What follows belongs to an exercise in optimizing a design on an open flow for small area, a short achievable clock period and few clock cycles per item; a production flow would make more cautious choices.
Where RTL was checked, it was by simulation tests only, not by an equivalence proof against the original.
The series may have gaps, and a smaller design here may also do less where the tests do not look.
Only the layout flow was run in run 7; the RTL was not checked for function there.

run_1/final_ir_drop.png
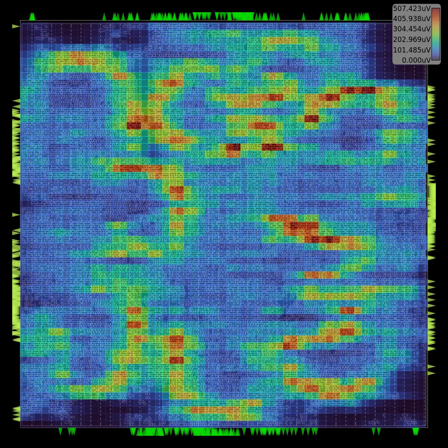
run_1/clock_map.png
Scale bar: 200 µm.
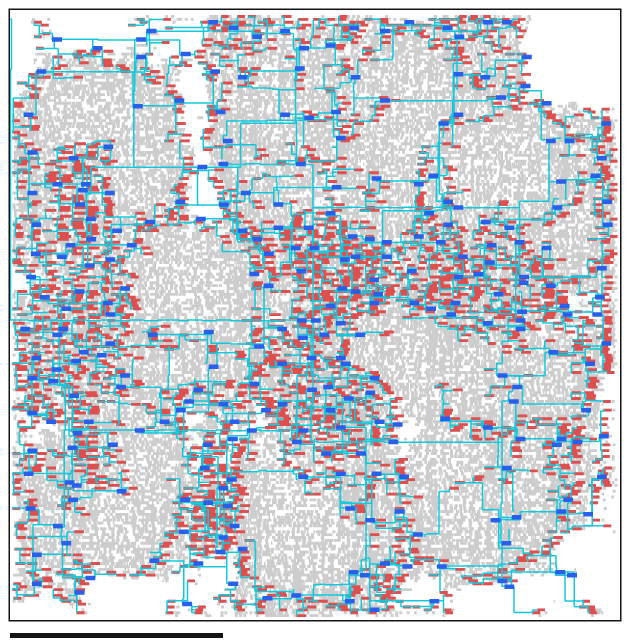
run_1/pins.png
Pins as bars across the die edge, other pins in grey.
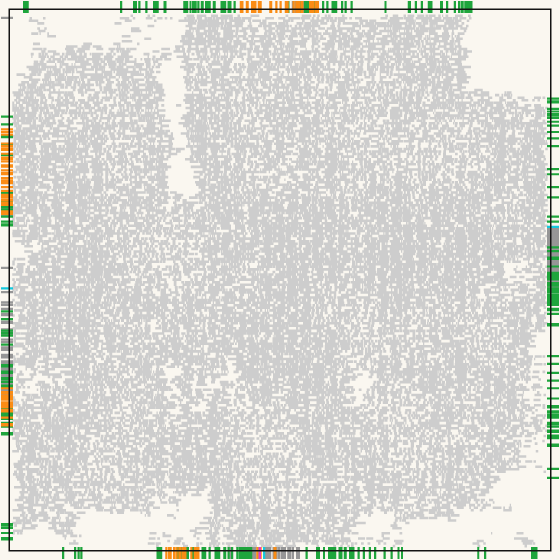
==> flow/design.v <==
module PE (
    input  wire        clk,
    input  wire        reset,
    input  wire [31:0] a_next,  
    input  wire [5:0]  hv_next,  
    input  wire [31:0] w_next,   
    output wire [31:0] a_now,   
    output reg  [31:0] result
);
  wire [15:0] one, two, neg;
  skid_buffer booth (.clk(clk), .en(&hv_next), .w(w_next), .one(one), .two(two), .neg(neg));
  reg  [31:0] a;
  always @(posedge clk) a <= a_next;
  assign a_now = a;
  reg  [31:0] acc0;
  reg  [30:0] acc1;
  reg  [30:0] acc2;
  reg  [9:0] acc_x;
  wire [30:0] ar0 = acc0[30:0];
  wire [30:0] ar1 = acc1;
  wire [30:0] ar2 = acc2;
  wire as31 = acc0[31];
  wire [31:0] pp0 = (({32{one[0]}} & a[31:0]) | ({32{two[0]}} & {a[30:0], 1'b0})) ^ {32{neg[0]}};
  wire [29:0] pp1 = (({30{one[1]}} & a[29:0]) | ({30{two[1]}} & {a[28:0], 1'b0})) ^ {30{neg[1]}};
  wire [27:0] pp2 = (({28{one[2]}} & a[27:0]) | ({28{two[2]}} & {a[26:0], 1'b0})) ^ {28{neg[2]}};
  wire [25:0] pp3 = (({26{one[3]}} & a[25:0]) | ({26{two[3]}} & {a[24:0], 1'b0})) ^ {26{neg[3]}};
  wire [23:0] pp4 = (({24{one[4]}} & a[23:0]) | ({24{two[4]}} & {a[22:0], 1'b0})) ^ {24{neg[4]}};
  wire [21:0] pp5 = (({22{one[5]}} & a[21:0]) | ({22{two[5]}} & {a[20:0], 1'b0})) ^ {22{neg[5]}};
  wire [19:0] pp6 = (({20{one[6]}} & a[19:0]) | ({20{two[6]}} & {a[18:0], 1'b0})) ^ {20{neg[6]}};
  wire [17:0] pp7 = (({18{one[7]}} & a[17:0]) | ({18{two[7]}} & {a[16:0], 1'b0})) ^ {18{neg[7]}};
  wire [15:0] pp8 = (({16{one[8]}} & a[15:0]) | ({16{two[8]}} & {a[14:0], 1'b0})) ^ {16{neg[8]}};
  wire [13:0] pp9 = (({14{one[9]}} & a[13:0]) | ({14{two[9]}} & {a[12:0], 1'b0})) ^ {14{neg[9]}};
  wire [11:0] pp10 = (({12{one[10]}} & a[11:0]) | ({12{two[10]}} & {a[10:0], 1'b0})) ^ {12{neg[10]}};
  wire [9:0] pp11 = (({10{one[11]}} & a[9:0]) | ({10{two[11]}} & {a[8:0], 1'b0})) ^ {10{neg[11]}};
  wire [7:0] pp12 = (({8{one[12]}} & a[7:0]) | ({8{two[12]}} & {a[6:0], 1'b0})) ^ {8{neg[12]}};
  wire [5:0] pp13 = (({6{one[13]}} & a[5:0]) | ({6{two[13]}} & {a[4:0], 1'b0})) ^ {6{neg[13]}};
  wire [3:0] pp14 = (({4{one[14]}} & a[3:0]) | ({4{two[14]}} & {a[2:0], 1'b0})) ^ {4{neg[14]}};
  wire t30 = one[15] & a[0];
  wire t31 = (one[15] & (a[1] ^ (neg[15] & a[0]))) | (two[15] & a[0]);
  wire s1, k2;
  assign {k2, s1} = pp0[18] + pp1[16];
  wire s3, k4;
  assign {k4, s3} = pp0[19] + pp1[17];
  wire s5, k6;
  assign s5 = pp0[20] ^ pp1[18] ^ pp2[16];
  assign k6 = (pp0[20] ^ pp1[18]) ? pp2[16] : pp0[20];
  wire s7, k8;
  assign {k8, s7} = pp3[14] + pp4[12];
  wire s9, k10;
  assign s9 = pp0[21] ^ pp1[19] ^ pp2[17];
  assign k10 = (pp0[21] ^ pp1[19]) ? pp2[17] : pp0[21];
  wire s11, k12;
  assign {k12, s11} = pp3[15] + pp4[13];
  wire s13, k14;
  assign s13 = pp0[22] ^ pp1[20] ^ pp2[18];
  assign k14 = (pp0[22] ^ pp1[20]) ? pp2[18] : pp0[22];
  wire s15, k16;
  assign s15 = pp3[16] ^ pp4[14] ^ pp5[12];
  assign k16 = (pp3[16] ^ pp4[14]) ? pp5[12] : pp3[16];
  wire s17, k18;
  assign {k18, s17} = pp6[10] + pp7[8];
  wire s19, k20;
  assign s19 = pp0[23] ^ pp1[21] ^ pp2[19];
  assign k20 = (pp0[23] ^ pp1[21]) ? pp2[19] : pp0[23];
  wire s21, k22;
  assign s21 = pp3[17] ^ pp4[15] ^ pp5[13];
  assign k22 = (pp3[17] ^ pp4[15]) ? pp5[13] : pp3[17];
  wire s23, k24;
  assign {k24, s23} = pp6[11] + pp7[9];
  wire s25, k26;
  assign s25 = pp0[24] ^ pp1[22] ^ pp2[20];
  assign k26 = (pp0[24] ^ pp1[22]) ? pp2[20] : pp0[24];
  wire s27, k28;
  assign s27 = pp3[18] ^ pp4[16] ^ pp5[14];
  assign k28 = (pp3[18] ^ pp4[16]) ? pp5[14] : pp3[18];
  wire s29, k30;
  assign s29 = pp6[12] ^ pp7[10] ^ pp8[8];
  assign k30 = (pp6[12] ^ pp7[10]) ? pp8[8] : pp6[12];
  wire s31, k32;
  assign {k32, s31} = pp9[6] + pp10[4];
  wire s33, k34;
  assign s33 = pp0[25] ^ pp1[23] ^ pp2[21];
  assign k34 = (pp0[25] ^ pp1[23]) ? pp2[21] : pp0[25];
  wire s35, k36;
  assign s35 = pp3[19] ^ pp4[17] ^ pp5[15];
  assign k36 = (pp3[19] ^ pp4[17]) ? pp5[15] : pp3[19];
  wire s37, k38;
  assign s37 = pp6[13] ^ pp7[11] ^ pp8[9];
  assign k38 = (pp6[13] ^ pp7[11]) ? pp8[9] : pp6[13];
  wire s39, k40;
  assign {k40, s39} = pp9[7] + pp10[5];
  wire s41, k42;
  assign s41 = pp0[26] ^ pp1[24] ^ pp2[22];
  assign k42 = (pp0[26] ^ pp1[24]) ? pp2[22] : pp0[26];
  wire s43, k44;
  assign s43 = pp3[20] ^ pp4[18] ^ pp5[16];
  assign k44 = (pp3[20] ^ pp4[18]) ? pp5[16] : pp3[20];
  wire s45, k46;
  assign s45 = pp6[14] ^ pp7[12] ^ pp8[10];
  assign k46 = (pp6[14] ^ pp7[12]) ? pp8[10] : pp6[14];
  wire s47, k48;
  assign s47 = pp9[8] ^ pp10[6] ^ pp11[4];
  assign k48 = (pp9[8] ^ pp10[6]) ? pp11[4] : pp9[8];
  wire s49, k50;
  assign {k50, s49} = pp12[2] + pp13[0];
  wire s51, k52;
  assign s51 = pp0[27] ^ pp1[25] ^ pp2[23];
  assign k52 = (pp0[27] ^ pp1[25]) ? pp2[23] : pp0[27];
  wire s53, k54;
  assign s53 = pp3[21] ^ pp4[19] ^ pp5[17];
  assign k54 = (pp3[21] ^ pp4[19]) ? pp5[17] : pp3[21];
  wire s55, k56;
  assign s55 = pp6[15] ^ pp7[13] ^ pp8[11];
  assign k56 = (pp6[15] ^ pp7[13]) ? pp8[11] : pp6[15];
  wire s57, k58;
  assign s57 = pp9[9] ^ pp10[7] ^ pp11[5];
  assign k58 = (pp9[9] ^ pp10[7]) ? pp11[5] : pp9[9];
  wire s59, k60;
  assign {k60, s59} = pp12[3] + pp13[1];
  wire s61, k62;
  assign s61 = pp0[28] ^ pp1[26] ^ pp2[24];
  assign k62 = (pp0[28] ^ pp1[26]) ? pp2[24] : pp0[28];
  wire s63, k64;
  assign s63 = pp3[22] ^ pp4[20] ^ pp5[18];
  assign k64 = (pp3[22] ^ pp4[20]) ? pp5[18] : pp3[22];
  wire s65, k66;
  assign s65 = pp6[16] ^ pp7[14] ^ pp8[12];
  assign k66 = (pp6[16] ^ pp7[14]) ? pp8[12] : pp6[16];
  wire s67, k68;
  assign s67 = pp9[10] ^ pp10[8] ^ pp11[6];
  assign k68 = (pp9[10] ^ pp10[8]) ? pp11[6] : pp9[10];
  wire s69, k70;
  assign s69 = pp12[4] ^ pp13[2] ^ pp14[0];
  assign k70 = (pp12[4] ^ pp13[2]) ? pp14[0] : pp12[4];
  wire s71, k72;
  assign {k72, s71} = neg[14] + ar0[28];
  wire s73, k74;
  assign s73 = pp0[29] ^ pp1[27] ^ pp2[25];
  assign k74 = (pp0[29] ^ pp1[27]) ? pp2[25] : pp0[29];
  wire s75, k76;
  assign s75 = pp3[23] ^ pp4[21] ^ pp5[19];
  assign k76 = (pp3[23] ^ pp4[21]) ? pp5[19] : pp3[23];
  wire s77, k78;
  assign s77 = pp6[17] ^ pp7[15] ^ pp8[13];
  assign k78 = (pp6[17] ^ pp7[15]) ? pp8[13] : pp6[17];
  wire s79, k80;
  assign s79 = pp9[11] ^ pp10[9] ^ pp11[7];
  assign k80 = (pp9[11] ^ pp10[9]) ? pp11[7] : pp9[11];
  wire s81, k82;
  assign s81 = pp12[5] ^ pp13[3] ^ pp14[1];
  assign k82 = (pp12[5] ^ pp13[3]) ? pp14[1] : pp12[5];
  wire s83, k84;
  assign {k84, s83} = ar0[29] + ar1[29];
  wire s85, k86;
  assign s85 = pp0[30] ^ pp1[28] ^ pp2[26];
  assign k86 = (pp0[30] ^ pp1[28]) ? pp2[26] : pp0[30];
  wire s87, k88;
  assign s87 = pp3[24] ^ pp4[22] ^ pp5[20];
  assign k88 = (pp3[24] ^ pp4[22]) ? pp5[20] : pp3[24];
  wire s89, k90;
  assign s89 = pp6[18] ^ pp7[16] ^ pp8[14];
  assign k90 = (pp6[18] ^ pp7[16]) ? pp8[14] : pp6[18];
  wire s91, k92;
  assign s91 = pp9[12] ^ pp10[10] ^ pp11[8];
  assign k92 = (pp9[12] ^ pp10[10]) ? pp11[8] : pp9[12];
  wire s93, k94;
  assign s93 = pp12[6] ^ pp13[4] ^ pp14[2];
  assign k94 = (pp12[6] ^ pp13[4]) ? pp14[2] : pp12[6];
  wire s95, k96;
  assign s95 = t30 ^ ar0[30] ^ ar1[30];
  assign k96 = (t30 ^ ar0[30]) ? ar1[30] : t30;
  wire s97, k98;
  assign {k98, s97} = pp0[10] + pp1[8];
  wire s99, k100;
  assign {k100, s99} = pp0[11] + pp1[9];
  wire s101, k102;
  assign {k102, s101} = pp0[12] + pp1[10] + pp2[8];
  wire s103, k104;
  assign {k104, s103} = pp3[6] + pp4[4];
  wire s105, k106;
  assign {k106, s105} = pp0[13] + pp1[11] + pp2[9];
  wire s107, k108;
  assign {k108, s107} = pp3[7] + pp4[5];
  wire s109, k110;
  assign {k110, s109} = pp0[14] + pp1[12] + pp2[10];
  wire s111, k112;
  assign {k112, s111} = pp3[8] + pp4[6] + pp5[4];
  wire s113, k114;
  assign {k114, s113} = pp6[2] + pp7[0];
  wire s115, k116;
  assign {k116, s115} = pp0[15] + pp1[13] + pp2[11];
  wire s117, k118;
  assign {k118, s117} = pp3[9] + pp4[7] + pp5[5];
  wire s119, k120;
  assign {k120, s119} = pp6[3] + pp7[1];
  wire s121, k122;
  assign {k122, s121} = pp0[16] + pp1[14] + pp2[12];
  wire s123, k124;
  assign {k124, s123} = pp3[10] + pp4[8] + pp5[6];
  wire s125, k126;
  assign {k126, s125} = pp6[4] + pp7[2] + pp8[0];
  wire s127, k128;
  assign {k128, s127} = neg[8] + ar0[16];
  wire s129, k130;
  assign {k130, s129} = pp0[17] + pp1[15] + pp2[13];
  wire s131, k132;
  assign {k132, s131} = pp3[11] + pp4[9] + pp5[7];
  wire s133, k134;
  assign {k134, s133} = pp6[5] + pp7[3] + pp8[1];
  wire s135, k136;
  assign {k136, s135} = ar0[17] + ar1[17];
  wire s137, k138;
  assign {k138, s137} = s1 + pp2[14] + pp3[12];
  wire s139, k140;
  assign {k140, s139} = pp4[10] + pp5[8] + pp6[6];
  wire s141, k142;
  assign {k142, s141} = pp7[4] + pp8[2] + pp9[0];
  wire s143, k144;
  assign {k144, s143} = neg[9] + ar0[18] + ar1[18];
  wire s145, k146;
  assign {k146, s145} = s3 + pp2[15] + pp3[13];
  wire s147, k148;
  assign {k148, s147} = pp4[11] + pp5[9] + pp6[7];
  wire s149, k150;
  assign {k150, s149} = pp7[5] + pp8[3] + pp9[1];
  wire s151, k152;
  assign {k152, s151} = ar0[19] + ar1[19] + ar2[19];
  wire s153, k154;
  assign {k154, s153} = s5 + s7 + pp5[10];
  wire s155, k156;
  assign {k156, s155} = pp6[8] + pp7[6] + pp8[4];
  wire s157, k158;
  assign {k158, s157} = pp9[2] + pp10[0] + neg[10];
  wire s159, k160;
  assign {k160, s159} = ar0[20] + ar1[20] + ar2[20];
  wire s161, k162;
  assign {k162, s161} = s9 + s11 + pp5[11];
  wire s163, k164;
  assign {k164, s163} = pp6[9] + pp7[7] + pp8[5];
  wire s165, k166;
  assign {k166, s165} = pp9[3] + pp10[1] + ar0[21];
  wire s167, k168;
  assign {k168, s167} = ar1[21] + ar2[21] + k6;
  wire s169, k170;
  assign {k170, s169} = s13 + s15 + s17;
  wire s171, k172;
  assign {k172, s171} = pp8[6] + pp9[4] + pp10[2];
  wire s173, k174;
  assign {k174, s173} = pp11[0] + neg[11] + ar0[22];
  wire s175, k176;
  assign {k176, s175} = ar1[22] + ar2[22] + k10;
  wire s177, k178;
  assign {k178, s177} = s19 + s21 + s23;
  wire s179, k180;
  assign {k180, s179} = pp8[7] + pp9[5] + pp10[3];
  wire s181, k182;
  assign {k182, s181} = pp11[1] + ar0[23] + ar1[23];
  wire s183, k184;
  assign {k184, s183} = ar2[23] + k14 + k16;
  wire s185, k186;
  assign {k186, s185} = s25 + s27 + s29;
  wire s187, k188;
  assign {k188, s187} = s31 + pp11[2] + pp12[0];
  wire s189, k190;
  assign {k190, s189} = neg[12] + ar0[24] + ar1[24];
  wire s191, k192;
  assign {k192, s191} = ar2[24] + k20 + k22;
  wire s193, k194;
  assign {k194, s193} = s33 + s35 + s37;
  wire s195, k196;
  assign {k196, s195} = s39 + pp11[3] + pp12[1];
  wire s197, k198;
  assign {k198, s197} = ar0[25] + ar1[25] + ar2[25];
  wire s199, k200;
  assign {k200, s199} = k26 + k28 + k30;
  wire s201, k202;
  assign {k202, s201} = s41 + s43 + s45;
  wire s203, k204;
  assign {k204, s203} = s47 + s49 + neg[13];
  wire s205, k206;
  assign {k206, s205} = ar0[26] + ar1[26] + ar2[26];
  wire s207, k208;
  assign {k208, s207} = k34 + k36 + k38;
  wire s209, k210;
  assign {k210, s209} = s51 + s53 + s55;
  wire s211, k212;
  assign {k212, s211} = s57 + s59 + ar0[27];
  wire s213, k214;
  assign {k214, s213} = ar1[27] + ar2[27] + k42;
  wire s215, k216;
  assign {k216, s215} = k44 + k46 + k48;
  wire s217, k218;
  assign {k218, s217} = s61 + s63 + s65;
  wire s219, k220;
  assign {k220, s219} = s67 + s69 + s71;
  wire s221, k222;
  assign {k222, s221} = ar1[28] + ar2[28] + k52;
  wire s223, k224;
  assign {k224, s223} = k54 + k56 + k58;
  wire s225, k226;
  assign {k226, s225} = s73 + s75 + s77;
  wire s227, k228;
  assign {k228, s227} = s79 + s81 + s83;
  wire s229, k230;
  assign {k230, s229} = ar2[29] + k62 + k64;
  wire s231, k232;
  assign {k232, s231} = k66 + k68 + k70;
  wire s233, k234;
  assign {k234, s233} = s85 + s87 + s89;
  wire s235, k236;
  assign {k236, s235} = s91 + s93 + s95;
  wire s237, k238;
  assign {k238, s237} = ar2[30] + k74 + k76;
  wire s239, k240;
  assign {k240, s239} = k78 + k80 + k82;
  wire s241, k242;
  assign {k242, s241} = pp0[4] + pp1[2];
  wire s243, k244;
  assign {k244, s243} = pp0[5] + pp1[3];
  wire s245, k246;
  assign {k246, s245} = pp0[6] + pp1[4] + pp2[2];
  wire s247, k248;
  assign {k248, s247} = pp3[0] + neg[3];
  wire s249, k250;
  assign {k250, s249} = pp0[7] + pp1[5] + pp2[3];
  wire s251, k252;
  assign {k252, s251} = pp3[1] + ar0[7];
  wire s253, k254;
  assign {k254, s253} = pp0[8] + pp1[6] + pp2[4];
  wire s255, k256;
  assign {k256, s255} = pp3[2] + pp4[0] + neg[4];
  wire s257, k258;
  assign {k258, s257} = ar0[8] + ar1[8];
  wire s259, k260;
  assign {k260, s259} = pp0[9] + pp1[7] + pp2[5];
  wire s261, k262;
  assign {k262, s261} = pp3[3] + pp4[1] + ar0[9];
  wire s263, k264;
  assign {k264, s263} = ar1[9] + ar2[9];
  wire s265, k266;
  assign {k266, s265} = s97 + pp2[6] + pp3[4];
  wire s267, k268;
  assign {k268, s267} = pp4[2] + pp5[0] + neg[5];
  wire s269, k270;
  assign {k270, s269} = ar0[10] + ar1[10] + ar2[10];
  wire s271, k272;
  assign {k272, s271} = s99 + pp2[7] + pp3[5];
  wire s273, k274;
  assign {k274, s273} = pp4[3] + pp5[1] + ar0[11];
  wire s275, k276;
  assign {k276, s275} = ar1[11] + ar2[11] + k98;
  wire s277, k278;
  assign {k278, s277} = s101 + s103 + pp5[2];
  wire s279, k280;
  assign {k280, s279} = pp6[0] + neg[6] + ar0[12];
  wire s281, k282;
  assign {k282, s281} = ar1[12] + ar2[12] + k100;
  wire s283, k284;
  assign {k284, s283} = s105 + s107 + pp5[3];
  wire s285, k286;
  assign {k286, s285} = pp6[1] + ar0[13] + ar1[13];
  wire s287, k288;
  assign {k288, s287} = ar2[13] + k102 + k104;
  wire s289, k290;
  assign {k290, s289} = s109 + s111 + s113;
  wire s291, k292;
  assign {k292, s291} = neg[7] + ar0[14] + ar1[14];
  wire s293, k294;
  assign {k294, s293} = ar2[14] + k106 + k108;
  wire s295, k296;
  assign {k296, s295} = s115 + s117 + s119;
  wire s297, k298;
  assign {k298, s297} = ar0[15] + ar1[15] + ar2[15];
  wire s299, k300;
  assign {k300, s299} = k110 + k112 + k114;
  wire s301, k302;
  assign {k302, s301} = s121 + s123 + s125;
  wire s303, k304;
  assign {k304, s303} = s127 + ar1[16] + ar2[16];
  wire s305, k306;
  assign {k306, s305} = k116 + k118 + k120;
  wire s307, k308;
  assign {k308, s307} = s129 + s131 + s133;
  wire s309, k310;
  assign {k310, s309} = s135 + ar2[17] + k122;
  wire s311, k312;
  assign {k312, s311} = k124 + k126 + k128;
  wire s313, k314;
  assign {k314, s313} = s137 + s139 + s141;
  wire s315, k316;
  assign {k316, s315} = s143 + ar2[18] + k130;
  wire s317, k318;
  assign {k318, s317} = k132 + k134 + k136;
  wire s319, k320;
  assign {k320, s319} = s145 + s147 + s149;
  wire s321, k322;
  assign {k322, s321} = s151 + k2 + k138;
  wire s323, k324;
  assign {k324, s323} = k140 + k142 + k144;
  wire s325, k326;
  assign {k326, s325} = s153 + s155 + s157;
  wire s327, k328;
  assign {k328, s327} = s159 + k4 + k146;
  wire s329, k330;
  assign {k330, s329} = k148 + k150 + k152;
  wire s331, k332;
  assign {k332, s331} = s161 + s163 + s165;
  wire s333, k334;
  assign {k334, s333} = s167 + k8 + k154;
  wire s335, k336;
  assign {k336, s335} = k156 + k158 + k160;
  wire s337, k338;
  assign {k338, s337} = s169 + s171 + s173;
  wire s339, k340;
  assign {k340, s339} = s175 + k12 + k162;
  wire s341, k342;
  assign {k342, s341} = k164 + k166 + k168;
  wire s343, k344;
  assign {k344, s343} = s177 + s179 + s181;
  wire s345, k346;
  assign {k346, s345} = s183 + k18 + k170;
  wire s347, k348;
  assign {k348, s347} = k172 + k174 + k176;
  wire s349, k350;
  assign {k350, s349} = s185 + s187 + s189;
  wire s351, k352;
  assign {k352, s351} = s191 + k24 + k178;
  wire s353, k354;
  assign {k354, s353} = k180 + k182 + k184;
  wire s355, k356;
  assign {k356, s355} = s193 + s195 + s197;
  wire s357, k358;
  assign {k358, s357} = s199 + k32 + k186;
  wire s359, k360;
  assign {k360, s359} = k188 + k190 + k192;
  wire s361, k362;
  assign {k362, s361} = s201 + s203 + s205;
  wire s363, k364;
  assign {k364, s363} = s207 + k40 + k194;
  wire s365, k366;
  assign {k366, s365} = k196 + k198 + k200;
  wire s367, k368;
  assign {k368, s367} = s209 + s211 + s213;
  wire s369, k370;
  assign {k370, s369} = s215 + k50 + k202;
  wire s371, k372;
  assign {k372, s371} = k204 + k206 + k208;
  wire s373, k374;
  assign {k374, s373} = s217 + s219 + s221;
  wire s375, k376;
  assign {k376, s375} = s223 + k60 + k210;
  wire s377, k378;
  assign {k378, s377} = k212 + k214 + k216;
  wire s379, k380;
  assign {k380, s379} = s225 + s227 + s229;
  wire s381, k382;
  assign {k382, s381} = s231 + k72 + k218;
  wire s383, k384;
  assign {k384, s383} = k220 + k222 + k224;
  wire s385, k386;
  assign {k386, s385} = s233 + s235 + s237;
  wire s387, k388;
  assign {k388, s387} = s239 + k84 + k226;
  wire s389, k390;
  assign {k390, s389} = k228 + k230 + k232;
  wire s391, k392;
  assign {k392, s391} = pp0[0] + neg[0];
  wire s393, k394;
  assign {k394, s393} = pp0[1] + ar0[1];
  wire s395, k396;
  assign {k396, s395} = pp0[2] + pp1[0] + neg[1];
  wire s397, k398;
  assign {k398, s397} = ar0[2] + ar1[2];
  wire s399, k400;
  assign {k400, s399} = pp0[3] + pp1[1] + ar0[3];
  wire s401, k402;
  assign {k402, s401} = ar1[3] + ar2[3];
  wire s403, k404;
  assign {k404, s403} = s241 + pp2[0] + neg[2];
  wire s405, k406;
  assign {k406, s405} = ar0[4] + ar1[4] + ar2[4];
  wire s407, k408;
  assign {k408, s407} = s243 + pp2[1] + ar0[5];
  wire s409, k410;
  assign {k410, s409} = ar1[5] + ar2[5] + k242;
  wire s411, k412;
  assign {k412, s411} = s245 + s247 + ar0[6];
  wire s413, k414;
  assign {k414, s413} = ar1[6] + ar2[6] + k244;
  wire s415, k416;
  assign {k416, s415} = s249 + s251 + ar1[7];
  wire s417, k418;
  assign {k418, s417} = ar2[7] + k246 + k248;
  wire s419, k420;
  assign {k420, s419} = s253 + s255 + s257;
  wire s421, k422;
  assign {k422, s421} = ar2[8] + k250 + k252;
  wire s423, k424;
  assign {k424, s423} = s259 + s261 + s263;
  wire s425, k426;
  assign {k426, s425} = k254 + k256 + k258;
  wire s427, k428;
  assign {k428, s427} = s265 + s267 + s269;
  wire s429, k430;
  assign {k430, s429} = k260 + k262 + k264;
  wire s431, k432;
  assign {k432, s431} = s271 + s273 + s275;
  wire s433, k434;
  assign {k434, s433} = k266 + k268 + k270;
  wire s435, k436;
  assign {k436, s435} = s277 + s279 + s281;
  wire s437, k438;
  assign {k438, s437} = k272 + k274 + k276;
  wire s439, k440;
  assign {k440, s439} = s283 + s285 + s287;
  wire s441, k442;
  assign {k442, s441} = k278 + k280 + k282;
  wire s443, k444;
  assign {k444, s443} = s289 + s291 + s293;
  wire s445, k446;
  assign {k446, s445} = k284 + k286 + k288;
  wire s447, k448;
  assign {k448, s447} = s295 + s297 + s299;
  wire s449, k450;
  assign {k450, s449} = k290 + k292 + k294;
  wire s451, k452;
  assign {k452, s451} = s301 + s303 + s305;
  wire s453, k454;
  assign {k454, s453} = k296 + k298 + k300;
  wire s455, k456;
  assign {k456, s455} = s307 + s309 + s311;
  wire s457, k458;
  assign {k458, s457} = k302 + k304 + k306;
  wire s459, k460;
  assign {k460, s459} = s313 + s315 + s317;
  wire s461, k462;
  assign {k462, s461} = k308 + k310 + k312;
  wire s463, k464;
  assign {k464, s463} = s319 + s321 + s323;
  wire s465, k466;
  assign {k466, s465} = k314 + k316 + k318;
  wire s467, k468;
  assign {k468, s467} = s325 + s327 + s329;
  wire s469, k470;
  assign {k470, s469} = k320 + k322 + k324;
  wire s471, k472;
  assign {k472, s471} = s331 + s333 + s335;
  wire s473, k474;
  assign {k474, s473} = k326 + k328 + k330;
  wire s475, k476;
  assign {k476, s475} = s337 + s339 + s341;
  wire s477, k478;
  assign {k478, s477} = k332 + k334 + k336;
  wire s479, k480;
  assign {k480, s479} = s343 + s345 + s347;
  wire s481, k482;
  assign {k482, s481} = k338 + k340 + k342;
  wire s483, k484;
  assign {k484, s483} = s349 + s351 + s353;
  wire s485, k486;
  assign {k486, s485} = k344 + k346 + k348;
  wire s487, k488;
  assign {k488, s487} = s355 + s357 + s359;
  wire s489, k490;
  assign {k490, s489} = k350 + k352 + k354;
  wire s491, k492;
  assign {k492, s491} = s361 + s363 + s365;
  wire s493, k494;
  assign {k494, s493} = k356 + k358 + k360;
  wire s495, k496;
  assign {k496, s495} = s367 + s369 + s371;
  wire s497, k498;
  assign {k498, s497} = k362 + k364 + k366;
  wire s499, k500;
  assign {k500, s499} = s373 + s375 + s377;
  wire s501, k502;
  assign {k502, s501} = k368 + k370 + k372;
  wire s503, k504;
  assign {k504, s503} = s379 + s381 + s383;
  wire s505, k506;
  assign {k506, s505} = k374 + k376 + k378;
  wire s507, k508;
  assign {k508, s507} = s385 + s387 + s389;
  wire s509, k510;
  assign {k510, s509} = k380 + k382 + k384;
  wire s511, k512;
  assign {k512, s511} = s391 + ar0[0];
  wire s513, k514;
  assign s513 = s393 ^ ar1[1] ^ ar2[1];
  assign k514 = (s393 ^ ar1[1]) ? ar2[1] : s393;
  wire s515, k516;
  assign s515 = s395 ^ s397 ^ ar2[2];
  assign k516 = (s395 ^ s397) ? ar2[2] : s395;
  wire s517, k518;
  assign s517 = s399 ^ s401 ^ k396;
  assign k518 = (s399 ^ s401) ? k396 : s399;
  wire s519, k520;
  assign s519 = s403 ^ s405 ^ k400;
  assign k520 = (s403 ^ s405) ? k400 : s403;
  wire s521, k522;
  assign s521 = s407 ^ s409 ^ k404;
  assign k522 = (s407 ^ s409) ? k404 : s407;
  wire s523, k524;
  assign s523 = s411 ^ s413 ^ k408;
  assign k524 = (s411 ^ s413) ? k408 : s411;
  wire s525, k526;
  assign s525 = s415 ^ s417 ^ k412;
  assign k526 = (s415 ^ s417) ? k412 : s415;
  wire s527, k528;
  assign s527 = s419 ^ s421 ^ k416;
  assign k528 = (s419 ^ s421) ? k416 : s419;
  wire s529, k530;
  assign s529 = s423 ^ s425 ^ k420;
  assign k530 = (s423 ^ s425) ? k420 : s423;
  wire s531, k532;
  assign s531 = s427 ^ s429 ^ k424;
  assign k532 = (s427 ^ s429) ? k424 : s427;
  wire s533, k534;
  assign s533 = s431 ^ s433 ^ k428;
  assign k534 = (s431 ^ s433) ? k428 : s431;
  wire s535, k536;
  assign s535 = s435 ^ s437 ^ k432;
  assign k536 = (s435 ^ s437) ? k432 : s435;
  wire s537, k538;
  assign s537 = s439 ^ s441 ^ k436;
  assign k538 = (s439 ^ s441) ? k436 : s439;
  wire s539, k540;
  assign s539 = s443 ^ s445 ^ k440;
  assign k540 = (s443 ^ s445) ? k440 : s443;
  wire s541, k542;
  assign s541 = s447 ^ s449 ^ k444;
  assign k542 = (s447 ^ s449) ? k444 : s447;
  wire s543, k544;
  assign s543 = s451 ^ s453 ^ k448;
  assign k544 = (s451 ^ s453) ? k448 : s451;
  wire s545, k546;
  assign s545 = s455 ^ s457 ^ k452;
  assign k546 = (s455 ^ s457) ? k452 : s455;
  wire s547, k548;
  assign s547 = s459 ^ s461 ^ k456;
  assign k548 = (s459 ^ s461) ? k456 : s459;
  wire s549, k550;
  assign s549 = s463 ^ s465 ^ k460;
  assign k550 = (s463 ^ s465) ? k460 : s463;
  wire s551, k552;
  assign s551 = s467 ^ s469 ^ k464;
  assign k552 = (s467 ^ s469) ? k464 : s467;
  wire s553, k554;
  assign s553 = s471 ^ s473 ^ k468;
  assign k554 = (s471 ^ s473) ? k468 : s471;
  wire s555, k556;
  assign s555 = s475 ^ s477 ^ k472;
  assign k556 = (s475 ^ s477) ? k472 : s475;
  wire s557, k558;
  assign s557 = s479 ^ s481 ^ k476;
  assign k558 = (s479 ^ s481) ? k476 : s479;
  wire s559, k560;
  assign s559 = s483 ^ s485 ^ k480;
  assign k560 = (s483 ^ s485) ? k480 : s483;
  wire s561, k562;
  assign s561 = s487 ^ s489 ^ k484;
  assign k562 = (s487 ^ s489) ? k484 : s487;
  wire s563, k564;
  assign s563 = s491 ^ s493 ^ k488;
  assign k564 = (s491 ^ s493) ? k488 : s491;
  wire s565, k566;
  assign s565 = s495 ^ s497 ^ k492;
  assign k566 = (s495 ^ s497) ? k492 : s495;
  wire s567, k568;
  assign s567 = s499 ^ s501 ^ k496;
  assign k568 = (s499 ^ s501) ? k496 : s499;
  wire s569, k570;
  assign s569 = s503 ^ s505 ^ k500;
  assign k570 = (s503 ^ s505) ? k500 : s503;
  wire s571, k572;
  assign s571 = s507 ^ s509 ^ k504;
  assign k572 = (s507 ^ s509) ? k504 : s507;
  wire top = pp0[31] ^ pp1[29] ^ pp2[27] ^ pp3[25] ^ pp4[23] ^ pp5[21] ^ pp6[19] ^ pp7[17] ^ pp8[15] ^ pp9[13] ^ pp10[11] ^ pp11[9] ^ pp12[7] ^ pp13[5] ^ pp14[3] ^ t31 ^ as31 ^ k86 ^ k88 ^ k90 ^ k92 ^ k94 ^ k96 ^ acc_x[0] ^ acc_x[1] ^ acc_x[2] ^ acc_x[3] ^ acc_x[4] ^ acc_x[5] ^ acc_x[6] ^ acc_x[7] ^ acc_x[8] ^ acc_x[9];
  wire [31:0] nxt0 = {top, s571, s569, s567, s565, s563, s561, s559, s557, s555, s553, s551, s549, s547, s545, s543, s541, s539, s537, s535, s533, s531, s529, s527, s525, s523, s521, s519, s517, s515, s513, s511};
  wire [30:0] nxt1 = {k506, k502, k498, k494, k490, k486, k482, k478, k474, k470, k466, k462, k458, k454, k450, k446, k442, k438, k434, k430, k426, k422, k418, k414, k410, k406, k402, k398, k394, k392, ar1[0]};
  wire [30:0] nxt2 = {k570, k568, k566, k564, k562, k560, k558, k556, k554, k552, k550, k548, k546, k544, k542, k540, k538, k536, k534, k532, k530, k528, k526, k524, k522, k520, k518, k516, k514, k512, ar2[0]};
  wire [9:0] nxt_x = {k572, k510, k508, k390, k388, k386, k240, k238, k236, k234};
  always @(posedge clk or posedge reset) begin
    if (reset) begin
      acc0  <= 32'd0;
      acc1  <= 31'd0;
      acc2  <= 31'd0;
      acc_x <= 10'd0;
    end else begin
      acc0  <= nxt0;
      acc1  <= nxt1;
      acc2  <= nxt2;
      acc_x <= nxt_x;
    end
  end
  wire [31:0] u0 = acc0;
  wire [31:0] u1 = {^acc_x, acc1};
  wire [31:0] u2 = {1'b0, acc2};
  wire [31:0] ra = u0 ^ u1 ^ u2;
  wire [31:0] rb = {((u0[30:0] & u1[30:0]) | (u0[30:0] & u2[30:0]) | (u1[30:0] & u2[30:0])), 1'b0};
  wire [31:0] rg = ra & rb;
  wire [31:0] rp = ra ^ rb;
  wire cg1 = rg[1] | (rp[1] & rg[0]);
  wire cg2 = rg[3] | (rp[3] & rg[2]);
  wire cp2 = rp[3] & rp[2];
  wire cg3 = rg[5] | (rp[5] & rg[4]);
  wire cp3 = rp[5] & rp[4];
  wire cg4 = rg[7] | (rp[7] & rg[6]);
  wire cp4 = rp[7] & rp[6];
  wire cg5 = rg[9] | (rp[9] & rg[8]);
  wire cp5 = rp[9] & rp[8];
  wire cg6 = rg[11] | (rp[11] & rg[10]);
  wire cp6 = rp[11] & rp[10];
  wire cg7 = rg[13] | (rp[13] & rg[12]);
  wire cp7 = rp[13] & rp[12];
  wire cg8 = rg[15] | (rp[15] & rg[14]);
  wire cp8 = rp[15] & rp[14];
  wire cg9 = rg[17] | (rp[17] & rg[16]);
  wire cp9 = rp[17] & rp[16];
  wire cg10 = rg[19] | (rp[19] & rg[18]);
  wire cp10 = rp[19] & rp[18];
  wire cg11 = rg[21] | (rp[21] & rg[20]);
  wire cp11 = rp[21] & rp[20];
  wire cg12 = rg[23] | (rp[23] & rg[22]);
  wire cp12 = rp[23] & rp[22];
  wire cg13 = rg[25] | (rp[25] & rg[24]);
  wire cp13 = rp[25] & rp[24];
  wire cg14 = rg[27] | (rp[27] & rg[26]);
  wire cp14 = rp[27] & rp[26];
  wire cg15 = rg[29] | (rp[29] & rg[28]);
  wire cp15 = rp[29] & rp[28];
  wire cg16 = rg[31] | (rp[31] & rg[30]);
  wire cg17 = rg[2] | (rp[2] & cg1);
  wire cp17 = rp[2] & rp[1];
  wire cg18 = cg2 | (cp2 & cg1);
  wire cp18 = cp2 & rp[1];
  wire cg19 = rg[6] | (rp[6] & cg3);
  wire cp19 = rp[6] & cp3;
  wire cg20 = cg4 | (cp4 & cg3);
  wire cp20 = cp4 & cp3;
  wire cg21 = rg[10] | (rp[10] & cg5);
  wire cp21 = rp[10] & cp5;
  wire cg22 = cg6 | (cp6 & cg5);
  wire cp22 = cp6 & cp5;
  wire cg23 = rg[14] | (rp[14] & cg7);
  wire cp23 = rp[14] & cp7;
  wire cg24 = cg8 | (cp8 & cg7);
  wire cp24 = cp8 & cp7;
  wire cg25 = rg[18] | (rp[18] & cg9);
  wire cp25 = rp[18] & cp9;
  wire cg26 = cg10 | (cp10 & cg9);
  wire cp26 = cp10 & cp9;
  wire cg27 = rg[22] | (rp[22] & cg11);
  wire cp27 = rp[22] & cp11;
  wire cg28 = cg12 | (cp12 & cg11);
  wire cp28 = cp12 & cp11;
  wire cg29 = rg[26] | (rp[26] & cg13);
  wire cp29 = rp[26] & cp13;
  wire cg30 = cg14 | (cp14 & cg13);
  wire cp30 = cp14 & cp13;
  wire cg31 = rg[30] | (rp[30] & cg15);
  wire cp31 = rp[30] & cp15;
  wire cg32 = cg16 | (rp[31] & cg15);
  wire cg33 = rg[4] | (rp[4] & cg18);
  wire cp33 = rp[4] & cp18;
  wire cg34 = cg3 | (cp3 & cg18);
  wire cp34 = cp3 & cp18;
  wire cg35 = cg19 | (cp19 & cg18);
  wire cp35 = cp19 & cp18;
  wire cg36 = cg20 | (cp20 & cg18);
  wire cp36 = cp20 & cp18;
  wire cg37 = rg[12] | (rp[12] & cg22);
  wire cp37 = rp[12] & cp22;
  wire cg38 = cg7 | (cp7 & cg22);
  wire cp38 = cp7 & cp22;
  wire cg39 = cg23 | (cp23 & cg22);
  wire cp39 = cp23 & cp22;
  wire cg40 = cg24 | (cp24 & cg22);
  wire cp40 = cp24 & cp22;
  wire cg41 = rg[20] | (rp[20] & cg26);
  wire cp41 = rp[20] & cp26;
  wire cg42 = cg11 | (cp11 & cg26);
  wire cp42 = cp11 & cp26;
  wire cg43 = cg27 | (cp27 & cg26);
  wire cp43 = cp27 & cp26;
  wire cg44 = cg28 | (cp28 & cg26);
  wire cp44 = cp28 & cp26;
  wire cg45 = rg[28] | (rp[28] & cg30);
  wire cp45 = rp[28] & cp30;
  wire cg46 = cg15 | (cp15 & cg30);
  wire cp46 = cp15 & cp30;
  wire cg47 = cg31 | (cp31 & cg30);
  wire cp47 = cp31 & cp30;
  wire cg48 = cg32 | (rp[31] & cg30);
  wire cg49 = rg[8] | (rp[8] & cg36);
  wire cp49 = rp[8] & cp36;
  wire cg50 = cg5 | (cp5 & cg36);
  wire cp50 = cp5 & cp36;
  wire cg51 = cg21 | (cp21 & cg36);
  wire cp51 = cp21 & cp36;
  wire cg52 = cg22 | (cp22 & cg36);
  wire cp52 = cp22 & cp36;
  wire cg53 = cg37 | (cp37 & cg36);
  wire cp53 = cp37 & cp36;
  wire cg54 = cg38 | (cp38 & cg36);
  wire cp54 = cp38 & cp36;
  wire cg55 = cg39 | (cp39 & cg36);
  wire cp55 = cp39 & cp36;
  wire cg56 = cg40 | (cp40 & cg36);
  wire cp56 = cp40 & cp36;
  wire cg57 = rg[24] | (rp[24] & cg44);
  wire cp57 = rp[24] & cp44;
  wire cg58 = cg13 | (cp13 & cg44);
  wire cp58 = cp13 & cp44;
  wire cg59 = cg29 | (cp29 & cg44);
  wire cp59 = cp29 & cp44;
  wire cg60 = cg30 | (cp30 & cg44);
  wire cp60 = cp30 & cp44;
  wire cg61 = cg45 | (cp45 & cg44);
  wire cp61 = cp45 & cp44;
  wire cg62 = cg46 | (cp46 & cg44);
  wire cp62 = cp46 & cp44;
  wire cg63 = cg47 | (cp47 & cg44);
  wire cp63 = cp47 & cp44;
  wire cg64 = cg48 | (rp[31] & cg44);
  wire cg65 = rg[16] | (rp[16] & cg56);
  wire cp65 = rp[16] & cp56;
  wire cg66 = cg9 | (cp9 & cg56);
  wire cp66 = cp9 & cp56;
  wire cg67 = cg25 | (cp25 & cg56);
  wire cp67 = cp25 & cp56;
  wire cg68 = cg26 | (cp26 & cg56);
  wire cp68 = cp26 & cp56;
  wire cg69 = cg41 | (cp41 & cg56);
  wire cp69 = cp41 & cp56;
  wire cg70 = cg42 | (cp42 & cg56);
  wire cp70 = cp42 & cp56;
  wire cg71 = cg43 | (cp43 & cg56);
  wire cp71 = cp43 & cp56;
  wire cg72 = cg44 | (cp44 & cg56);
  wire cp72 = cp44 & cp56;
  wire cg73 = cg57 | (cp57 & cg56);
  wire cp73 = cp57 & cp56;
  wire cg74 = cg58 | (cp58 & cg56);
  wire cp74 = cp58 & cp56;
  wire cg75 = cg59 | (cp59 & cg56);
  wire cp75 = cp59 & cp56;
  wire cg76 = cg60 | (cp60 & cg56);
  wire cp76 = cp60 & cp56;
  wire cg77 = cg61 | (cp61 & cg56);
  wire cp77 = cp61 & cp56;
  wire cg78 = cg62 | (cp62 & cg56);
  wire cp78 = cp62 & cp56;
  wire cg79 = cg63 | (cp63 & cg56);
  wire cp79 = cp63 & cp56;
  wire cg80 = cg64 | (rp[31] & cg56);
  wire [31:0] sum = rp ^ {cg79, cg78, cg77, cg76, cg75, cg74, cg73, cg72, cg71, cg70, cg69, cg68, cg67, cg66, cg65, cg56, cg55, cg54, cg53, cg52, cg51, cg50, cg49, cg36, cg35, cg34, cg33, cg18, cg17, cg1, rg[0], 1'b0};
  always @(posedge clk) result <= sum;
endmodule
module skid_buffer (
    input  wire        clk,
    input  wire        en,
    input  wire [31:0] w,
    output reg  [15:0] one,
    output reg  [15:0] two,
    output reg  [15:0] neg
);
    wire [32:0] wx = {w, 1'b0};
    integer i;
    always @(posedge clk) begin
        for (i = 0; i < 16; i = i + 1) begin
            one[i] <= en & (wx[2*i+1] ^ wx[2*i]);
            two[i] <= en & ((wx[2*i+2] & ~wx[2*i+1] & ~wx[2*i]) | (~wx[2*i+2] & wx[2*i+1] & wx[2*i]));
            neg[i] <= wx[2*i+2] & ~(wx[2*i+1] & wx[2*i]);
        end
    end
endmodule
module sync_fifo #(
    parameter OWN_HEAD = 1
) (
    input  wire        clk,
    input  wire        reset,
    input  wire        s_valid,
    output wire        s_ready,
    input  wire [31:0] s_data,
    input  wire        pop,
    output wire        hv_next,
    output wire        hold,
    output wire [31:0] head_next,
    input  wire [31:0] head_in
);
    reg [1:0]  taken;    
    reg        ready;    
    reg [1:0]  n;        
    reg [31:0] q1, q2;
    wire [31:0] q0;          
    assign s_ready = ready;
    wire       push   = s_valid & (taken != 2'd3);    
    wire [1:0] m      = n - {1'b0, pop};    
    wire [1:0] n_next = m + {1'b0, push};
    assign hold      = n[1] | (n[0] & ~pop);    
    assign hv_next   = push | hold;              
    assign head_next = (push && m == 2'd0) ? s_data : (pop ? q1 : q0);
    always @(posedge clk or posedge reset) begin
        if (reset) begin
            taken <= 2'd0;
            ready <= 1'b1;
            n     <= 2'd0;
        end else begin
            if (push) taken <= taken + 2'd1;
            ready <= ~((taken == 2'd3) | (push & (taken == 2'd2)));
            n <= n_next;
        end
    end
    generate
        if (OWN_HEAD) begin : own
            reg [31:0] h;
            always @(posedge clk) h <= head_next;
            assign q0 = h;
        end else begin : ext
            assign q0 = head_in;
        end
    endgenerate
    always @(posedge clk) begin
        if (push && m == 2'd1)  q1 <= s_data;
        else if (pop)           q1 <= q2;
        if (push && m == 2'd2)  q2 <= s_data;
    end
endmodule
module systolic_array_integration #(
    parameter DATA_WIDTH = 32,
    parameter M = 3
) (
    input  wire clk,
    input  wire reset,
    input  wire start,
    input  wire [M-1:0]              s_valid_w,
    output wire [M-1:0]              s_ready_w,
    input  wire [M*DATA_WIDTH-1:0]   s_data_w,
    input  wire [M-1:0]              s_valid_a,
    output wire [M-1:0]              s_ready_a,
    input  wire [M*DATA_WIDTH-1:0]   s_data_a,
    output wire [M*M*DATA_WIDTH-1:0] result_out,
    output reg done
);
    wire [M-1:0] hvn_w, hvn_a;
    wire [M-1:0] hold_unused_w, hold_unused_a;
    wire [31:0]  hn_w [0:M-1];    
    wire [31:0]  hn_a [0:M-1];
    wire [31:0]  ha   [0:M-1];    
    wire [5:0]   hv_cell = {hvn_w, hvn_a} & {6{~reset}};
    reg  [1:0] step;       
    reg        fire;       
    reg        started;
    genvar i, j;
    generate
        for (i = 0; i < M; i = i + 1) begin : lane
            sync_fifo #(.OWN_HEAD(1)) wq (
                .clk(clk), .reset(reset),
                .s_valid(s_valid_w[i]), .s_ready(s_ready_w[i]),
                .s_data(s_data_w[i*32 +: 32]),
                .pop(fire), .hv_next(hvn_w[i]), .hold(hold_unused_w[i]),
                .head_next(hn_w[i]), .head_in(32'd0));
            sync_fifo #(.OWN_HEAD(0)) aq (
                .clk(clk), .reset(reset),
                .s_valid(s_valid_a[i]), .s_ready(s_ready_a[i]),
                .s_data(s_data_a[i*32 +: 32]),
                .pop(fire), .hv_next(hvn_a[i]), .hold(hold_unused_a[i]),
                .head_next(hn_a[i]), .head_in(ha[i]));
        end
        for (i = 0; i < M; i = i + 1) begin : row
            for (j = 0; j < M; j = j + 1) begin : col
                wire [31:0] a_now;
                PE pe_unit (
                    .clk(clk), .reset(reset),
                    .a_next(hn_a[i]),
                    .hv_next(hv_cell), .w_next(hn_w[j]),
                    .a_now(a_now),
                    .result(result_out[(i*M+j)*32 +: 32]));
                if (j == 0) begin : head
                    assign ha[i] = a_now;
                end
            end
        end
    endgenerate
    always @(posedge clk or posedge reset) begin
        if (reset) begin
            step    <= 2'd0;
            fire    <= 1'b0;
            started <= 1'b0;
            done    <= 1'b0;
        end else begin
            fire <= &hv_cell;
            if (fire) step <= step + 2'd1;
            if (start) started <= 1'b1;
            if ((start | started) && step == 2'd3)
                done <= 1'b1;
        end
    end
endmodule
==> flow/flow/run.sh <==
#!/bin/bash
# Layout flow: the standard layout (standard.sh, all ORFS steps from
# synthesis to the routed layout), except that the input and output port
# buffers are inserted as sky130_fd_sc_hd__buf_4 rather than the flow's
# default choice. Every port still gets its own buffer.
set -euo pipefail
export BUFFER_PORTS_ARGS="-buffer_cell sky130_fd_sc_hd__buf_4"
bash standard.sh > standard_flow.log 2>&1
==> flow/standard.sh <==
#!/bin/bash
# synth_recipe.tcl (not shown) runs the flow's synth.tcl, then flattens the netlist and writes it again
# the make line also repeats each setting of config.mk as NAME=value (left out here)
make -C /OpenROAD-flow-scripts/flow DESIGN_CONFIG=/design/flow/config.mk WORK_HOME=/design/flow/orfs CLKGATE_MAP_FILE= SYNTH_SCRIPT=/design/flow/synth_recipe.tcl "${@:-finish}"
==> flow/config.mk <==
export PLATFORM = sky130hd
export DESIGN_NAME = systolic_array_integration
export DESIGN_NICKNAME = systolic_array_integration
export VERILOG_FILES = /design/flow/design.v
export SDC_FILE = /design/flow/constraint.sdc
export NUM_CORES = 4
export LEC_CHECK = 0
export CAP_MARGIN = 70
export CORE_MARGIN = 2
export CORE_UTILIZATION = 60
export PLACE_DENSITY = 0.75
export SLEW_MARGIN = 70
export SYNTH_HIERARCHICAL = 1
==> flow/constraint.sdc <==
create_clock -name core_clock -period 12.0 [get_ports {clk}]
set_input_delay 2.4000 -clock core_clock [delete_from_list [all_inputs] [get_ports {clk}]]
set_output_delay 2.4000 -clock core_clock [all_outputs]
set_load 0.01 [all_outputs]
==> impl_metrics.json, run 1 <==
{
  "finalMaxSlewViolations": 0,
  "vias_per_cell": 6.24,
  "min-delay-path-class": "flip-flop to flip-flop",
  "floorplan.initialDensity_pct": 60.4,
  "seq_cells": 2441,
  "num-clock-buffers": 390,
  "cts_inserted_buffers": 280,
  "critPathKind": "flip-flop to primary output",
  "startpoint_types": "flip-flop",
  "postCtsSetupRepairBufs": 0,
  "top_area_cell_class": "multi-input combinational cells",
  "finalHoldViolations": 0,
  "post_cts.resized_instances": 0,
  "finalCriticalPeriod_ns": 4.32,
  "clock_tree_from_tritoncts": "yes",
  "setup.worst_path.start": "lane[2].aq.ready",
  "hold_path_depth": 0,
  "placedInstanceArea_mm2": 0.205,
  "first_global_vias": 146000,
  "antennaDiodeCount": 40,
  "unrepaired_setup_endpoints_after_global_routing": "false",
  "r2r_setup_slack_ns": 7.84,
  "crit-reg2reg-launch": "fire",
  "area_of_the_multi_input_gates_mm2": 0.126,
  "nNetsFinal": 20700,
  "total_number_of_clock_tree_sinks": 2441,
  "clock-root-buffer": "clkbuf_16",
  "avgSynthCellArea_um2": 10.8,
  "cts.clk_slew.worst_paths_ns": 0.06,
  "wire_length_of_the_first_global_routing_pass_mm": 915,
  "number_of_tapcells": 4305,
  "netlist_instances": 18000,
  "place.gp.congestion": 0.992,
  "worst_ep_required_time_ns": 9.60,
  "antenna_left": 0,
  "seqAreaFraction_pct": 27.0,
  "worstSetupEndpoint": "s_ready_a[2]",
  "htree_levels": 5,
  "number_of_buffers_on_the_longest_clock_path": 4,
  "floorplan.die_area_mm2": 0.329,
  "dpl.hpwl_mm": 432,
  "drtIter0Drc": 17100,
  "place_inst": 22000,
  "layout_top_registers": "row.col.pe_unit.a (288), row.col.pe_unit.acc0 (288), row.col.pe_unit.result (288)",
  "number_of_primary_i_o_pins": 496,
  "stdcell_count": 22600,
  "critical_path_depth": 1,
  "critPathCaptureType": "primary output",
  "synth_fp_nets": 20800,
  "clkCellAreaFrac_pct": 4.45,
  "post-route-drc-count": 0,
  "outcome": "complete, no violations",
  "yosysWarnings": 11,
  "post-route-cell-area_mm2": 0.216,
  "drtPass1Iterations": 10
}
Testbench counts for the RTL of run 1, summed over its fixed seeds: cycles 3,360, items 480.
-- final_ir_drop.png (at the start) --

-- clock_map.png (at the start) --
[blue] cells driving clock nets | count: 280
[cyan] clock wires | length: 33.6 mm
[red] flip-flops | count: 2441
routed clock nets	281
flops lie	spread over the die
final setup skew: 0.0663 ns
clock network latency to the later pin of the worst-skew pair: 0.97 ns

-- pins.png (at the start) --
colour	port	pins	direction	edge
orange	s_data_a	96	input	49 left, 28 top, 19 bottom
cyan	s_ready_w	3	output	1 left, 1 right, 1 bottom
magenta	done	1	output	bottom
green	result_out	288	output	86 top, 79 bottom, 76 right, 47 left
all pins by edge	135 left, 130 bottom, 121 top, 110 right
Die W: 573 µm
I/O Buffers: 495

## run 1: cells in the final DEF (no fill, tap or decap), drive strengths merged, types with 219 or more instances in the layout
cell type / n
xnor2: 2484
a22oi: 2295
fa: 1881
inv: 1821
xor2: 1645
dfxtp: 1104
buf: 1006
dfrtp: 947
nand2: 696
ha: 691
maj3: 423
clkbuf: 394
o21ai: 387
edfxtp: 384
mux2: 229
mux2i: 219
## run 1: routing by layer
layer  part of all wire [%]  vias to the layer above  global-route usage [%]
li1                       -                    59700                       -
met1                     37                    69900                    46.4
met2                     44                     8884                    55.1
met3                     12                     2270                    10.8
met4                    7.4                       20                    22.6
met5                  0.044                        -                       0
## run 1: through the flow
step | setup slack, ns
6_report | 7.68
5_1_grt | 7.66
4_1_cts | 7.74
3_5_place_dp | 7.13
3_3_place_gp | 6.91
2_1_floorplan | 6.92
run_1/final_clocks.png
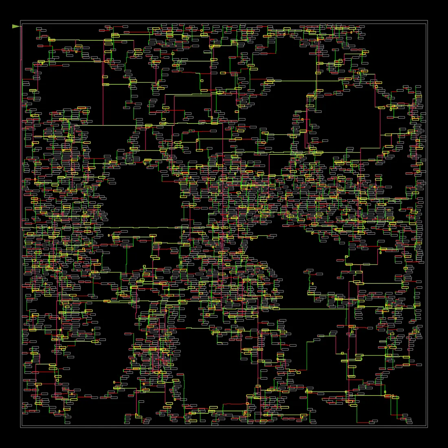

==> run 1 -> run 2 <==
--- a/flow/config.mk
+++ b/flow/config.mk
@@ -10,2 +10,5 @@
 export CORE_UTILIZATION = 60
+export CTS_BUF_LIST = sky130_fd_sc_hd__clkbuf_16
+export CTS_CLUSTER_DIAMETER = 80
+export CTS_CLUSTER_SIZE = 25
 export PLACE_DENSITY = 0.75
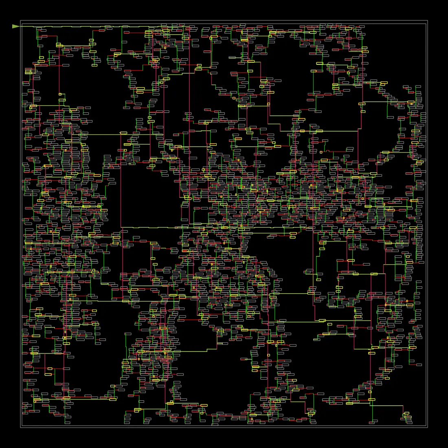
run_2/final_clocks.png
total number of clock tree sinks: 2441

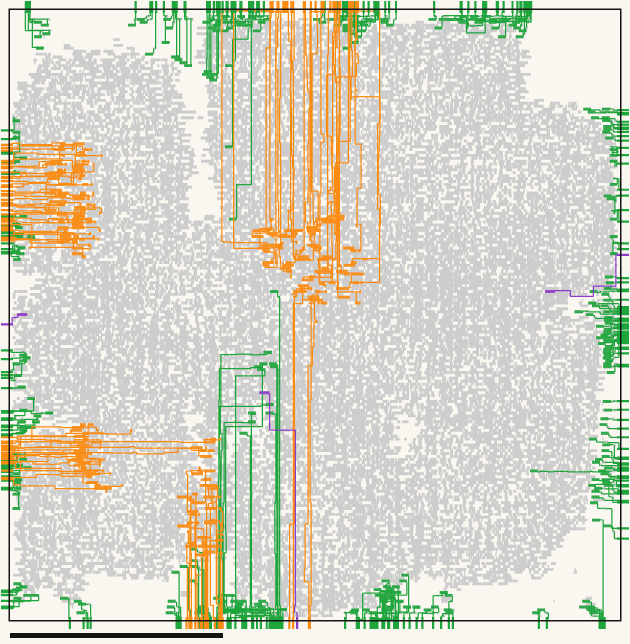
run_2/port_nets.png
Scale bar: 200 µm.
colour	port	direction	edge	end cells	buffers	wire
orange	s_data_a	input	49 left, 28 top, 19 bottom	288	96	15800 µm
green	result_out	output	86 top, 79 bottom, 76 right, 47 left	288	288	10100 µm
purple	s_ready_w	output	1 left, 1 right, 1 bottom	3	3	368 µm
number of primary I/O pins: 496

==> impl_metrics.json, run 2 <==
{
  "outcome": "complete, no violations",
  "clkCellAreaFrac_pct": 2.62,
  "seqAreaFraction_pct": 27.5,
  "clock-root-buffer": "clkbuf_16",
  "clock_tree_from_tritoncts": "yes",
  "global_route.usage.met1_pct": 46.3,
  "critPathKind": "flip-flop to primary output",
  "stdcell_count": 22300,
  "post-route-drc-count": 0,
  "place_inst": 22000,
  "floorplan.die_area_mm2": 0.329,
  "startpoint_types": "flip-flop",
  "number_of_buffers_on_the_longest_clock_path": 4,
  "top_area_cell_class": "multi-input combinational cells",
  "netlist_instances": 18000,
  "highest-signal-layer": "met5",
  "r2r_setup_slack_ns": 7.87,
  "place.gp.congestion": 0.992,
  "vias_per_cell": 6.25,
  "unrepaired_setup_endpoints_after_global_routing": "false",
  "mostFrequentLayoutCells": "2450 x xnor2_1, 2295 x a22oi_1, 1881 x fa_1",
  "cts.clk_slew.worst_paths_ns": 0.10,
  "antenna_left": 0,
  "finalCriticalPeriod_ns": 4.31,
  "cts_inserted_buffers": 161,
  "met3WireLength_mm": 71.1,
  "min-delay-path-class": "flip-flop to flip-flop",
  "drtPass1Iterations": 10,
  "use_met3_pct": 10.0,
  "critPathCaptureType": "primary output",
  "critical_path_depth": 1,
  "route.met2.wl_mm": 263,
  "port_buffers": 495,
  "wire_length_of_the_first_global_routing_pass_mm": 904,
  "die_w_um": 573,
  "avgSynthCellArea_um2": 10.8,
  "num-clock-buffers": 167,
  "detail_route.wirelength.met1_mm": 220
}
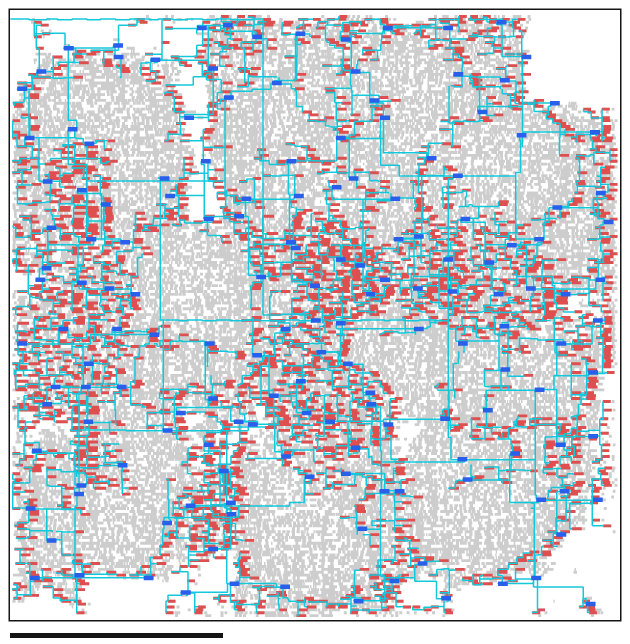
run_2/clock_map.png
Scale bar: 200 µm.
clock network latency to the later pin of the worst-skew pair: 0.95 ns
final setup skew: 0.0706 ns

[run 2: per-stage QoR]
| step | utilization, % | cell area [µm²] | worst slack, ns |
|---|---|---|---|
| 4_1_cts | 65.6 | 211000 | 7.72 |
| 5_1_grt | 66.0 | 212000 | 7.68 |
| 3_3_place_gp | 62.4 | 201000 | 6.91 |
| 3_5_place_dp | 63.9 | 205000 | 7.13 |
| 6_report | 66.0 | 212000 | 7.69 |
| 2_1_floorplan | - | 194000 | 6.92 |
[run 2: how the worst max path moves through the flow]
stage                startpoint                            endpoint  slack [ns]
6_report       lane[2].aq.ready                        s_ready_a[2]        7.69
5_1_grt        lane[2].aq.ready                        s_ready_a[2]        7.68
4_1_cts        lane[2].aq.ready                        s_ready_a[2]        7.72
3_5_place_dp       s_valid_w[1]  row[2].col[1].pe_unit.booth.two[2]        7.13
3_3_place_gp               fire  row[1].col[2].pe_unit.booth.one[7]        6.91
2_1_floorplan             reset       row[0].col[0].pe_unit.acc0[0]        6.92
run_2/pins.png
Pins as bars across the die edge, other pins in grey.
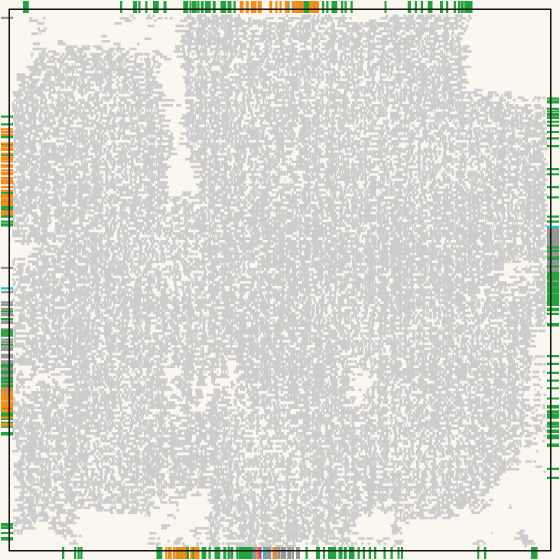

==> run 2 -> run 3 <==
--- a/flow/design.v
+++ b/flow/design.v
@@ -885,3 +885,3 @@
     input  wire [31:0] s_data,
-    input  wire        pop,
+    input  wire        pop_next,    
     output wire        hv_next,
@@ -894,2 +894,3 @@
     reg [1:0]  n;        
+    reg        pop;      
     reg [31:0] q1, q2;
@@ -908,2 +909,3 @@
             n     <= 2'd0;
+            pop   <= 1'b0;
         end else begin
@@ -912,2 +914,3 @@
             n <= n_next;
+            pop <= pop_next;
         end
@@ -961,3 +964,3 @@
                 .s_data(s_data_w[i*32 +: 32]),
-                .pop(fire), .hv_next(hvn_w[i]), .hold(hold_unused_w[i]),
+                .pop_next(&hv_cell), .hv_next(hvn_w[i]), .hold(hold_unused_w[i]),
                 .head_next(hn_w[i]), .head_in(32'd0));
@@ -967,3 +970,3 @@
                 .s_data(s_data_a[i*32 +: 32]),
-                .pop(fire), .hv_next(hvn_a[i]), .hold(hold_unused_a[i]),
+                .pop_next(&hv_cell), .hv_next(hvn_a[i]), .hold(hold_unused_a[i]),
                 .head_next(hn_a[i]), .head_in(ha[i]));
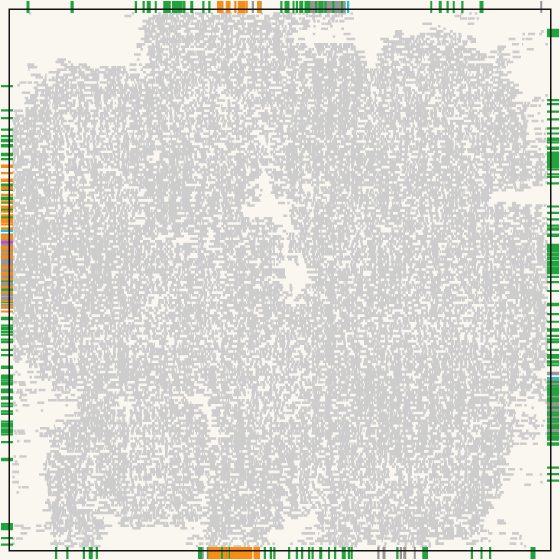
run_3/pins.png
Pins as bars across the die edge, other pins in grey.
colour	port	pins	direction	edge
green	result_out	288	output	108 right, 71 left, 58 top, 51 bottom
cyan	s_ready_w	3	output	1 left, 1 right, 1 top
orange	s_data_a	96	input	41 bottom, 37 left, 18 top
magenta	done	1	output	left
die extent in y: 573 µm
Die W: 573 µm

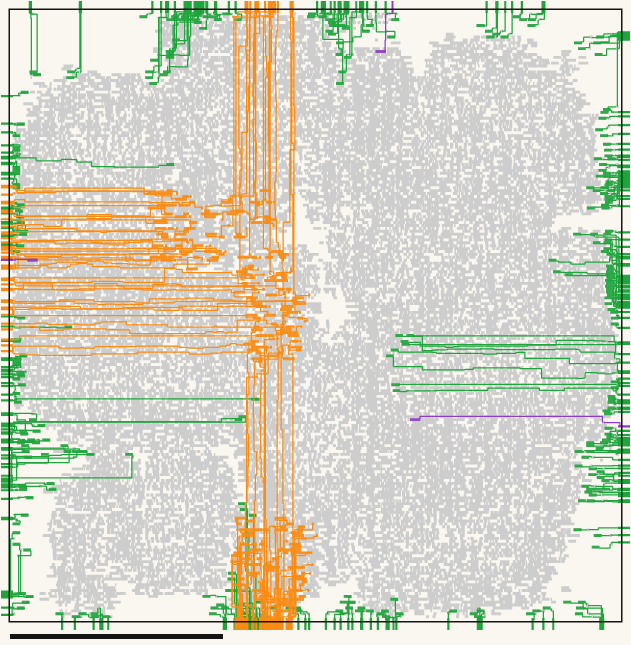
run_3/port_nets.png
Scale bar: 200 µm.
colour	port	direction	edge	end cells	buffers	wire
green	result_out	output	108 right, 71 left, 58 top, 51 bottom	288	288	9890 µm
purple	s_ready_w	output	1 left, 1 right, 1 top	3	3	270 µm
orange	s_data_a	input	41 bottom, 37 left, 18 top	288	96	18200 µm

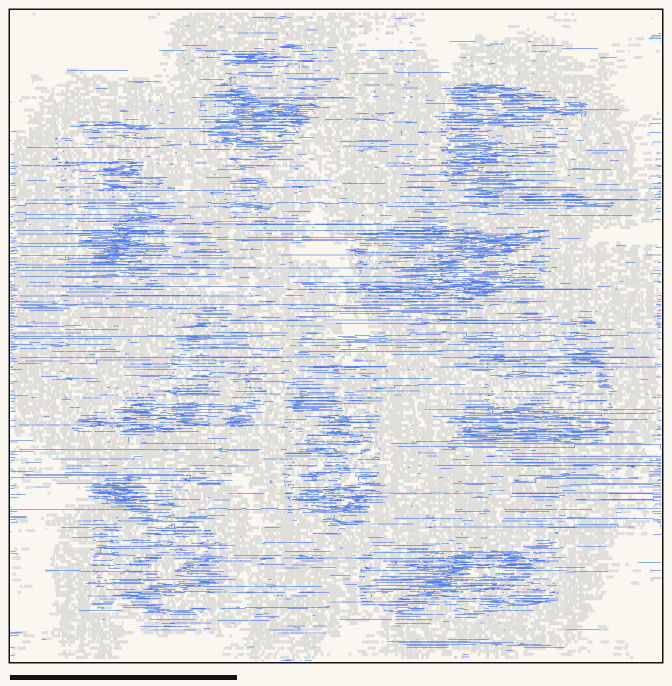
run_3/met3.png
Scale bar: 200 µm.
main direction	horizontal
wire length on this layer	65.2 mm
longest straight run	244 µm
wirelength, routed: 578 mm
total number of vias: 137k

==> impl_metrics.json, run 3 <==
{
  "unrepaired_setup_endpoints_after_global_routing": "false",
  "num-clock-buffers": 163,
  "floorplan.initialDensity_pct": 60.2,
  "fin_skew_ns": 0.0544,
  "capture_point_of_the_worst_reg_to_reg_path": "row[1].col[1].pe_unit.acc2[24]",
  "wire_length_of_the_first_global_routing_pass_mm": 876,
  "final_common_cell": "xnor2_1",
  "clock_latency_ns": 0.94,
  "final_core_util_pct": 65.4,
  "clock_tree_from_tritoncts": "yes",
  "seq_cells": 2447,
  "antenna_left": 0,
  "antennaDiodeCount": 48,
  "max_stage_delay_ns": 0.68,
  "netlist_instances": 18000,
  "pre_cts_ws_ns": 7.16,
  "top_area_cell_class": "multi-input combinational cells",
  "crit-reg2reg-launch": "row[1].col[1].pe_unit.booth.one[0]",
  "port_buffers": 495,
  "drtPass1Iterations": 8,
  "r2r_setup_slack_ns": 7.93,
  "comb.multi_input.count": 12400,
  "first_global_vias": 142000,
  "seqAreaFraction_pct": 27.6,
  "worst_ep_required_time_ns": 9.60,
  "clock-root-buffer": "clkbuf_16",
  "critPathCaptureType": "primary output",
  "mostFrequentLayoutCells": "2423 x xnor2_1, 2295 x a22oi_1, 1881 x fa_1",
  "multi_input_combinational_area_share_pct": 59.6,
  "totalNegativeSetupSlack_ns": 0,
  "grt.overflow.total": 0,
  "timing.critical_path.max_delay_family": "flip-flops",
  "post_drt_wl_per_cell_um": 25.9,
  "post-route-cell-area_mm2": 0.211,
  "post_cts.resized_instances": 0,
  "cts_inserted_buffers": 159,
  "critPathKind": "flip-flop to primary output",
  "hold_sp": "row[1].col[2].pe_unit.acc0[0]",
  "cts.clk_slew.worst_paths_ns": 0.10,
  "dpl.hpwl_mm": 421,
  "number_of_primary_i_o_pins": 496,
  "layout_top_registers": "row.col.pe_unit.a (288), row.col.pe_unit.acc0 (288), row.col.pe_unit.result (288)",
  "setup-violations-final": 0,
  "post_synth_instance_area_mm2": 0.195,
  "vias_per_cell": 6.15,
  "nNetsFinal": 20600,
  "number_of_buffers_on_the_longest_clock_path": 4,
  "fillerInstances": 25200,
  "number_of_tapcells": 4325,
  "avgSynthCellArea_um2": 10.8,
  "critical_path_depth": 1,
  "startpoint_types": "flip-flop",
  "drtIter0Drc": 16000,
  "detail_route.wirelength.met1_mm": 224,
  "synth_fp_nets": 20800,
  "yosysWarnings": 11,
  "postCtsSetupRepairBufs": 0,
  "floorplan.die_area_mm2": 0.329,
  "min-delay-path-class": "flip-flop to flip-flop",
  "pin_count_of_the_biggest_net_entering_global_routing": 65,
  "setup_slack_ns": 7.81,
  "place.gp.congestion": 0.970,
  "finalCriticalPeriod_ns": 4.19,
  "grtUsageTotal_pct": 34.9,
  "clkCellAreaFrac_pct": 2.58,
  "placedInstanceArea_mm2": 0.205,
  "finalMaxSlewViolations": 0,
  "area_of_the_multi_input_gates_mm2": 0.126,
  "inverters_excl_clock": 1798,
  "timing.fmax_ghz": 0.239,
  "highest-signal-layer": "met5",
  "outcome": "complete, no violations",
  "post-route-drc-count": 0,
  "htree_levels": 4,
  "hold_path_depth": 0,
  "met3WireLength_mm": 65.2,
  "finalHoldViolations": 0,
  "route.met2.wl_mm": 251,
  "maxSlewHeadroom_pct": 66.4,
  "total_number_of_clock_tree_sinks": 2447
}
Testbench counts for the RTL of run 3, summed over its fixed seeds: cycles 3,360, items 480.
==> run 3: how the worst max path moves through the flow <==
stage                           startpoint                                  end
after detailed placement      s_valid_w[1]  row[2].col[1].pe_unit.booth.two[11]
after global placement        s_valid_w[2]   row[0].col[1].pe_unit.booth.two[2]
after CTS                 lane[2].aq.ready                         s_ready_a[2]
after floorplan                      reset        row[0].col[0].pe_unit.acc0[0]
final                     lane[1].aq.ready                         s_ready_a[1]
after global routing      lane[1].aq.ready                         s_ready_a[1]
==> run 3: layer usage <==
metal  GRT usage [%]  up-vias
met1            46.2    68300
met4            19.8       18
met5          0.0436        -
met2            51.8     7951
li1                -    59400
met3            9.51     1808
==> run 3: stage by stage <==
stage	hold slack [ns]	cells
3_5_place_dp	0.365	22000
4_1_cts	0.383	22300
6_report	0.376	22300
5_1_grt	0.387	22300
3_3_place_gp	0.365	21900
2_1_floorplan	0.353	18000
run_3/clock_map.png
Scale bar: 200 µm.
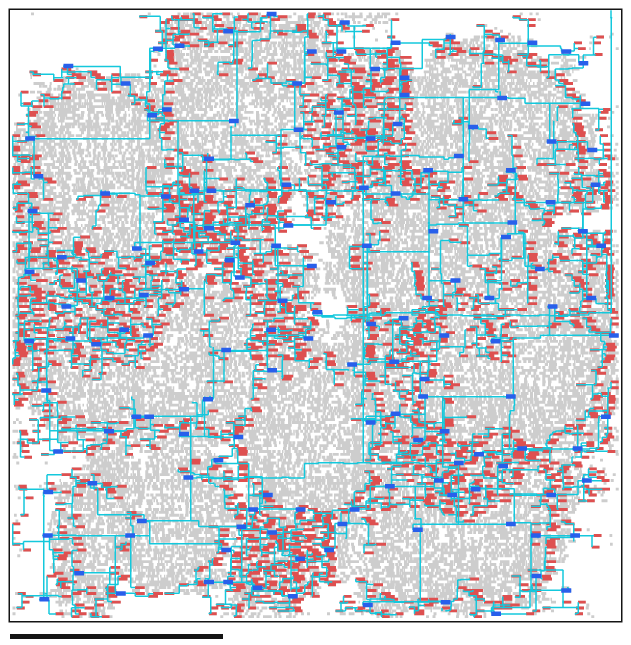

==> run 3 -> run 4 <==
--- a/flow/design.v
+++ b/flow/design.v
@@ -892,3 +892,3 @@
     reg [1:0]  taken;    
-    reg        ready;    
+    reg        full;     
     reg [1:0]  n;        
@@ -897,3 +897,3 @@
     wire [31:0] q0;          
-    assign s_ready = ready;
+    assign s_ready = ~full;
     wire       push   = s_valid & (taken != 2'd3);    
@@ -907,3 +907,3 @@
             taken <= 2'd0;
-            ready <= 1'b1;
+            full  <= 1'b0;
             n     <= 2'd0;
@@ -912,3 +912,3 @@
             if (push) taken <= taken + 2'd1;
-            ready <= ~((taken == 2'd3) | (push & (taken == 2'd2)));
+            full  <= (taken == 2'd3) | (push & (taken == 2'd2));
             n <= n_next;
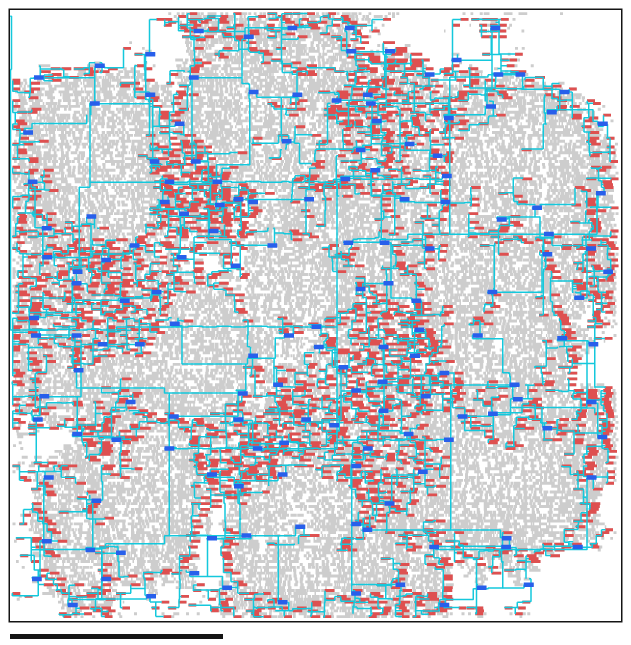
run_4/clock_map.png
Scale bar: 200 µm.
clock network latency to the later pin of the worst-skew pair: 0.96 ns
final setup skew: 0.0588 ns

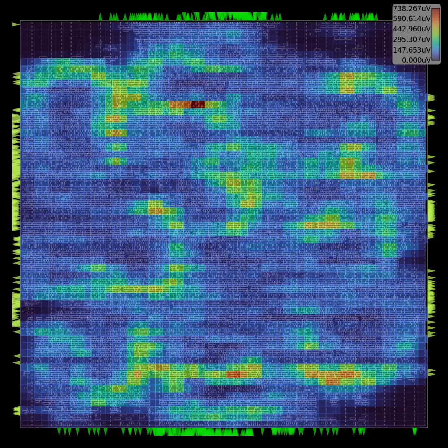
run_4/final_ir_drop.png

==> impl_metrics.json, run 4 <==
{
  "outcome": "complete, no violations",
  "highest-signal-layer": "met5",
  "grt.overflow.total": 0,
  "clock_tree_from_tritoncts": "yes",
  "worst_max_slew_pin_slew_ns": 0.512,
  "layout_worst_path_cycle_share_pct": 34.6,
  "cts.clk_slew.worst_paths_ns": 0.09,
  "post-route-cell-area_mm2": 0.212,
  "layout_top_registers": "row.col.pe_unit.a (288), row.col.pe_unit.acc0 (288), row.col.pe_unit.result (288)",
  "timing.fmax_ghz": 0.241,
  "setup-violations-final": 0,
  "wirelength_mm": 599,
  "rows": 209,
  "floorplan.die_area_mm2": 0.329,
  "clock-root-buffer": "clkbuf_16",
  "setup.worst_path.start": "lane[2].aq.full",
  "setup_slack_ns": 7.85,
  "core-area_mm2": 0.323,
  "avgSynthCellArea_um2": 10.8,
  "timing.hold.ws_ns": 0.383,
  "postCtsSetupRepairBufs": 0,
  "startpoint_types": "flip-flop",
  "capture_point_of_the_worst_reg_to_reg_path": "row[0].col[1].pe_unit.acc2[28]",
  "place.gp.congestion": 0.986,
  "stdcell_count": 22400,
  "worstSetupEndpoint": "s_ready_a[2]",
  "post_drt_wl_per_cell_um": 26.8,
  "pin_count_of_the_biggest_net_entering_global_routing": 65,
  "maxSlewHeadroom_pct": 65.9,
  "critPathCaptureType": "primary output",
  "hold_path_depth": 0,
  "hold_sp": "row[0].col[0].pe_unit.acc0[0]",
  "die_height_um": 573,
  "critPathMaxFanout": 1,
  "detail_route.wirelength.met1_mm": 222,
  "max_stage_delay_ns": 0.40,
  "grtUsageTotal_pct": 36.1,
  "drtIter0Drc": 16100,
  "drive_above_1_share_pct": 11.7,
  "place_inst": 22000,
  "fillerInstances": 25000,
  "finalHoldViolations": 0,
  "crit-reg2reg-launch": "row[0].col[1].pe_unit.booth.two[0]",
  "cts_inserted_buffers": 158,
  "yosysWarnings": 11,
  "route.met2.wl_mm": 263,
  "synth_fp_nets": 20800,
  "post-route-drc-count": 0,
  "wire_length_of_the_first_global_routing_pass_mm": 903,
  "drtPass1Iterations": 10,
  "placedInstanceArea_mm2": 0.205,
  "pre_cts_ws_ns": 7.50,
  "worst_ep_required_time_ns": 9.60,
  "critPathKind": "flip-flop to primary output",
  "dpl.hpwl_mm": 434,
  "finalCriticalPeriod_ns": 4.15,
  "die_w_um": 573,
  "netlist_instances": 18000,
  "first_global_vias": 143000,
  "finalMaxSlewViolations": 0,
  "totalNegativeSetupSlack_ns": 0,
  "post_cts.resized_instances": 0,
  "total_number_of_clock_tree_sinks": 2447,
  "vias_per_cell": 6.25,
  "htree_levels": 4,
  "vias": 140000,
  "unrepaired_setup_endpoints_after_global_routing": "false",
  "area_of_the_multi_input_gates_mm2": 0.126,
  "min-delay-path-class": "flip-flop to flip-flop",
  "r2r.worst_path.cells": 10,
  "cap_viol_max_count": 0,
  "antenna_left": 0,
  "number_of_primary_i_o_pins": 496,
  "post_synth_instance_area_mm2": 0.194,
  "mostFrequentLayoutCells": "2393 x xnor2_1, 2294 x a22oi_1, 1881 x fa_1",
  "number_of_buffers_on_the_longest_clock_path": 4,
  "met3WireLength_mm": 69.4,
  "final_common_cell": "xnor2_1",
  "port_buffers": 495,
  "r2r_setup_slack_ns": 8.08,
  "floorplan.initialDensity_pct": 60.2,
  "nNetsFinal": 20600,
  "final_core_util_pct": 65.6
}
Testbench counts for the RTL of run 4, summed over its fixed seeds: cycles 3,360, items 480.
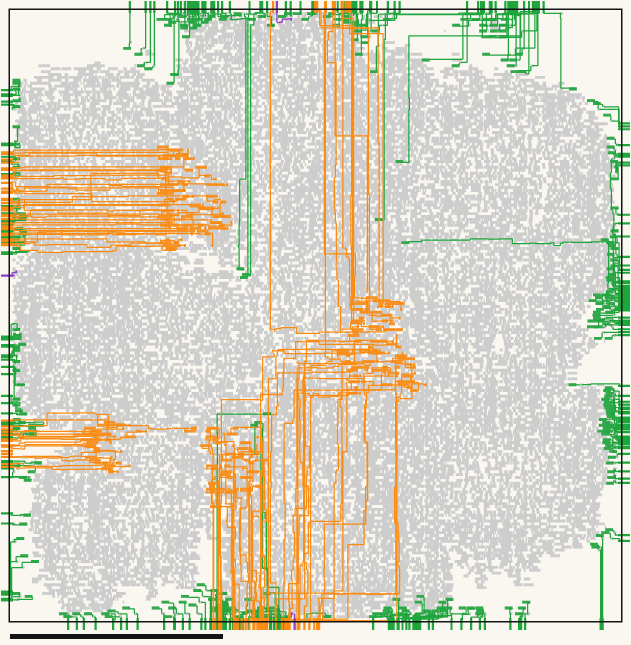
run_4/port_nets.png
Scale bar: 200 µm.
colour	port	direction	edge	end cells	buffers	wire
orange	s_data_a	input	46 left, 38 bottom, 12 top	288	96	22.7 mm
green	result_out	output	82 top, 76 bottom, 76 right, 54 left	288	288	9150 µm
purple	s_ready_w	output	1 left, 1 bottom, 1 top	3	3	46.8 µm

==> run 4: changes by cell type in the layout (fill, tap and decap cells not counted), sizes merged, moves of 9 or more <==
cell / delta
xnor2: -36
nor2: +9
a21oi: +12
o21ai: -9
o2111ai: +9
nand2: +9
maj3: -9
nor2b: -9
a31oi: +9
nand4: +9
nand3: -18
xor2: +36
a221oi: -9
==> run 4: layout make-up <==
type / count / share of cell area, %
well taps: 4325 / 2.55
repair buffers: 990 / 4.52
clock buffers: 165 / 1.95
diodes: 50 / 0.0590
inverters: 1813 / 3.24
clock inverters: 126 / 0.696
multi-input cells: 12500 / 59.4
flip-flops and latches: 2447 / 27.6
==> run 4: worst max-delay path: cells and delay by family, from the launching register on <==
kind     cells  cell delay [ns]
buf+inv      2             0.40
flops        1             0.40
==> run 4: layer usage <==
layer | GRT usage (%) | up-vias
met5 | 0.0436 | -
met4 | 22.2 | 8
met3 | 9.27 | 2226
met2 | 54.5 | 8660
met1 | 46.8 | 69500
li1 | - | 59400
run_4/final_clocks.png
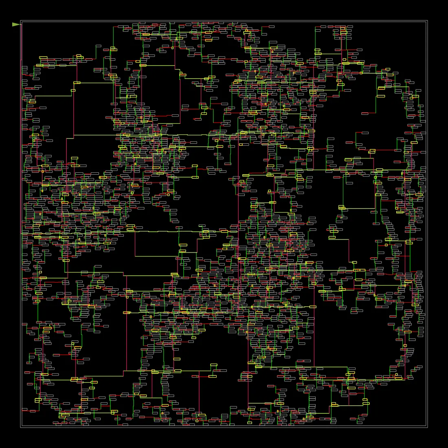

==> run 4 -> run 5 <==
--- a/flow/design.v
+++ b/flow/design.v
@@ -892,3 +892,3 @@
     reg [1:0]  taken;    
-    reg        full;     
+    reg        ready;    
     reg [1:0]  n;        
@@ -897,3 +897,3 @@
     wire [31:0] q0;          
-    assign s_ready = ~full;
+    assign s_ready = ready;
     wire       push   = s_valid & (taken != 2'd3);    
@@ -907,3 +907,3 @@
             taken <= 2'd0;
-            full  <= 1'b0;
+            ready <= 1'b1;
             n     <= 2'd0;
@@ -912,3 +912,3 @@
             if (push) taken <= taken + 2'd1;
-            full  <= (taken == 2'd3) | (push & (taken == 2'd2));
+            ready <= ~((taken == 2'd3) | (push & (taken == 2'd2)));
             n <= n_next;
==> flow/flow/run.sh (replaced) <==
#!/bin/bash
# Layout flow: the standard layout (standard.sh: the ORFS steps from
# synthesis to the routed layout) with two changes to how it is built:
#  - the input and output port buffers are inserted as
#    sky130_fd_sc_hd__buf_4 rather than the flow's default choice (every port
#    still gets its own buffer);
#  - after placement, the registers that drive output ports (results, lane
#    ready flags, done) are given drive strength 4 of the same cell type
#    (flow/upsize.tcl); the clock-tree step then legalizes the placement.
set -euo pipefail
export BUFFER_PORTS_ARGS="-buffer_cell sky130_fd_sc_hd__buf_4"
bash standard.sh place > standard_place.log 2>&1
PLACE_ODB="$PWD/orfs/results/sky130hd/systolic_array_integration/base/3_place.odb" \
  openroad -no_init -exit flow/upsize.tcl > upsize.log 2>&1
bash standard.sh > standard_finish.log 2>&1
==> flow/flow/upsize.tcl (new file) <==
# Give the registers that drive output ports a stronger drive strength (same
# cell type): the result registers, the lane ready registers and done. They
# drive long wires to their port buffers. Runs on the placed design; the
# clock-tree step that follows legalizes the placement again.
set odb $::env(PLACE_ODB)
read_db $odb
set db [ord::get_db]
set block [ord::get_db_block]
set swaps {
  sky130_fd_sc_hd__dfxtp_1 sky130_fd_sc_hd__dfxtp_4
  sky130_fd_sc_hd__dfxtp_2 sky130_fd_sc_hd__dfxtp_4
  sky130_fd_sc_hd__dfstp_1 sky130_fd_sc_hd__dfstp_4
  sky130_fd_sc_hd__dfstp_2 sky130_fd_sc_hd__dfstp_4
  sky130_fd_sc_hd__dfrtp_1 sky130_fd_sc_hd__dfrtp_4
  sky130_fd_sc_hd__dfrtp_2 sky130_fd_sc_hd__dfrtp_4
}
set n 0
foreach inst [$block getInsts] {
  set name [$inst getName]
  if {[string first "pe_unit.result" $name] < 0 && [string first ".ready" $name] < 0 && [string first "done" $name] != 0} { continue }
  set m [[$inst getMaster] getName]
  if {![dict exists $swaps $m]} { continue }
  set new [$db findMaster [dict get $swaps $m]]
  if {$new eq "NULL" || $new eq ""} { continue }
  if {[$inst swapMaster $new]} { incr n; puts "upsized $name $m -> [dict get $swaps $m]" }
}
puts "upsized $n registers"
write_db $odb
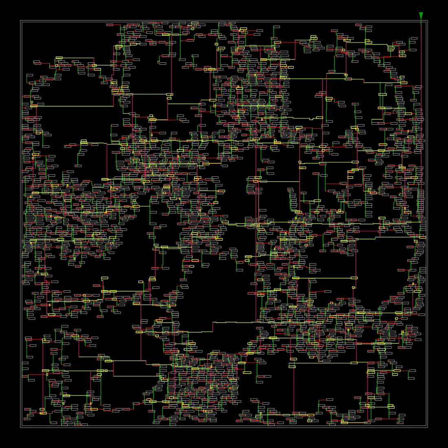
run_5/final_clocks.png
total number of clock tree sinks: 2447
CTS Buf Count: 159
final setup skew: 0.0556 ns
number of clock buffers in the layout: 162

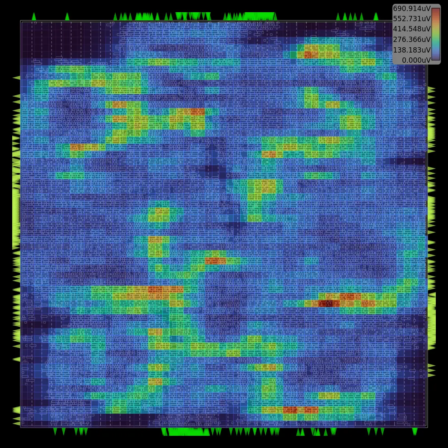
run_5/final_ir_drop.png

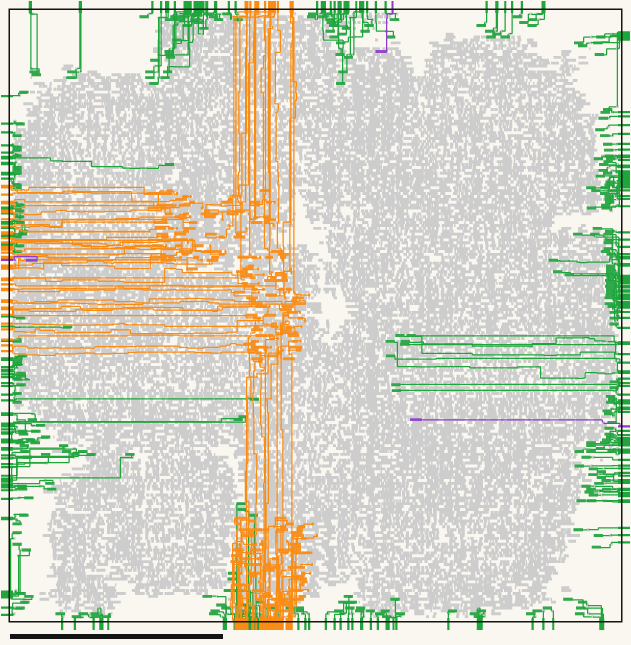
run_5/port_nets.png
Scale bar: 200 µm.

==> impl_metrics.json, run 5 <==
{
  "outcome": "complete, no violations",
  "max_stage_delay_ns": 0.70,
  "dpl.hpwl_mm": 421,
  "post_drt_wl_per_cell_um": 25.9,
  "yosysWarnings": 11,
  "nNetsFinal": 20600,
  "layout_worst_path_cycle_share_pct": 34.9,
  "grt.overflow.total": 0,
  "placedInstanceArea_mm2": 0.205,
  "place_inst": 22000,
  "critPathKind": "flip-flop to primary output",
  "totalNegativeSetupSlack_ns": 0,
  "mostFrequentLayoutCells": "2423 x xnor2_1, 2295 x a22oi_1, 1881 x fa_1",
  "final_core_util_pct": 65.7,
  "post_synth_instance_area_mm2": 0.195,
  "pin_count_of_the_biggest_net_entering_global_routing": 65,
  "final_common_cell": "xnor2_1",
  "drive_above_1_share_pct": 13.2,
  "setup_slack_ns": 7.81,
  "fillerInstances": 25000,
  "first_global_vias": 142000,
  "postCtsSetupRepairBufs": 0,
  "floorplan.die_area_mm2": 0.329,
  "setup-violations-final": 0,
  "clock-root-buffer": "clkbuf_16",
  "clock_latency_ns": 0.94,
  "die_height_um": 573,
  "synth_fp_nets": 20800,
  "number_of_primary_i_o_pins": 496,
  "worst_max_slew_pin_slew_ns": 0.491,
  "netlist_instances": 18000,
  "number_of_buffers_on_the_longest_clock_path": 4,
  "place.gp.congestion": 0.970,
  "timing.hold.ws_ns": 0.372,
  "die_w_um": 573,
  "drtIter0Drc": 16100,
  "finalHoldViolations": 0,
  "stdcell_count": 22300,
  "port_buffers": 495,
  "htree_levels": 4,
  "post_cts.resized_instances": 0,
  "cts.clk_slew.worst_paths_ns": 0.10,
  "core-area_mm2": 0.323,
  "r2r_setup_slack_ns": 8.00,
  "finalCriticalPeriod_ns": 4.19,
  "critPathCaptureType": "primary output",
  "critPathBufInv": 1,
  "wirelength_mm": 578,
  "rows": 209,
  "maxSlewHeadroom_pct": 67.0,
  "grtUsageTotal_pct": 35.0,
  "floorplan.initialDensity_pct": 60.2,
  "post-route-drc-count": 0,
  "unrepaired_setup_endpoints_after_global_routing": "false",
  "timing.critical_path.max_delay_family": "flip-flops",
  "min-delay-path-class": "flip-flop to flip-flop",
  "finalMaxSlewViolations": 0,
  "vias_per_cell": 6.15
}
Testbench counts for the RTL of run 5, summed over its fixed seeds: cycles 3,360, items 480.
run 5: worst paths after layout:
check,endpoint,depth (start not counted),startpoint
worst max-delay path,s_ready_a[1],1,lane[1].aq.ready
min in group asynchronous,lane[2].aq.taken[1],2,reset
max in group asynchronous,row[0].col[1].pe_unit.acc1[12],7,reset
worst min-delay path,row[1].col[2].pe_unit.result[0],0,row[1].col[2].pe_unit.acc0[0]
worst min register to register,row[1].col[2].pe_unit.result[0],0,row[1].col[2].pe_unit.acc0[0]
worst max register to register,row[1].col[1].pe_unit.acc2[24],10,row[1].col[1].pe_unit.booth.one[0]
run 5: routing by layer:
metal | part of all wire [%] | track usage, % | vias to the layer above
met5 | 0.044 | 0.319 | -
met3 | 11 | 9.24 | 1839
met1 | 39 | 46.4 | 68400
met2 | 43 | 51.9 | 7876
met4 | 6.6 | 19.8 | 24
li1 | - | - | 59300
run 5: final cells by class:
type	count	area (µm²)	share of cell area (%)
Inverter	1798	6820	3.21
Antenna cell	41	103	0.0483
Tap cell	4325	5410	2.55
Sequential cell	2447	59500	28.0
Timing Repair Buffer	988	9220	4.34
Multi-Input combinational cell	12400	126000	59.3
Clock buffer	162	4050	1.91
Clock inverter	129	1420	0.667
run_5/met3.png
Scale bar: 200 µm.
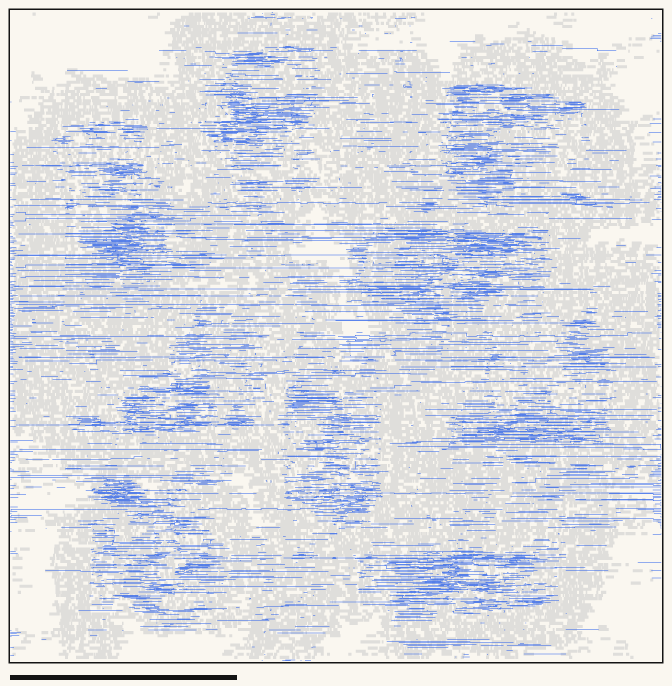

==> run 5 -> run 6 <==
--- a/flow/design.v
+++ b/flow/design.v
@@ -892,3 +892,3 @@
     reg [1:0]  taken;    
-    reg        ready;    
+    reg        full;     
     reg [1:0]  n;        
@@ -897,3 +897,3 @@
     wire [31:0] q0;          
-    assign s_ready = ready;
+    assign s_ready = ~full;
     wire       push   = s_valid & (taken != 2'd3);    
@@ -907,3 +907,3 @@
             taken <= 2'd0;
-            ready <= 1'b1;
+            full  <= 1'b0;
             n     <= 2'd0;
@@ -912,3 +912,3 @@
             if (push) taken <= taken + 2'd1;
-            ready <= ~((taken == 2'd3) | (push & (taken == 2'd2)));
+            full  <= (taken == 2'd3) | (push & (taken == 2'd2));
             n <= n_next;
--- a/flow/flow/run.sh
+++ b/flow/flow/run.sh
@@ -7,3 +7,3 @@
 #  - after placement, the registers that drive output ports (results, lane
-#    ready flags, done) are given drive strength 4 of the same cell type
+#    full flags behind s_ready, done) are given drive strength 4 of the same cell type
 #    (flow/upsize.tcl); the clock-tree step then legalizes the placement.
--- a/flow/flow/upsize.tcl
+++ b/flow/flow/upsize.tcl
@@ -1,3 +1,3 @@
 # Give the registers that drive output ports a stronger drive strength (same
-# cell type): the result registers, the lane ready registers and done. They
+# cell type): the result registers, the lane full registers (s_ready) and done. They
 # drive long wires to their port buffers. Runs on the placed design; the
@@ -19,3 +19,3 @@
   set name [$inst getName]
-  if {[string first "pe_unit.result" $name] < 0 && [string first ".ready" $name] < 0 && [string first "done" $name] != 0} { continue }
+  if {[string first "pe_unit.result" $name] < 0 && [string first ".full" $name] < 0 && [string first "done" $name] != 0} { continue }
   set m [[$inst getMaster] getName]
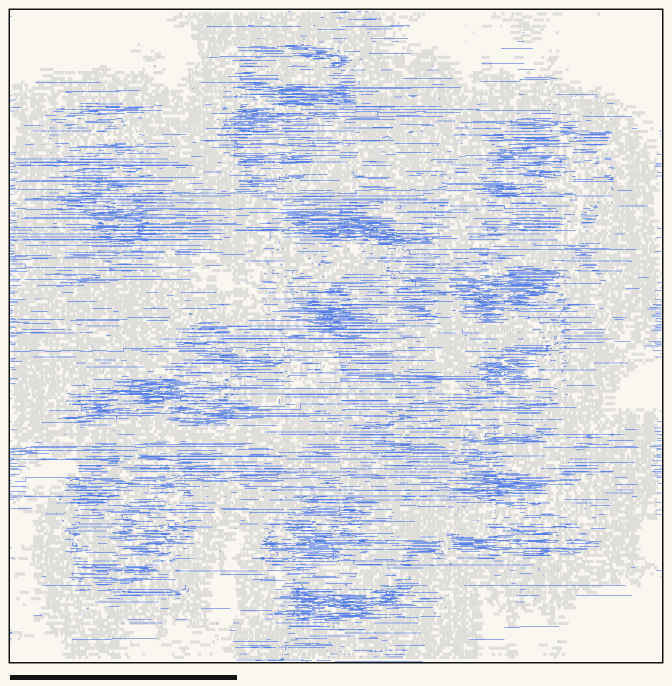
run_6/met3.png
Scale bar: 200 µm.
main direction	horizontal
nets with wire on the layer	1843
wire length on this layer	68.8 mm
share of all routed wire	11%
longest straight run	195 µm
total number of vias: 140k
wirelength, routed: 600 mm
met3 Track Usage GR: 9.37%

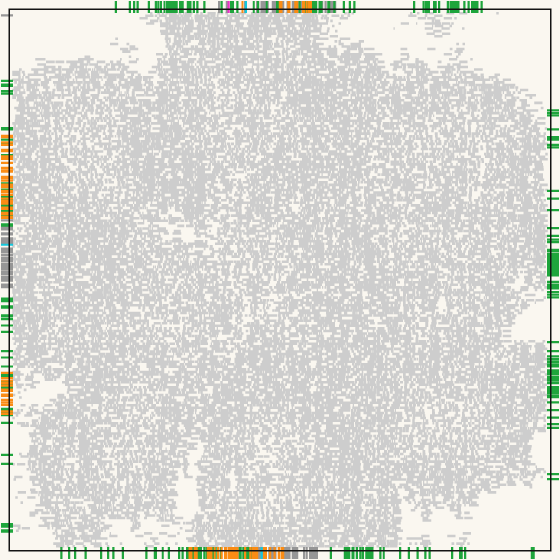
run_6/pins.png
Pins as bars across the die edge, other pins in grey.
colour	port	pins	direction	edge
green	result_out	288	output	82 top, 76 bottom, 76 right, 54 left
cyan	s_ready_w	3	output	1 left, 1 bottom, 1 top
orange	s_data_a	96	input	46 left, 38 bottom, 12 top
magenta	done	1	output	top
all pins by edge	150 bottom, 137 left, 133 top, 76 right
Die W: 573 µm
die extent in y: 573 µm

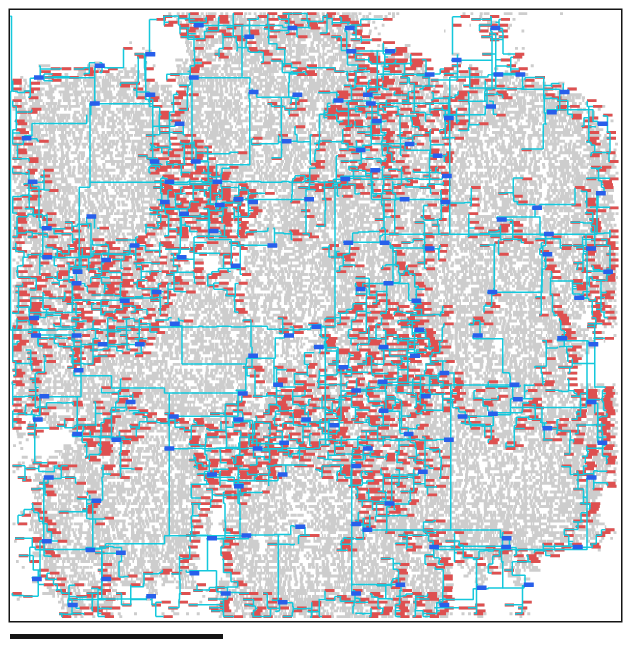
run_6/clock_map.png
Scale bar: 200 µm.
[red] flip-flops | count: 2447
[blue] cells driving clock nets | count: 158
[cyan] clock wires | length: 30.7 mm
flops lie	spread over the die
final setup skew: 0.0559 ns

==> impl_metrics.json, run 6 <==
{
  "post_synth_instance_area_mm2": 0.194,
  "dpl.hpwl_mm": 434,
  "crit-reg2reg-launch": "row[0].col[1].pe_unit.booth.two[0]",
  "floorplan.initialDensity_pct": 60.2,
  "cp_cell_sequence": "inv_2, buf_4",
  "pin_count_of_the_biggest_net_entering_global_routing": 65,
  "grt.overflow.total": 0,
  "synth_fp_nets": 20800,
  "worstSetupEndpoint": "s_ready_a[2]",
  "total_number_of_clock_tree_sinks": 2447,
  "final_core_util_pct": 65.9,
  "timing.critical_path.max_delay_family": "flip-flops",
  "placedInstanceArea_mm2": 0.205,
  "finalCriticalPeriod_ns": 4.25,
  "port_buffers": 495,
  "nNetsFinal": 20600,
  "mostFrequentLayoutCells": "2393 x xnor2_1, 2294 x a22oi_1, 1881 x fa_1",
  "clock-root-buffer": "clkbuf_16",
  "rows": 209,
  "netlist_instances": 18000,
  "stdcell_count": 22400,
  "htree_levels": 4,
  "clock_latency_ns": 0.96,
  "unrepaired_setup_endpoints_after_global_routing": "false",
  "startpoint_types": "flip-flop",
  "worst_max_slew_pin_slew_ns": 0.491,
  "place_inst": 22000,
  "area_growth_syn_to_layout_pct": 9.62,
  "avgSynthCellArea_um2": 10.8,
  "critPathBufInv": 2,
  "drtPass1Iterations": 10,
  "post_cts.resized_instances": 0,
  "critPathKind": "flip-flop to primary output",
  "pre_cts_ws_ns": 7.50,
  "first_global_vias": 144000,
  "totalNegativeSetupSlack_ns": 0,
  "antenna_left": 0,
  "timing.fmax_ghz": 0.235,
  "finalHoldViolations": 0,
  "setup.worst_path.start": "lane[2].aq.full",
  "r2r_setup_slack_ns": 8.09,
  "number_of_buffers_on_the_longest_clock_path": 4,
  "timing.hold.ws_ns": 0.382,
  "number_of_primary_i_o_pins": 496,
  "critical_path_depth": 2,
  "cpMaxStageDelayCell": "dfrtp_4",
  "hold_path_depth": 0,
  "grtUsageTotal_pct": 36.2,
  "setup-violations-final": 0,
  "wire_length_of_the_first_global_routing_pass_mm": 905,
  "critPathMaxFanout": 1,
  "core-area_mm2": 0.323,
  "post-route-cell-area_mm2": 0.213,
  "ctsHoldBuffers": 0,
  "cap_viol_max_count": 0,
  "cts_inserted_buffers": 158,
  "maxSlewHeadroom_pct": 67.0,
  "floorplan.die_area_mm2": 0.329,
  "setup_slack_ns": 7.75,
  "postCtsSetupRepairBufs": 0,
  "min-delay-path-class": "flip-flop to flip-flop",
  "critPathCaptureType": "primary output",
  "finalMaxSlewViolations": 0,
  "capture_point_of_the_worst_reg_to_reg_path": "row[0].col[1].pe_unit.acc2[28]",
  "drtIter0Drc": 16300,
  "final_common_cell": "xnor2_1",
  "worstHoldEndpoint": "row[0].col[0].pe_unit.result[0]",
  "outcome": "complete, no violations",
  "post_drt_wl_per_cell_um": 26.8,
  "post-route-drc-count": 0,
  "drive_above_1_share_pct": 13.4,
  "worst_ep_required_time_ns": 9.60,
  "antenna_violations_before_repair": 78,
  "vias_per_cell": 6.24,
  "clock_tree_from_tritoncts": "yes",
  "crit_arrival_ns": 1.85,
  "yosysWarnings": 11,
  "r2r.worst_path.cells": 10,
  "layout_top_registers": "row.col.pe_unit.a (288), row.col.pe_unit.acc0 (288), row.col.pe_unit.result (288)",
  "max_stage_delay_ns": 0.49,
  "cts.clk_slew.worst_paths_ns": 0.09,
  "hold_sp": "row[0].col[0].pe_unit.acc0[0]",
  "layout_worst_path_cycle_share_pct": 35.4,
  "place.gp.congestion": 0.986
}
Testbench counts for the RTL of run 6, summed over its fixed seeds: cycles 3,360, items 480.
-- run 6: worst register-to-register path: stages (launching register included) --
cell	delay, ns
dfxtp_2	0.33
buf_6	0.34
a22oi_1	0.20
xor2_1	0.31
xor2_1	0.13
xnor2_1	0.33
fa_1	0.49
fa_1	0.55
inv_1	0.06
fa_1	0.55
maj3_1	0.42
-- run 6: metal layers --
metal	GRT usage [%]	vias to the layer above	share of wire, %
li1	-	59400	-
met1	46.7	69400	37
met2	54.8	8521	44
met3	9.37	2170	11
met4	22.2	8	7.5
met5	0.0871	-	0.0097
-- run 6: layout make-up --
cell class | instances | area, µm²
multi-input cells | 12500 | 126000
fillers | 24900 | 110000
flip-flops and latches | 2447 | 59600
repair buffers | 993 | 9650
inverters | 1813 | 6870
well taps | 4325 | 5410
clock buffers | 164 | 4100
clock inverters | 127 | 1500
diodes | 51 | 128
run_6/port_nets.png
Scale bar: 200 µm.
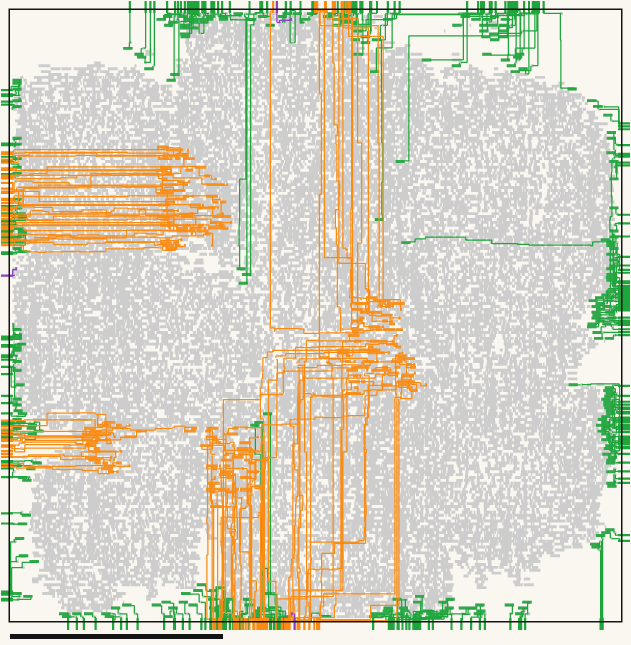

## Run 7: large edit since run 6, in outline
flow/design.v: 1003 -> 915 lines; modules unchanged: 0
  PE: edited, 859 -> 788 lines
  skid_buffer: edited, 18 -> 18 lines
  sync_fifo: edited, 55 -> 37 lines
  systolic_array_integration: edited, 71 -> 72 lines
==> module sync_fifo as of run 7 <==
module sync_fifo (
    input  wire        clk,
    input  wire        reset,
    input  wire        s_valid,
    output wire        s_ready,
    input  wire [31:0] s_data,
    input  wire        pop,
    output wire        hv_next,
    output wire [31:0] head_next,
    output wire [31:0] head
);
    reg [1:0]  taken;    
    reg [1:0]  n;        
    reg [31:0] q0, q1, q2;
    assign s_ready = (taken != 2'd3);
    wire       push   = s_valid & s_ready;
    wire [1:0] m      = n - {1'b0, pop};    
    wire [1:0] n_next = m + {1'b0, push};
    assign hv_next   = (n_next != 2'd0);
    assign head_next = (push && m == 2'd0) ? s_data : (pop ? q1 : q0);
    assign head      = q0;
    always @(posedge clk or posedge reset) begin
        if (reset) begin
            taken <= 2'd0;
            n     <= 2'd0;
        end else begin
            if (push) taken <= taken + 2'd1;
            n <= n_next;
        end
    end
    always @(posedge clk) begin
        q0 <= head_next;
        if (push && m == 2'd1)  q1 <= s_data;
        else if (pop)           q1 <= q2;
        if (push && m == 2'd2)  q2 <= s_data;
    end
endmodule
==> module systolic_array_integration as of run 7 <==
module systolic_array_integration #(
    parameter DATA_WIDTH = 32,
    parameter M = 3
) (
    input  wire clk,
    input  wire reset,
    input  wire start,
    input  wire [M-1:0]              s_valid_w,
    output wire [M-1:0]              s_ready_w,
    input  wire [M*DATA_WIDTH-1:0]   s_data_w,
    input  wire [M-1:0]              s_valid_a,
    output wire [M-1:0]              s_ready_a,
    input  wire [M*DATA_WIDTH-1:0]   s_data_a,
    output wire [M*M*DATA_WIDTH-1:0] result_out,
    output reg done
);
    wire [M-1:0] hvn_w, hvn_a;
    wire [31:0]  hn_w [0:M-1];
    wire [31:0]  hn_w_unused [0:M-1];
    wire [31:0]  hn_a_unused [0:M-1];
    wire [31:0]  ha [0:M-1];
    wire [15:0]  one [0:M-1];
    wire [15:0]  two [0:M-1];
    wire [15:0]  neg [0:M-1];
    reg  [1:0] step;       
    reg        fire;       
    reg        started;
    wire       fire_next = (&hvn_w) & (&hvn_a);
    genvar i, j;
    generate
        for (i = 0; i < M; i = i + 1) begin : lane
            sync_fifo wq (
                .clk(clk), .reset(reset),
                .s_valid(s_valid_w[i]), .s_ready(s_ready_w[i]),
                .s_data(s_data_w[i*32 +: 32]),
                .pop(fire), .hv_next(hvn_w[i]), .head_next(hn_w[i]),
                .head(hn_w_unused[i]));
            sync_fifo aq (
                .clk(clk), .reset(reset),
                .s_valid(s_valid_a[i]), .s_ready(s_ready_a[i]),
                .s_data(s_data_a[i*32 +: 32]),
                .pop(fire), .hv_next(hvn_a[i]), .head_next(hn_a_unused[i]),
                .head(ha[i]));
            skid_buffer enc (
                .clk(clk), .en(fire_next), .w(hn_w[i]),
                .one(one[i]), .two(two[i]), .neg(neg[i]));
        end
        for (i = 0; i < M; i = i + 1) begin : row
            for (j = 0; j < M; j = j + 1) begin : col
                PE pe_unit (
                    .clk(clk), .reset(reset),
                    .a(ha[i]),
                    .one(one[j]), .two(two[j]), .neg(neg[j]),
                    .result(result_out[(i*M+j)*32 +: 32]));
            end
        end
    endgenerate
    always @(posedge clk or posedge reset) begin
        if (reset) begin
            step    <= 2'd0;
            fire    <= 1'b0;
            started <= 1'b0;
            done    <= 1'b0;
        end else begin
            fire <= fire_next;
            if (fire) step <= step + 2'd1;
            if (start) started <= 1'b1;
            if ((start | started) && step == 2'd3)
                done <= 1'b1;
        end
    end
endmodule
==> module skid_buffer as of run 7 <==
module skid_buffer (
    input  wire        clk,
    input  wire        en,
    input  wire [31:0] w,
    output reg  [15:0] one,
    output reg  [15:0] two,
    output reg  [15:0] neg
);
    wire [32:0] wx = {w, 1'b0};
    integer i;
    always @(posedge clk) begin
        for (i = 0; i < 16; i = i + 1) begin
            one[i] <= en & (wx[2*i+1] ^ wx[2*i]);
            two[i] <= en & ((wx[2*i+2] & ~wx[2*i+1] & ~wx[2*i]) | (~wx[2*i+2] & wx[2*i+1] & wx[2*i]));
            neg[i] <= en & wx[2*i+2] & ~(wx[2*i+1] & wx[2*i]);
        end
    end
endmodule
==> flow/run.sh (new file) <==
#!/bin/bash
# synth_recipe.tcl (not shown) runs the flow's synth.tcl, then flattens the netlist and writes it again
# the make line also repeats each setting of config.mk as NAME=value (left out here)
make -C /OpenROAD-flow-scripts/flow DESIGN_CONFIG=/design/flow/config.mk WORK_HOME=/design/flow/orfs CLKGATE_MAP_FILE= SYNTH_SCRIPT=/design/flow/synth_recipe.tcl finish
==> flow/config.mk (replaced) <==
export PLATFORM = sky130hd
export DESIGN_NAME = systolic_array_integration
export DESIGN_NICKNAME = systolic_array_integration
export VERILOG_FILES = /design/flow/design.v
export SDC_FILE = /design/flow/constraint.sdc
export NUM_CORES = 4
export LEC_CHECK = 0
export ABC_CLOCK_PERIOD_IN_PS = 4000
export CAP_MARGIN = 20
export CORE_MARGIN = 2
export CORE_UTILIZATION = 40
export SLEW_MARGIN = 20
removed: flow/flow/run.sh
removed: flow/flow/upsize.tcl
removed: flow/standard.sh
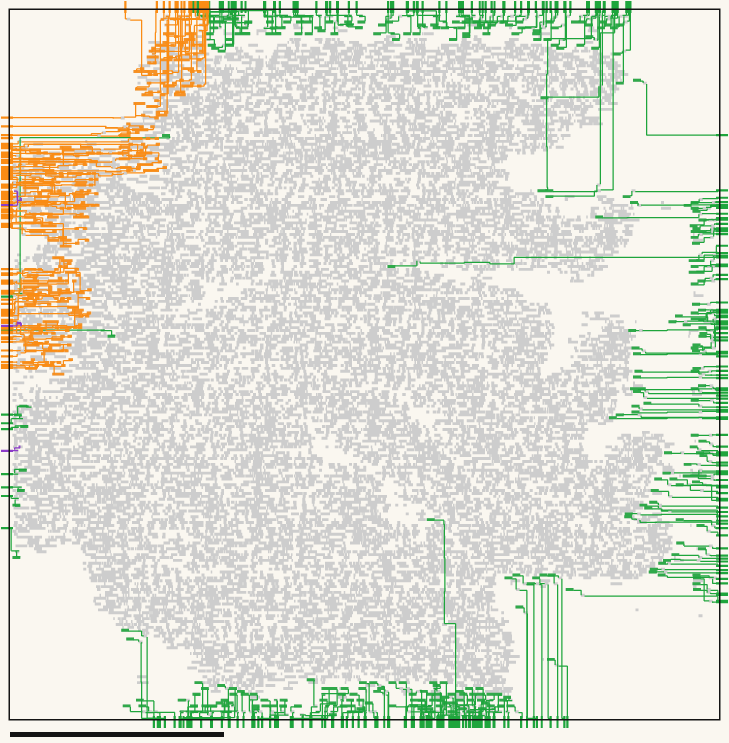
run_7/port_nets.png
Scale bar: 200 µm.

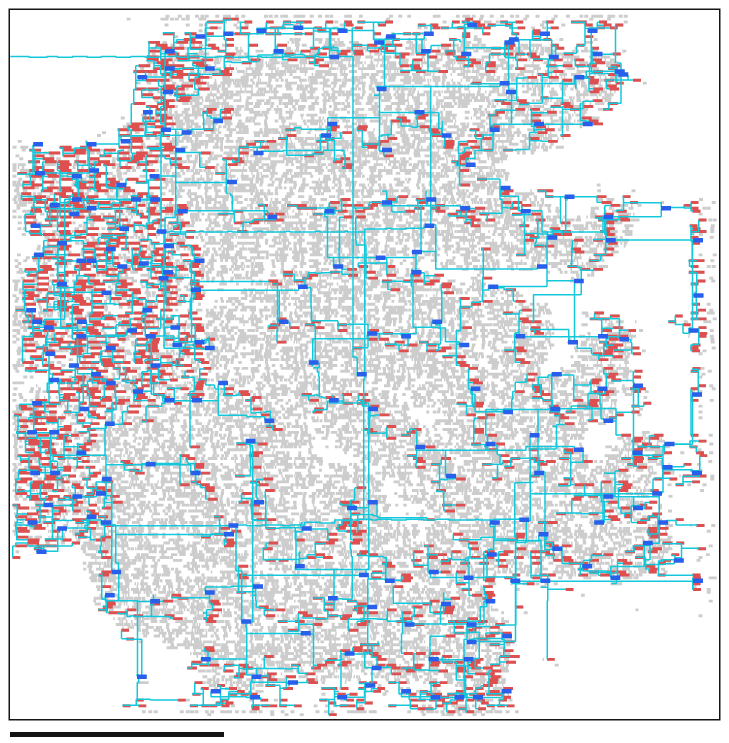
run_7/clock_map.png
Scale bar: 200 µm.
[cyan] clock wires | length: 31.7 mm
[red] flip-flops | count: 1892
[blue] cells driving clock nets | count: 237
flops lie	spread over the die
clock network latency to the later pin of the worst-skew pair: 1.05 ns
final setup skew: 0.158 ns

==> impl_metrics.json, run 7 <==
{
  "finalHoldViolations": 0,
  "avgSynthCellArea_um2": 10.9,
  "netlist_instances": 15900,
  "pin_count_of_the_biggest_net_entering_global_routing": 127,
  "number_of_primary_i_o_pins": 496,
  "wirelength_mm": 613,
  "global_route.usage.met1_pct": 38.5,
  "highest-signal-layer": "met5",
  "placedInstanceArea_mm2": 0.183,
  "synthMuxAreaShare_pct": 2.84,
  "port_buffers": 495,
  "vias": 125000,
  "ctsHoldBuffers": 0,
  "maxSlewHeadroom_pct": 11.6,
  "timing.fmax_ghz": 0.179,
  "layout_top_registers": "row.col.pe_unit.acc0 (288), row.col.pe_unit.result (288)",
  "critPathKind": "flip-flop to flip-flop",
  "route.met2.wl_mm": 247,
  "clock-root-buffer": "clkbuf_16",
  "place_inst": 21000,
  "seq_area_frac_synth_pct": 27.1,
  "fillerInstances": 40100,
  "place.gp.congestion": 0.896,
  "unrepaired_setup_endpoints_after_global_routing": "false",
  "drive_above_1_share_pct": 7.23,
  "dpl.hpwl_mm": 385,
  "pre_cts_ws_ns": 5.87,
  "timing.critical_path.max_delay_family": "adder cells",
  "worst_ep_required_time_ns": 12.84,
  "floorplan.die_area_mm2": 0.439,
  "layout_worst_path_cycle_share_pct": 46.5,
  "register_area_mm2": 0.0474,
  "critPathMaxFanout": 50,
  "globalRouteMet2Util_pct": 38.8,
  "critPathCaptureType": "flip-flop",
  "critPathBufInv": 4,
  "total_number_of_clock_tree_sinks": 1892,
  "cpMaxStageDelayCell": "edfxtp_1",
  "antenna_left": 0,
  "area_of_the_multi_input_gates_mm2": 0.111,
  "grt.overflow.total": 0,
  "met3WireLength_mm": 83.8,
  "drtIter0Drc": 16400,
  "finalCriticalPeriod_ns": 5.57,
  "totalNegativeSetupSlack_ns": 0,
  "timing.hold.ws_ns": 0.376,
  "vias_per_cell": 5.82,
  "setup_slack_ns": 6.43,
  "postCtsSetupRepairBufs": 0,
  "mostFrequentLayoutCells": "2621 x inv_1, 2475 x fa_1, 2304 x a22oi_1",
  "worst_max_slew_pin_slew_ns": 1.33,
  "setup-violations-final": 0,
  "core-area_mm2": 0.432,
  "max_stage_delay_ns": 1.11,
  "grtUsageTotal_pct": 27.8,
  "min-delay-path-class": "flip-flop to flip-flop",
  "crit_arrival_ns": 6.41,
  "cts_inserted_buffers": 237,
  "cp_cell_sequence": "buf_4, a22oi_1, xor2_1, fa_1, inv_1, fa_1, inv_1, fa_1, fa_1, fa_1, inv_1",
  "number_of_buffers_on_the_longest_clock_path": 4,
  "wire_length_of_the_first_global_routing_pass_mm": 911,
  "yosysWarnings": 4,
  "synth_fp_nets": 19200,
  "post_cts.resized_instances": 0,
  "rows": 241,
  "final_common_cell": "inv_1",
  "outcome": "complete, no violations",
  "area_growth_syn_to_layout_pct": 10.4,
  "htree_levels": 4,
  "first_global_vias": 134000,
  "cts.clk_slew.worst_paths_ns": 0.06,
  "final_core_util_pct": 44.4,
  "post_drt_wl_per_cell_um": 28.5,
  "post_synth_instance_area_mm2": 0.174,
  "grt_busiest_layer": "met2",
  "clock_tree_from_tritoncts": "yes",
  "stdcell_count": 21500,
  "detail_route.wirelength.met1_mm": 248,
  "post-route-cell-area_mm2": 0.192,
  "finalMaxSlewViolations": 0,
  "floorplan.initialDensity_pct": 40.2,
  "startpoint_types": "flip-flop",
  "use_met3_pct": 10.3,
  "cap_viol_max_count": 0,
  "drtPass1Iterations": 7,
  "post-route-drc-count": 0
}
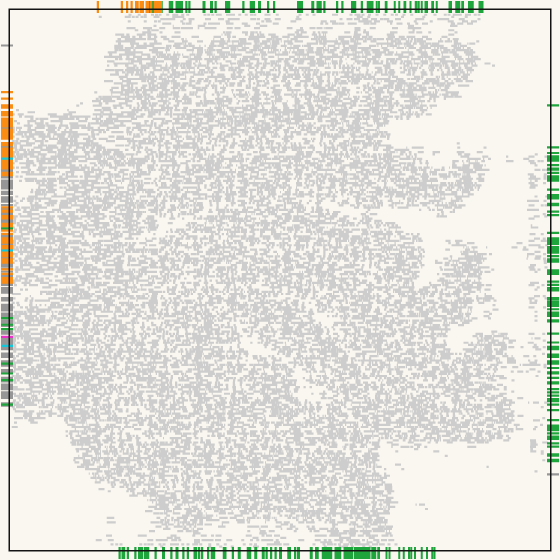
run_7/pins.png
Pins as bars across the die edge, other pins in grey.
colour	port	pins	direction	edge
green	result_out	288	output	102 bottom, 91 right, 86 top, 9 left
cyan	s_ready_w	3	output	left
orange	s_data_a	96	input	77 left, 19 top
magenta	done	1	output	left
die extent in y: 663 µm
Die W: 663 µm

[run 7: path summary, 6_finish.rpt]
path | startpoint | depth (start not counted) | slack [ns] | to
worst max register to register | lane[1].aq.q0[8] | 11 | 6.43 | row[1].col[0].pe_unit.acc0[27]
max in group asynchronous | reset | 5 | 7.72 | row[1].col[0].pe_unit.acc1[29]
min in group asynchronous | reset | 3 | 2.09 | row[2].col[2].pe_unit.acc0[12]
worst min register to register | row[1].col[1].pe_unit.acc0[0] | 0 | 0.38 | row[1].col[1].pe_unit.result[0]
worst max-delay path | lane[1].aq.q0[8] | 11 | 6.43 | row[1].col[0].pe_unit.acc0[27]
worst min-delay path | row[1].col[1].pe_unit.acc0[0] | 0 | 0.38 | row[1].col[1].pe_unit.result[0]
[run 7: layout make-up]
cell class / count / share of cell area (%)
Antenna cell: 44 / 0.0575
Clock buffer: 311 / 3.53
Clock inverter: 136 / 0.878
Inverter: 2622 / 5.14
Multi-Input combinational cell: 10000 / 58.2
Sequential cell: 1892 / 24.7
Tap cell: 5710 / 3.73
Timing Repair Buffer: 761 / 3.74

[re-timing with driven ports]
No port has a modelled driver above. Below, the same layouts with a new extraction and two added sets of constraints.
Step 1: set_driving_cell puts a clkbuf_16 on clk and a buf_2 on each other input, an assumption about the parent block.
Step 2, shift: input delay + t, output delay - t, t = (earliest + latest rising clock arrival at the registers) / 2. This alone moves slack from input paths to output paths.
a / b / c = ideal / step 1 / step 2; a / b = the first two.
run | t (ns) | slack for setup (ns) | latest minus earliest clock arrival (ns)
run 1 | 1.048 | 7.683 / 7.573 / 6.863 | 0.072 / 0.073
run 2 | 1.030 | 7.688 / 7.572 / 6.984 | 0.076 / 0.076
run 3 | 1.030 | 7.809 / 7.694 / 6.922 | 0.062 / 0.061
run 4 | 1.042 | 7.849 / 7.739 / 7.334 | 0.063 / 0.063
run 5 | 1.034 | 7.813 / 7.698 / 6.928 | 0.063 / 0.063
run 6 | 1.045 | 7.751 / 7.640 / 7.345 | 0.062 / 0.062
run 7 | 1.091 | 6.425 / 6.425 / 6.020 | 0.169 / 0.169
After both steps setup and hold are still met in every run listed. The setup slack of run 3, which loses most, moves by -0.115 ns with the drivers and by -0.887 ns with both steps.
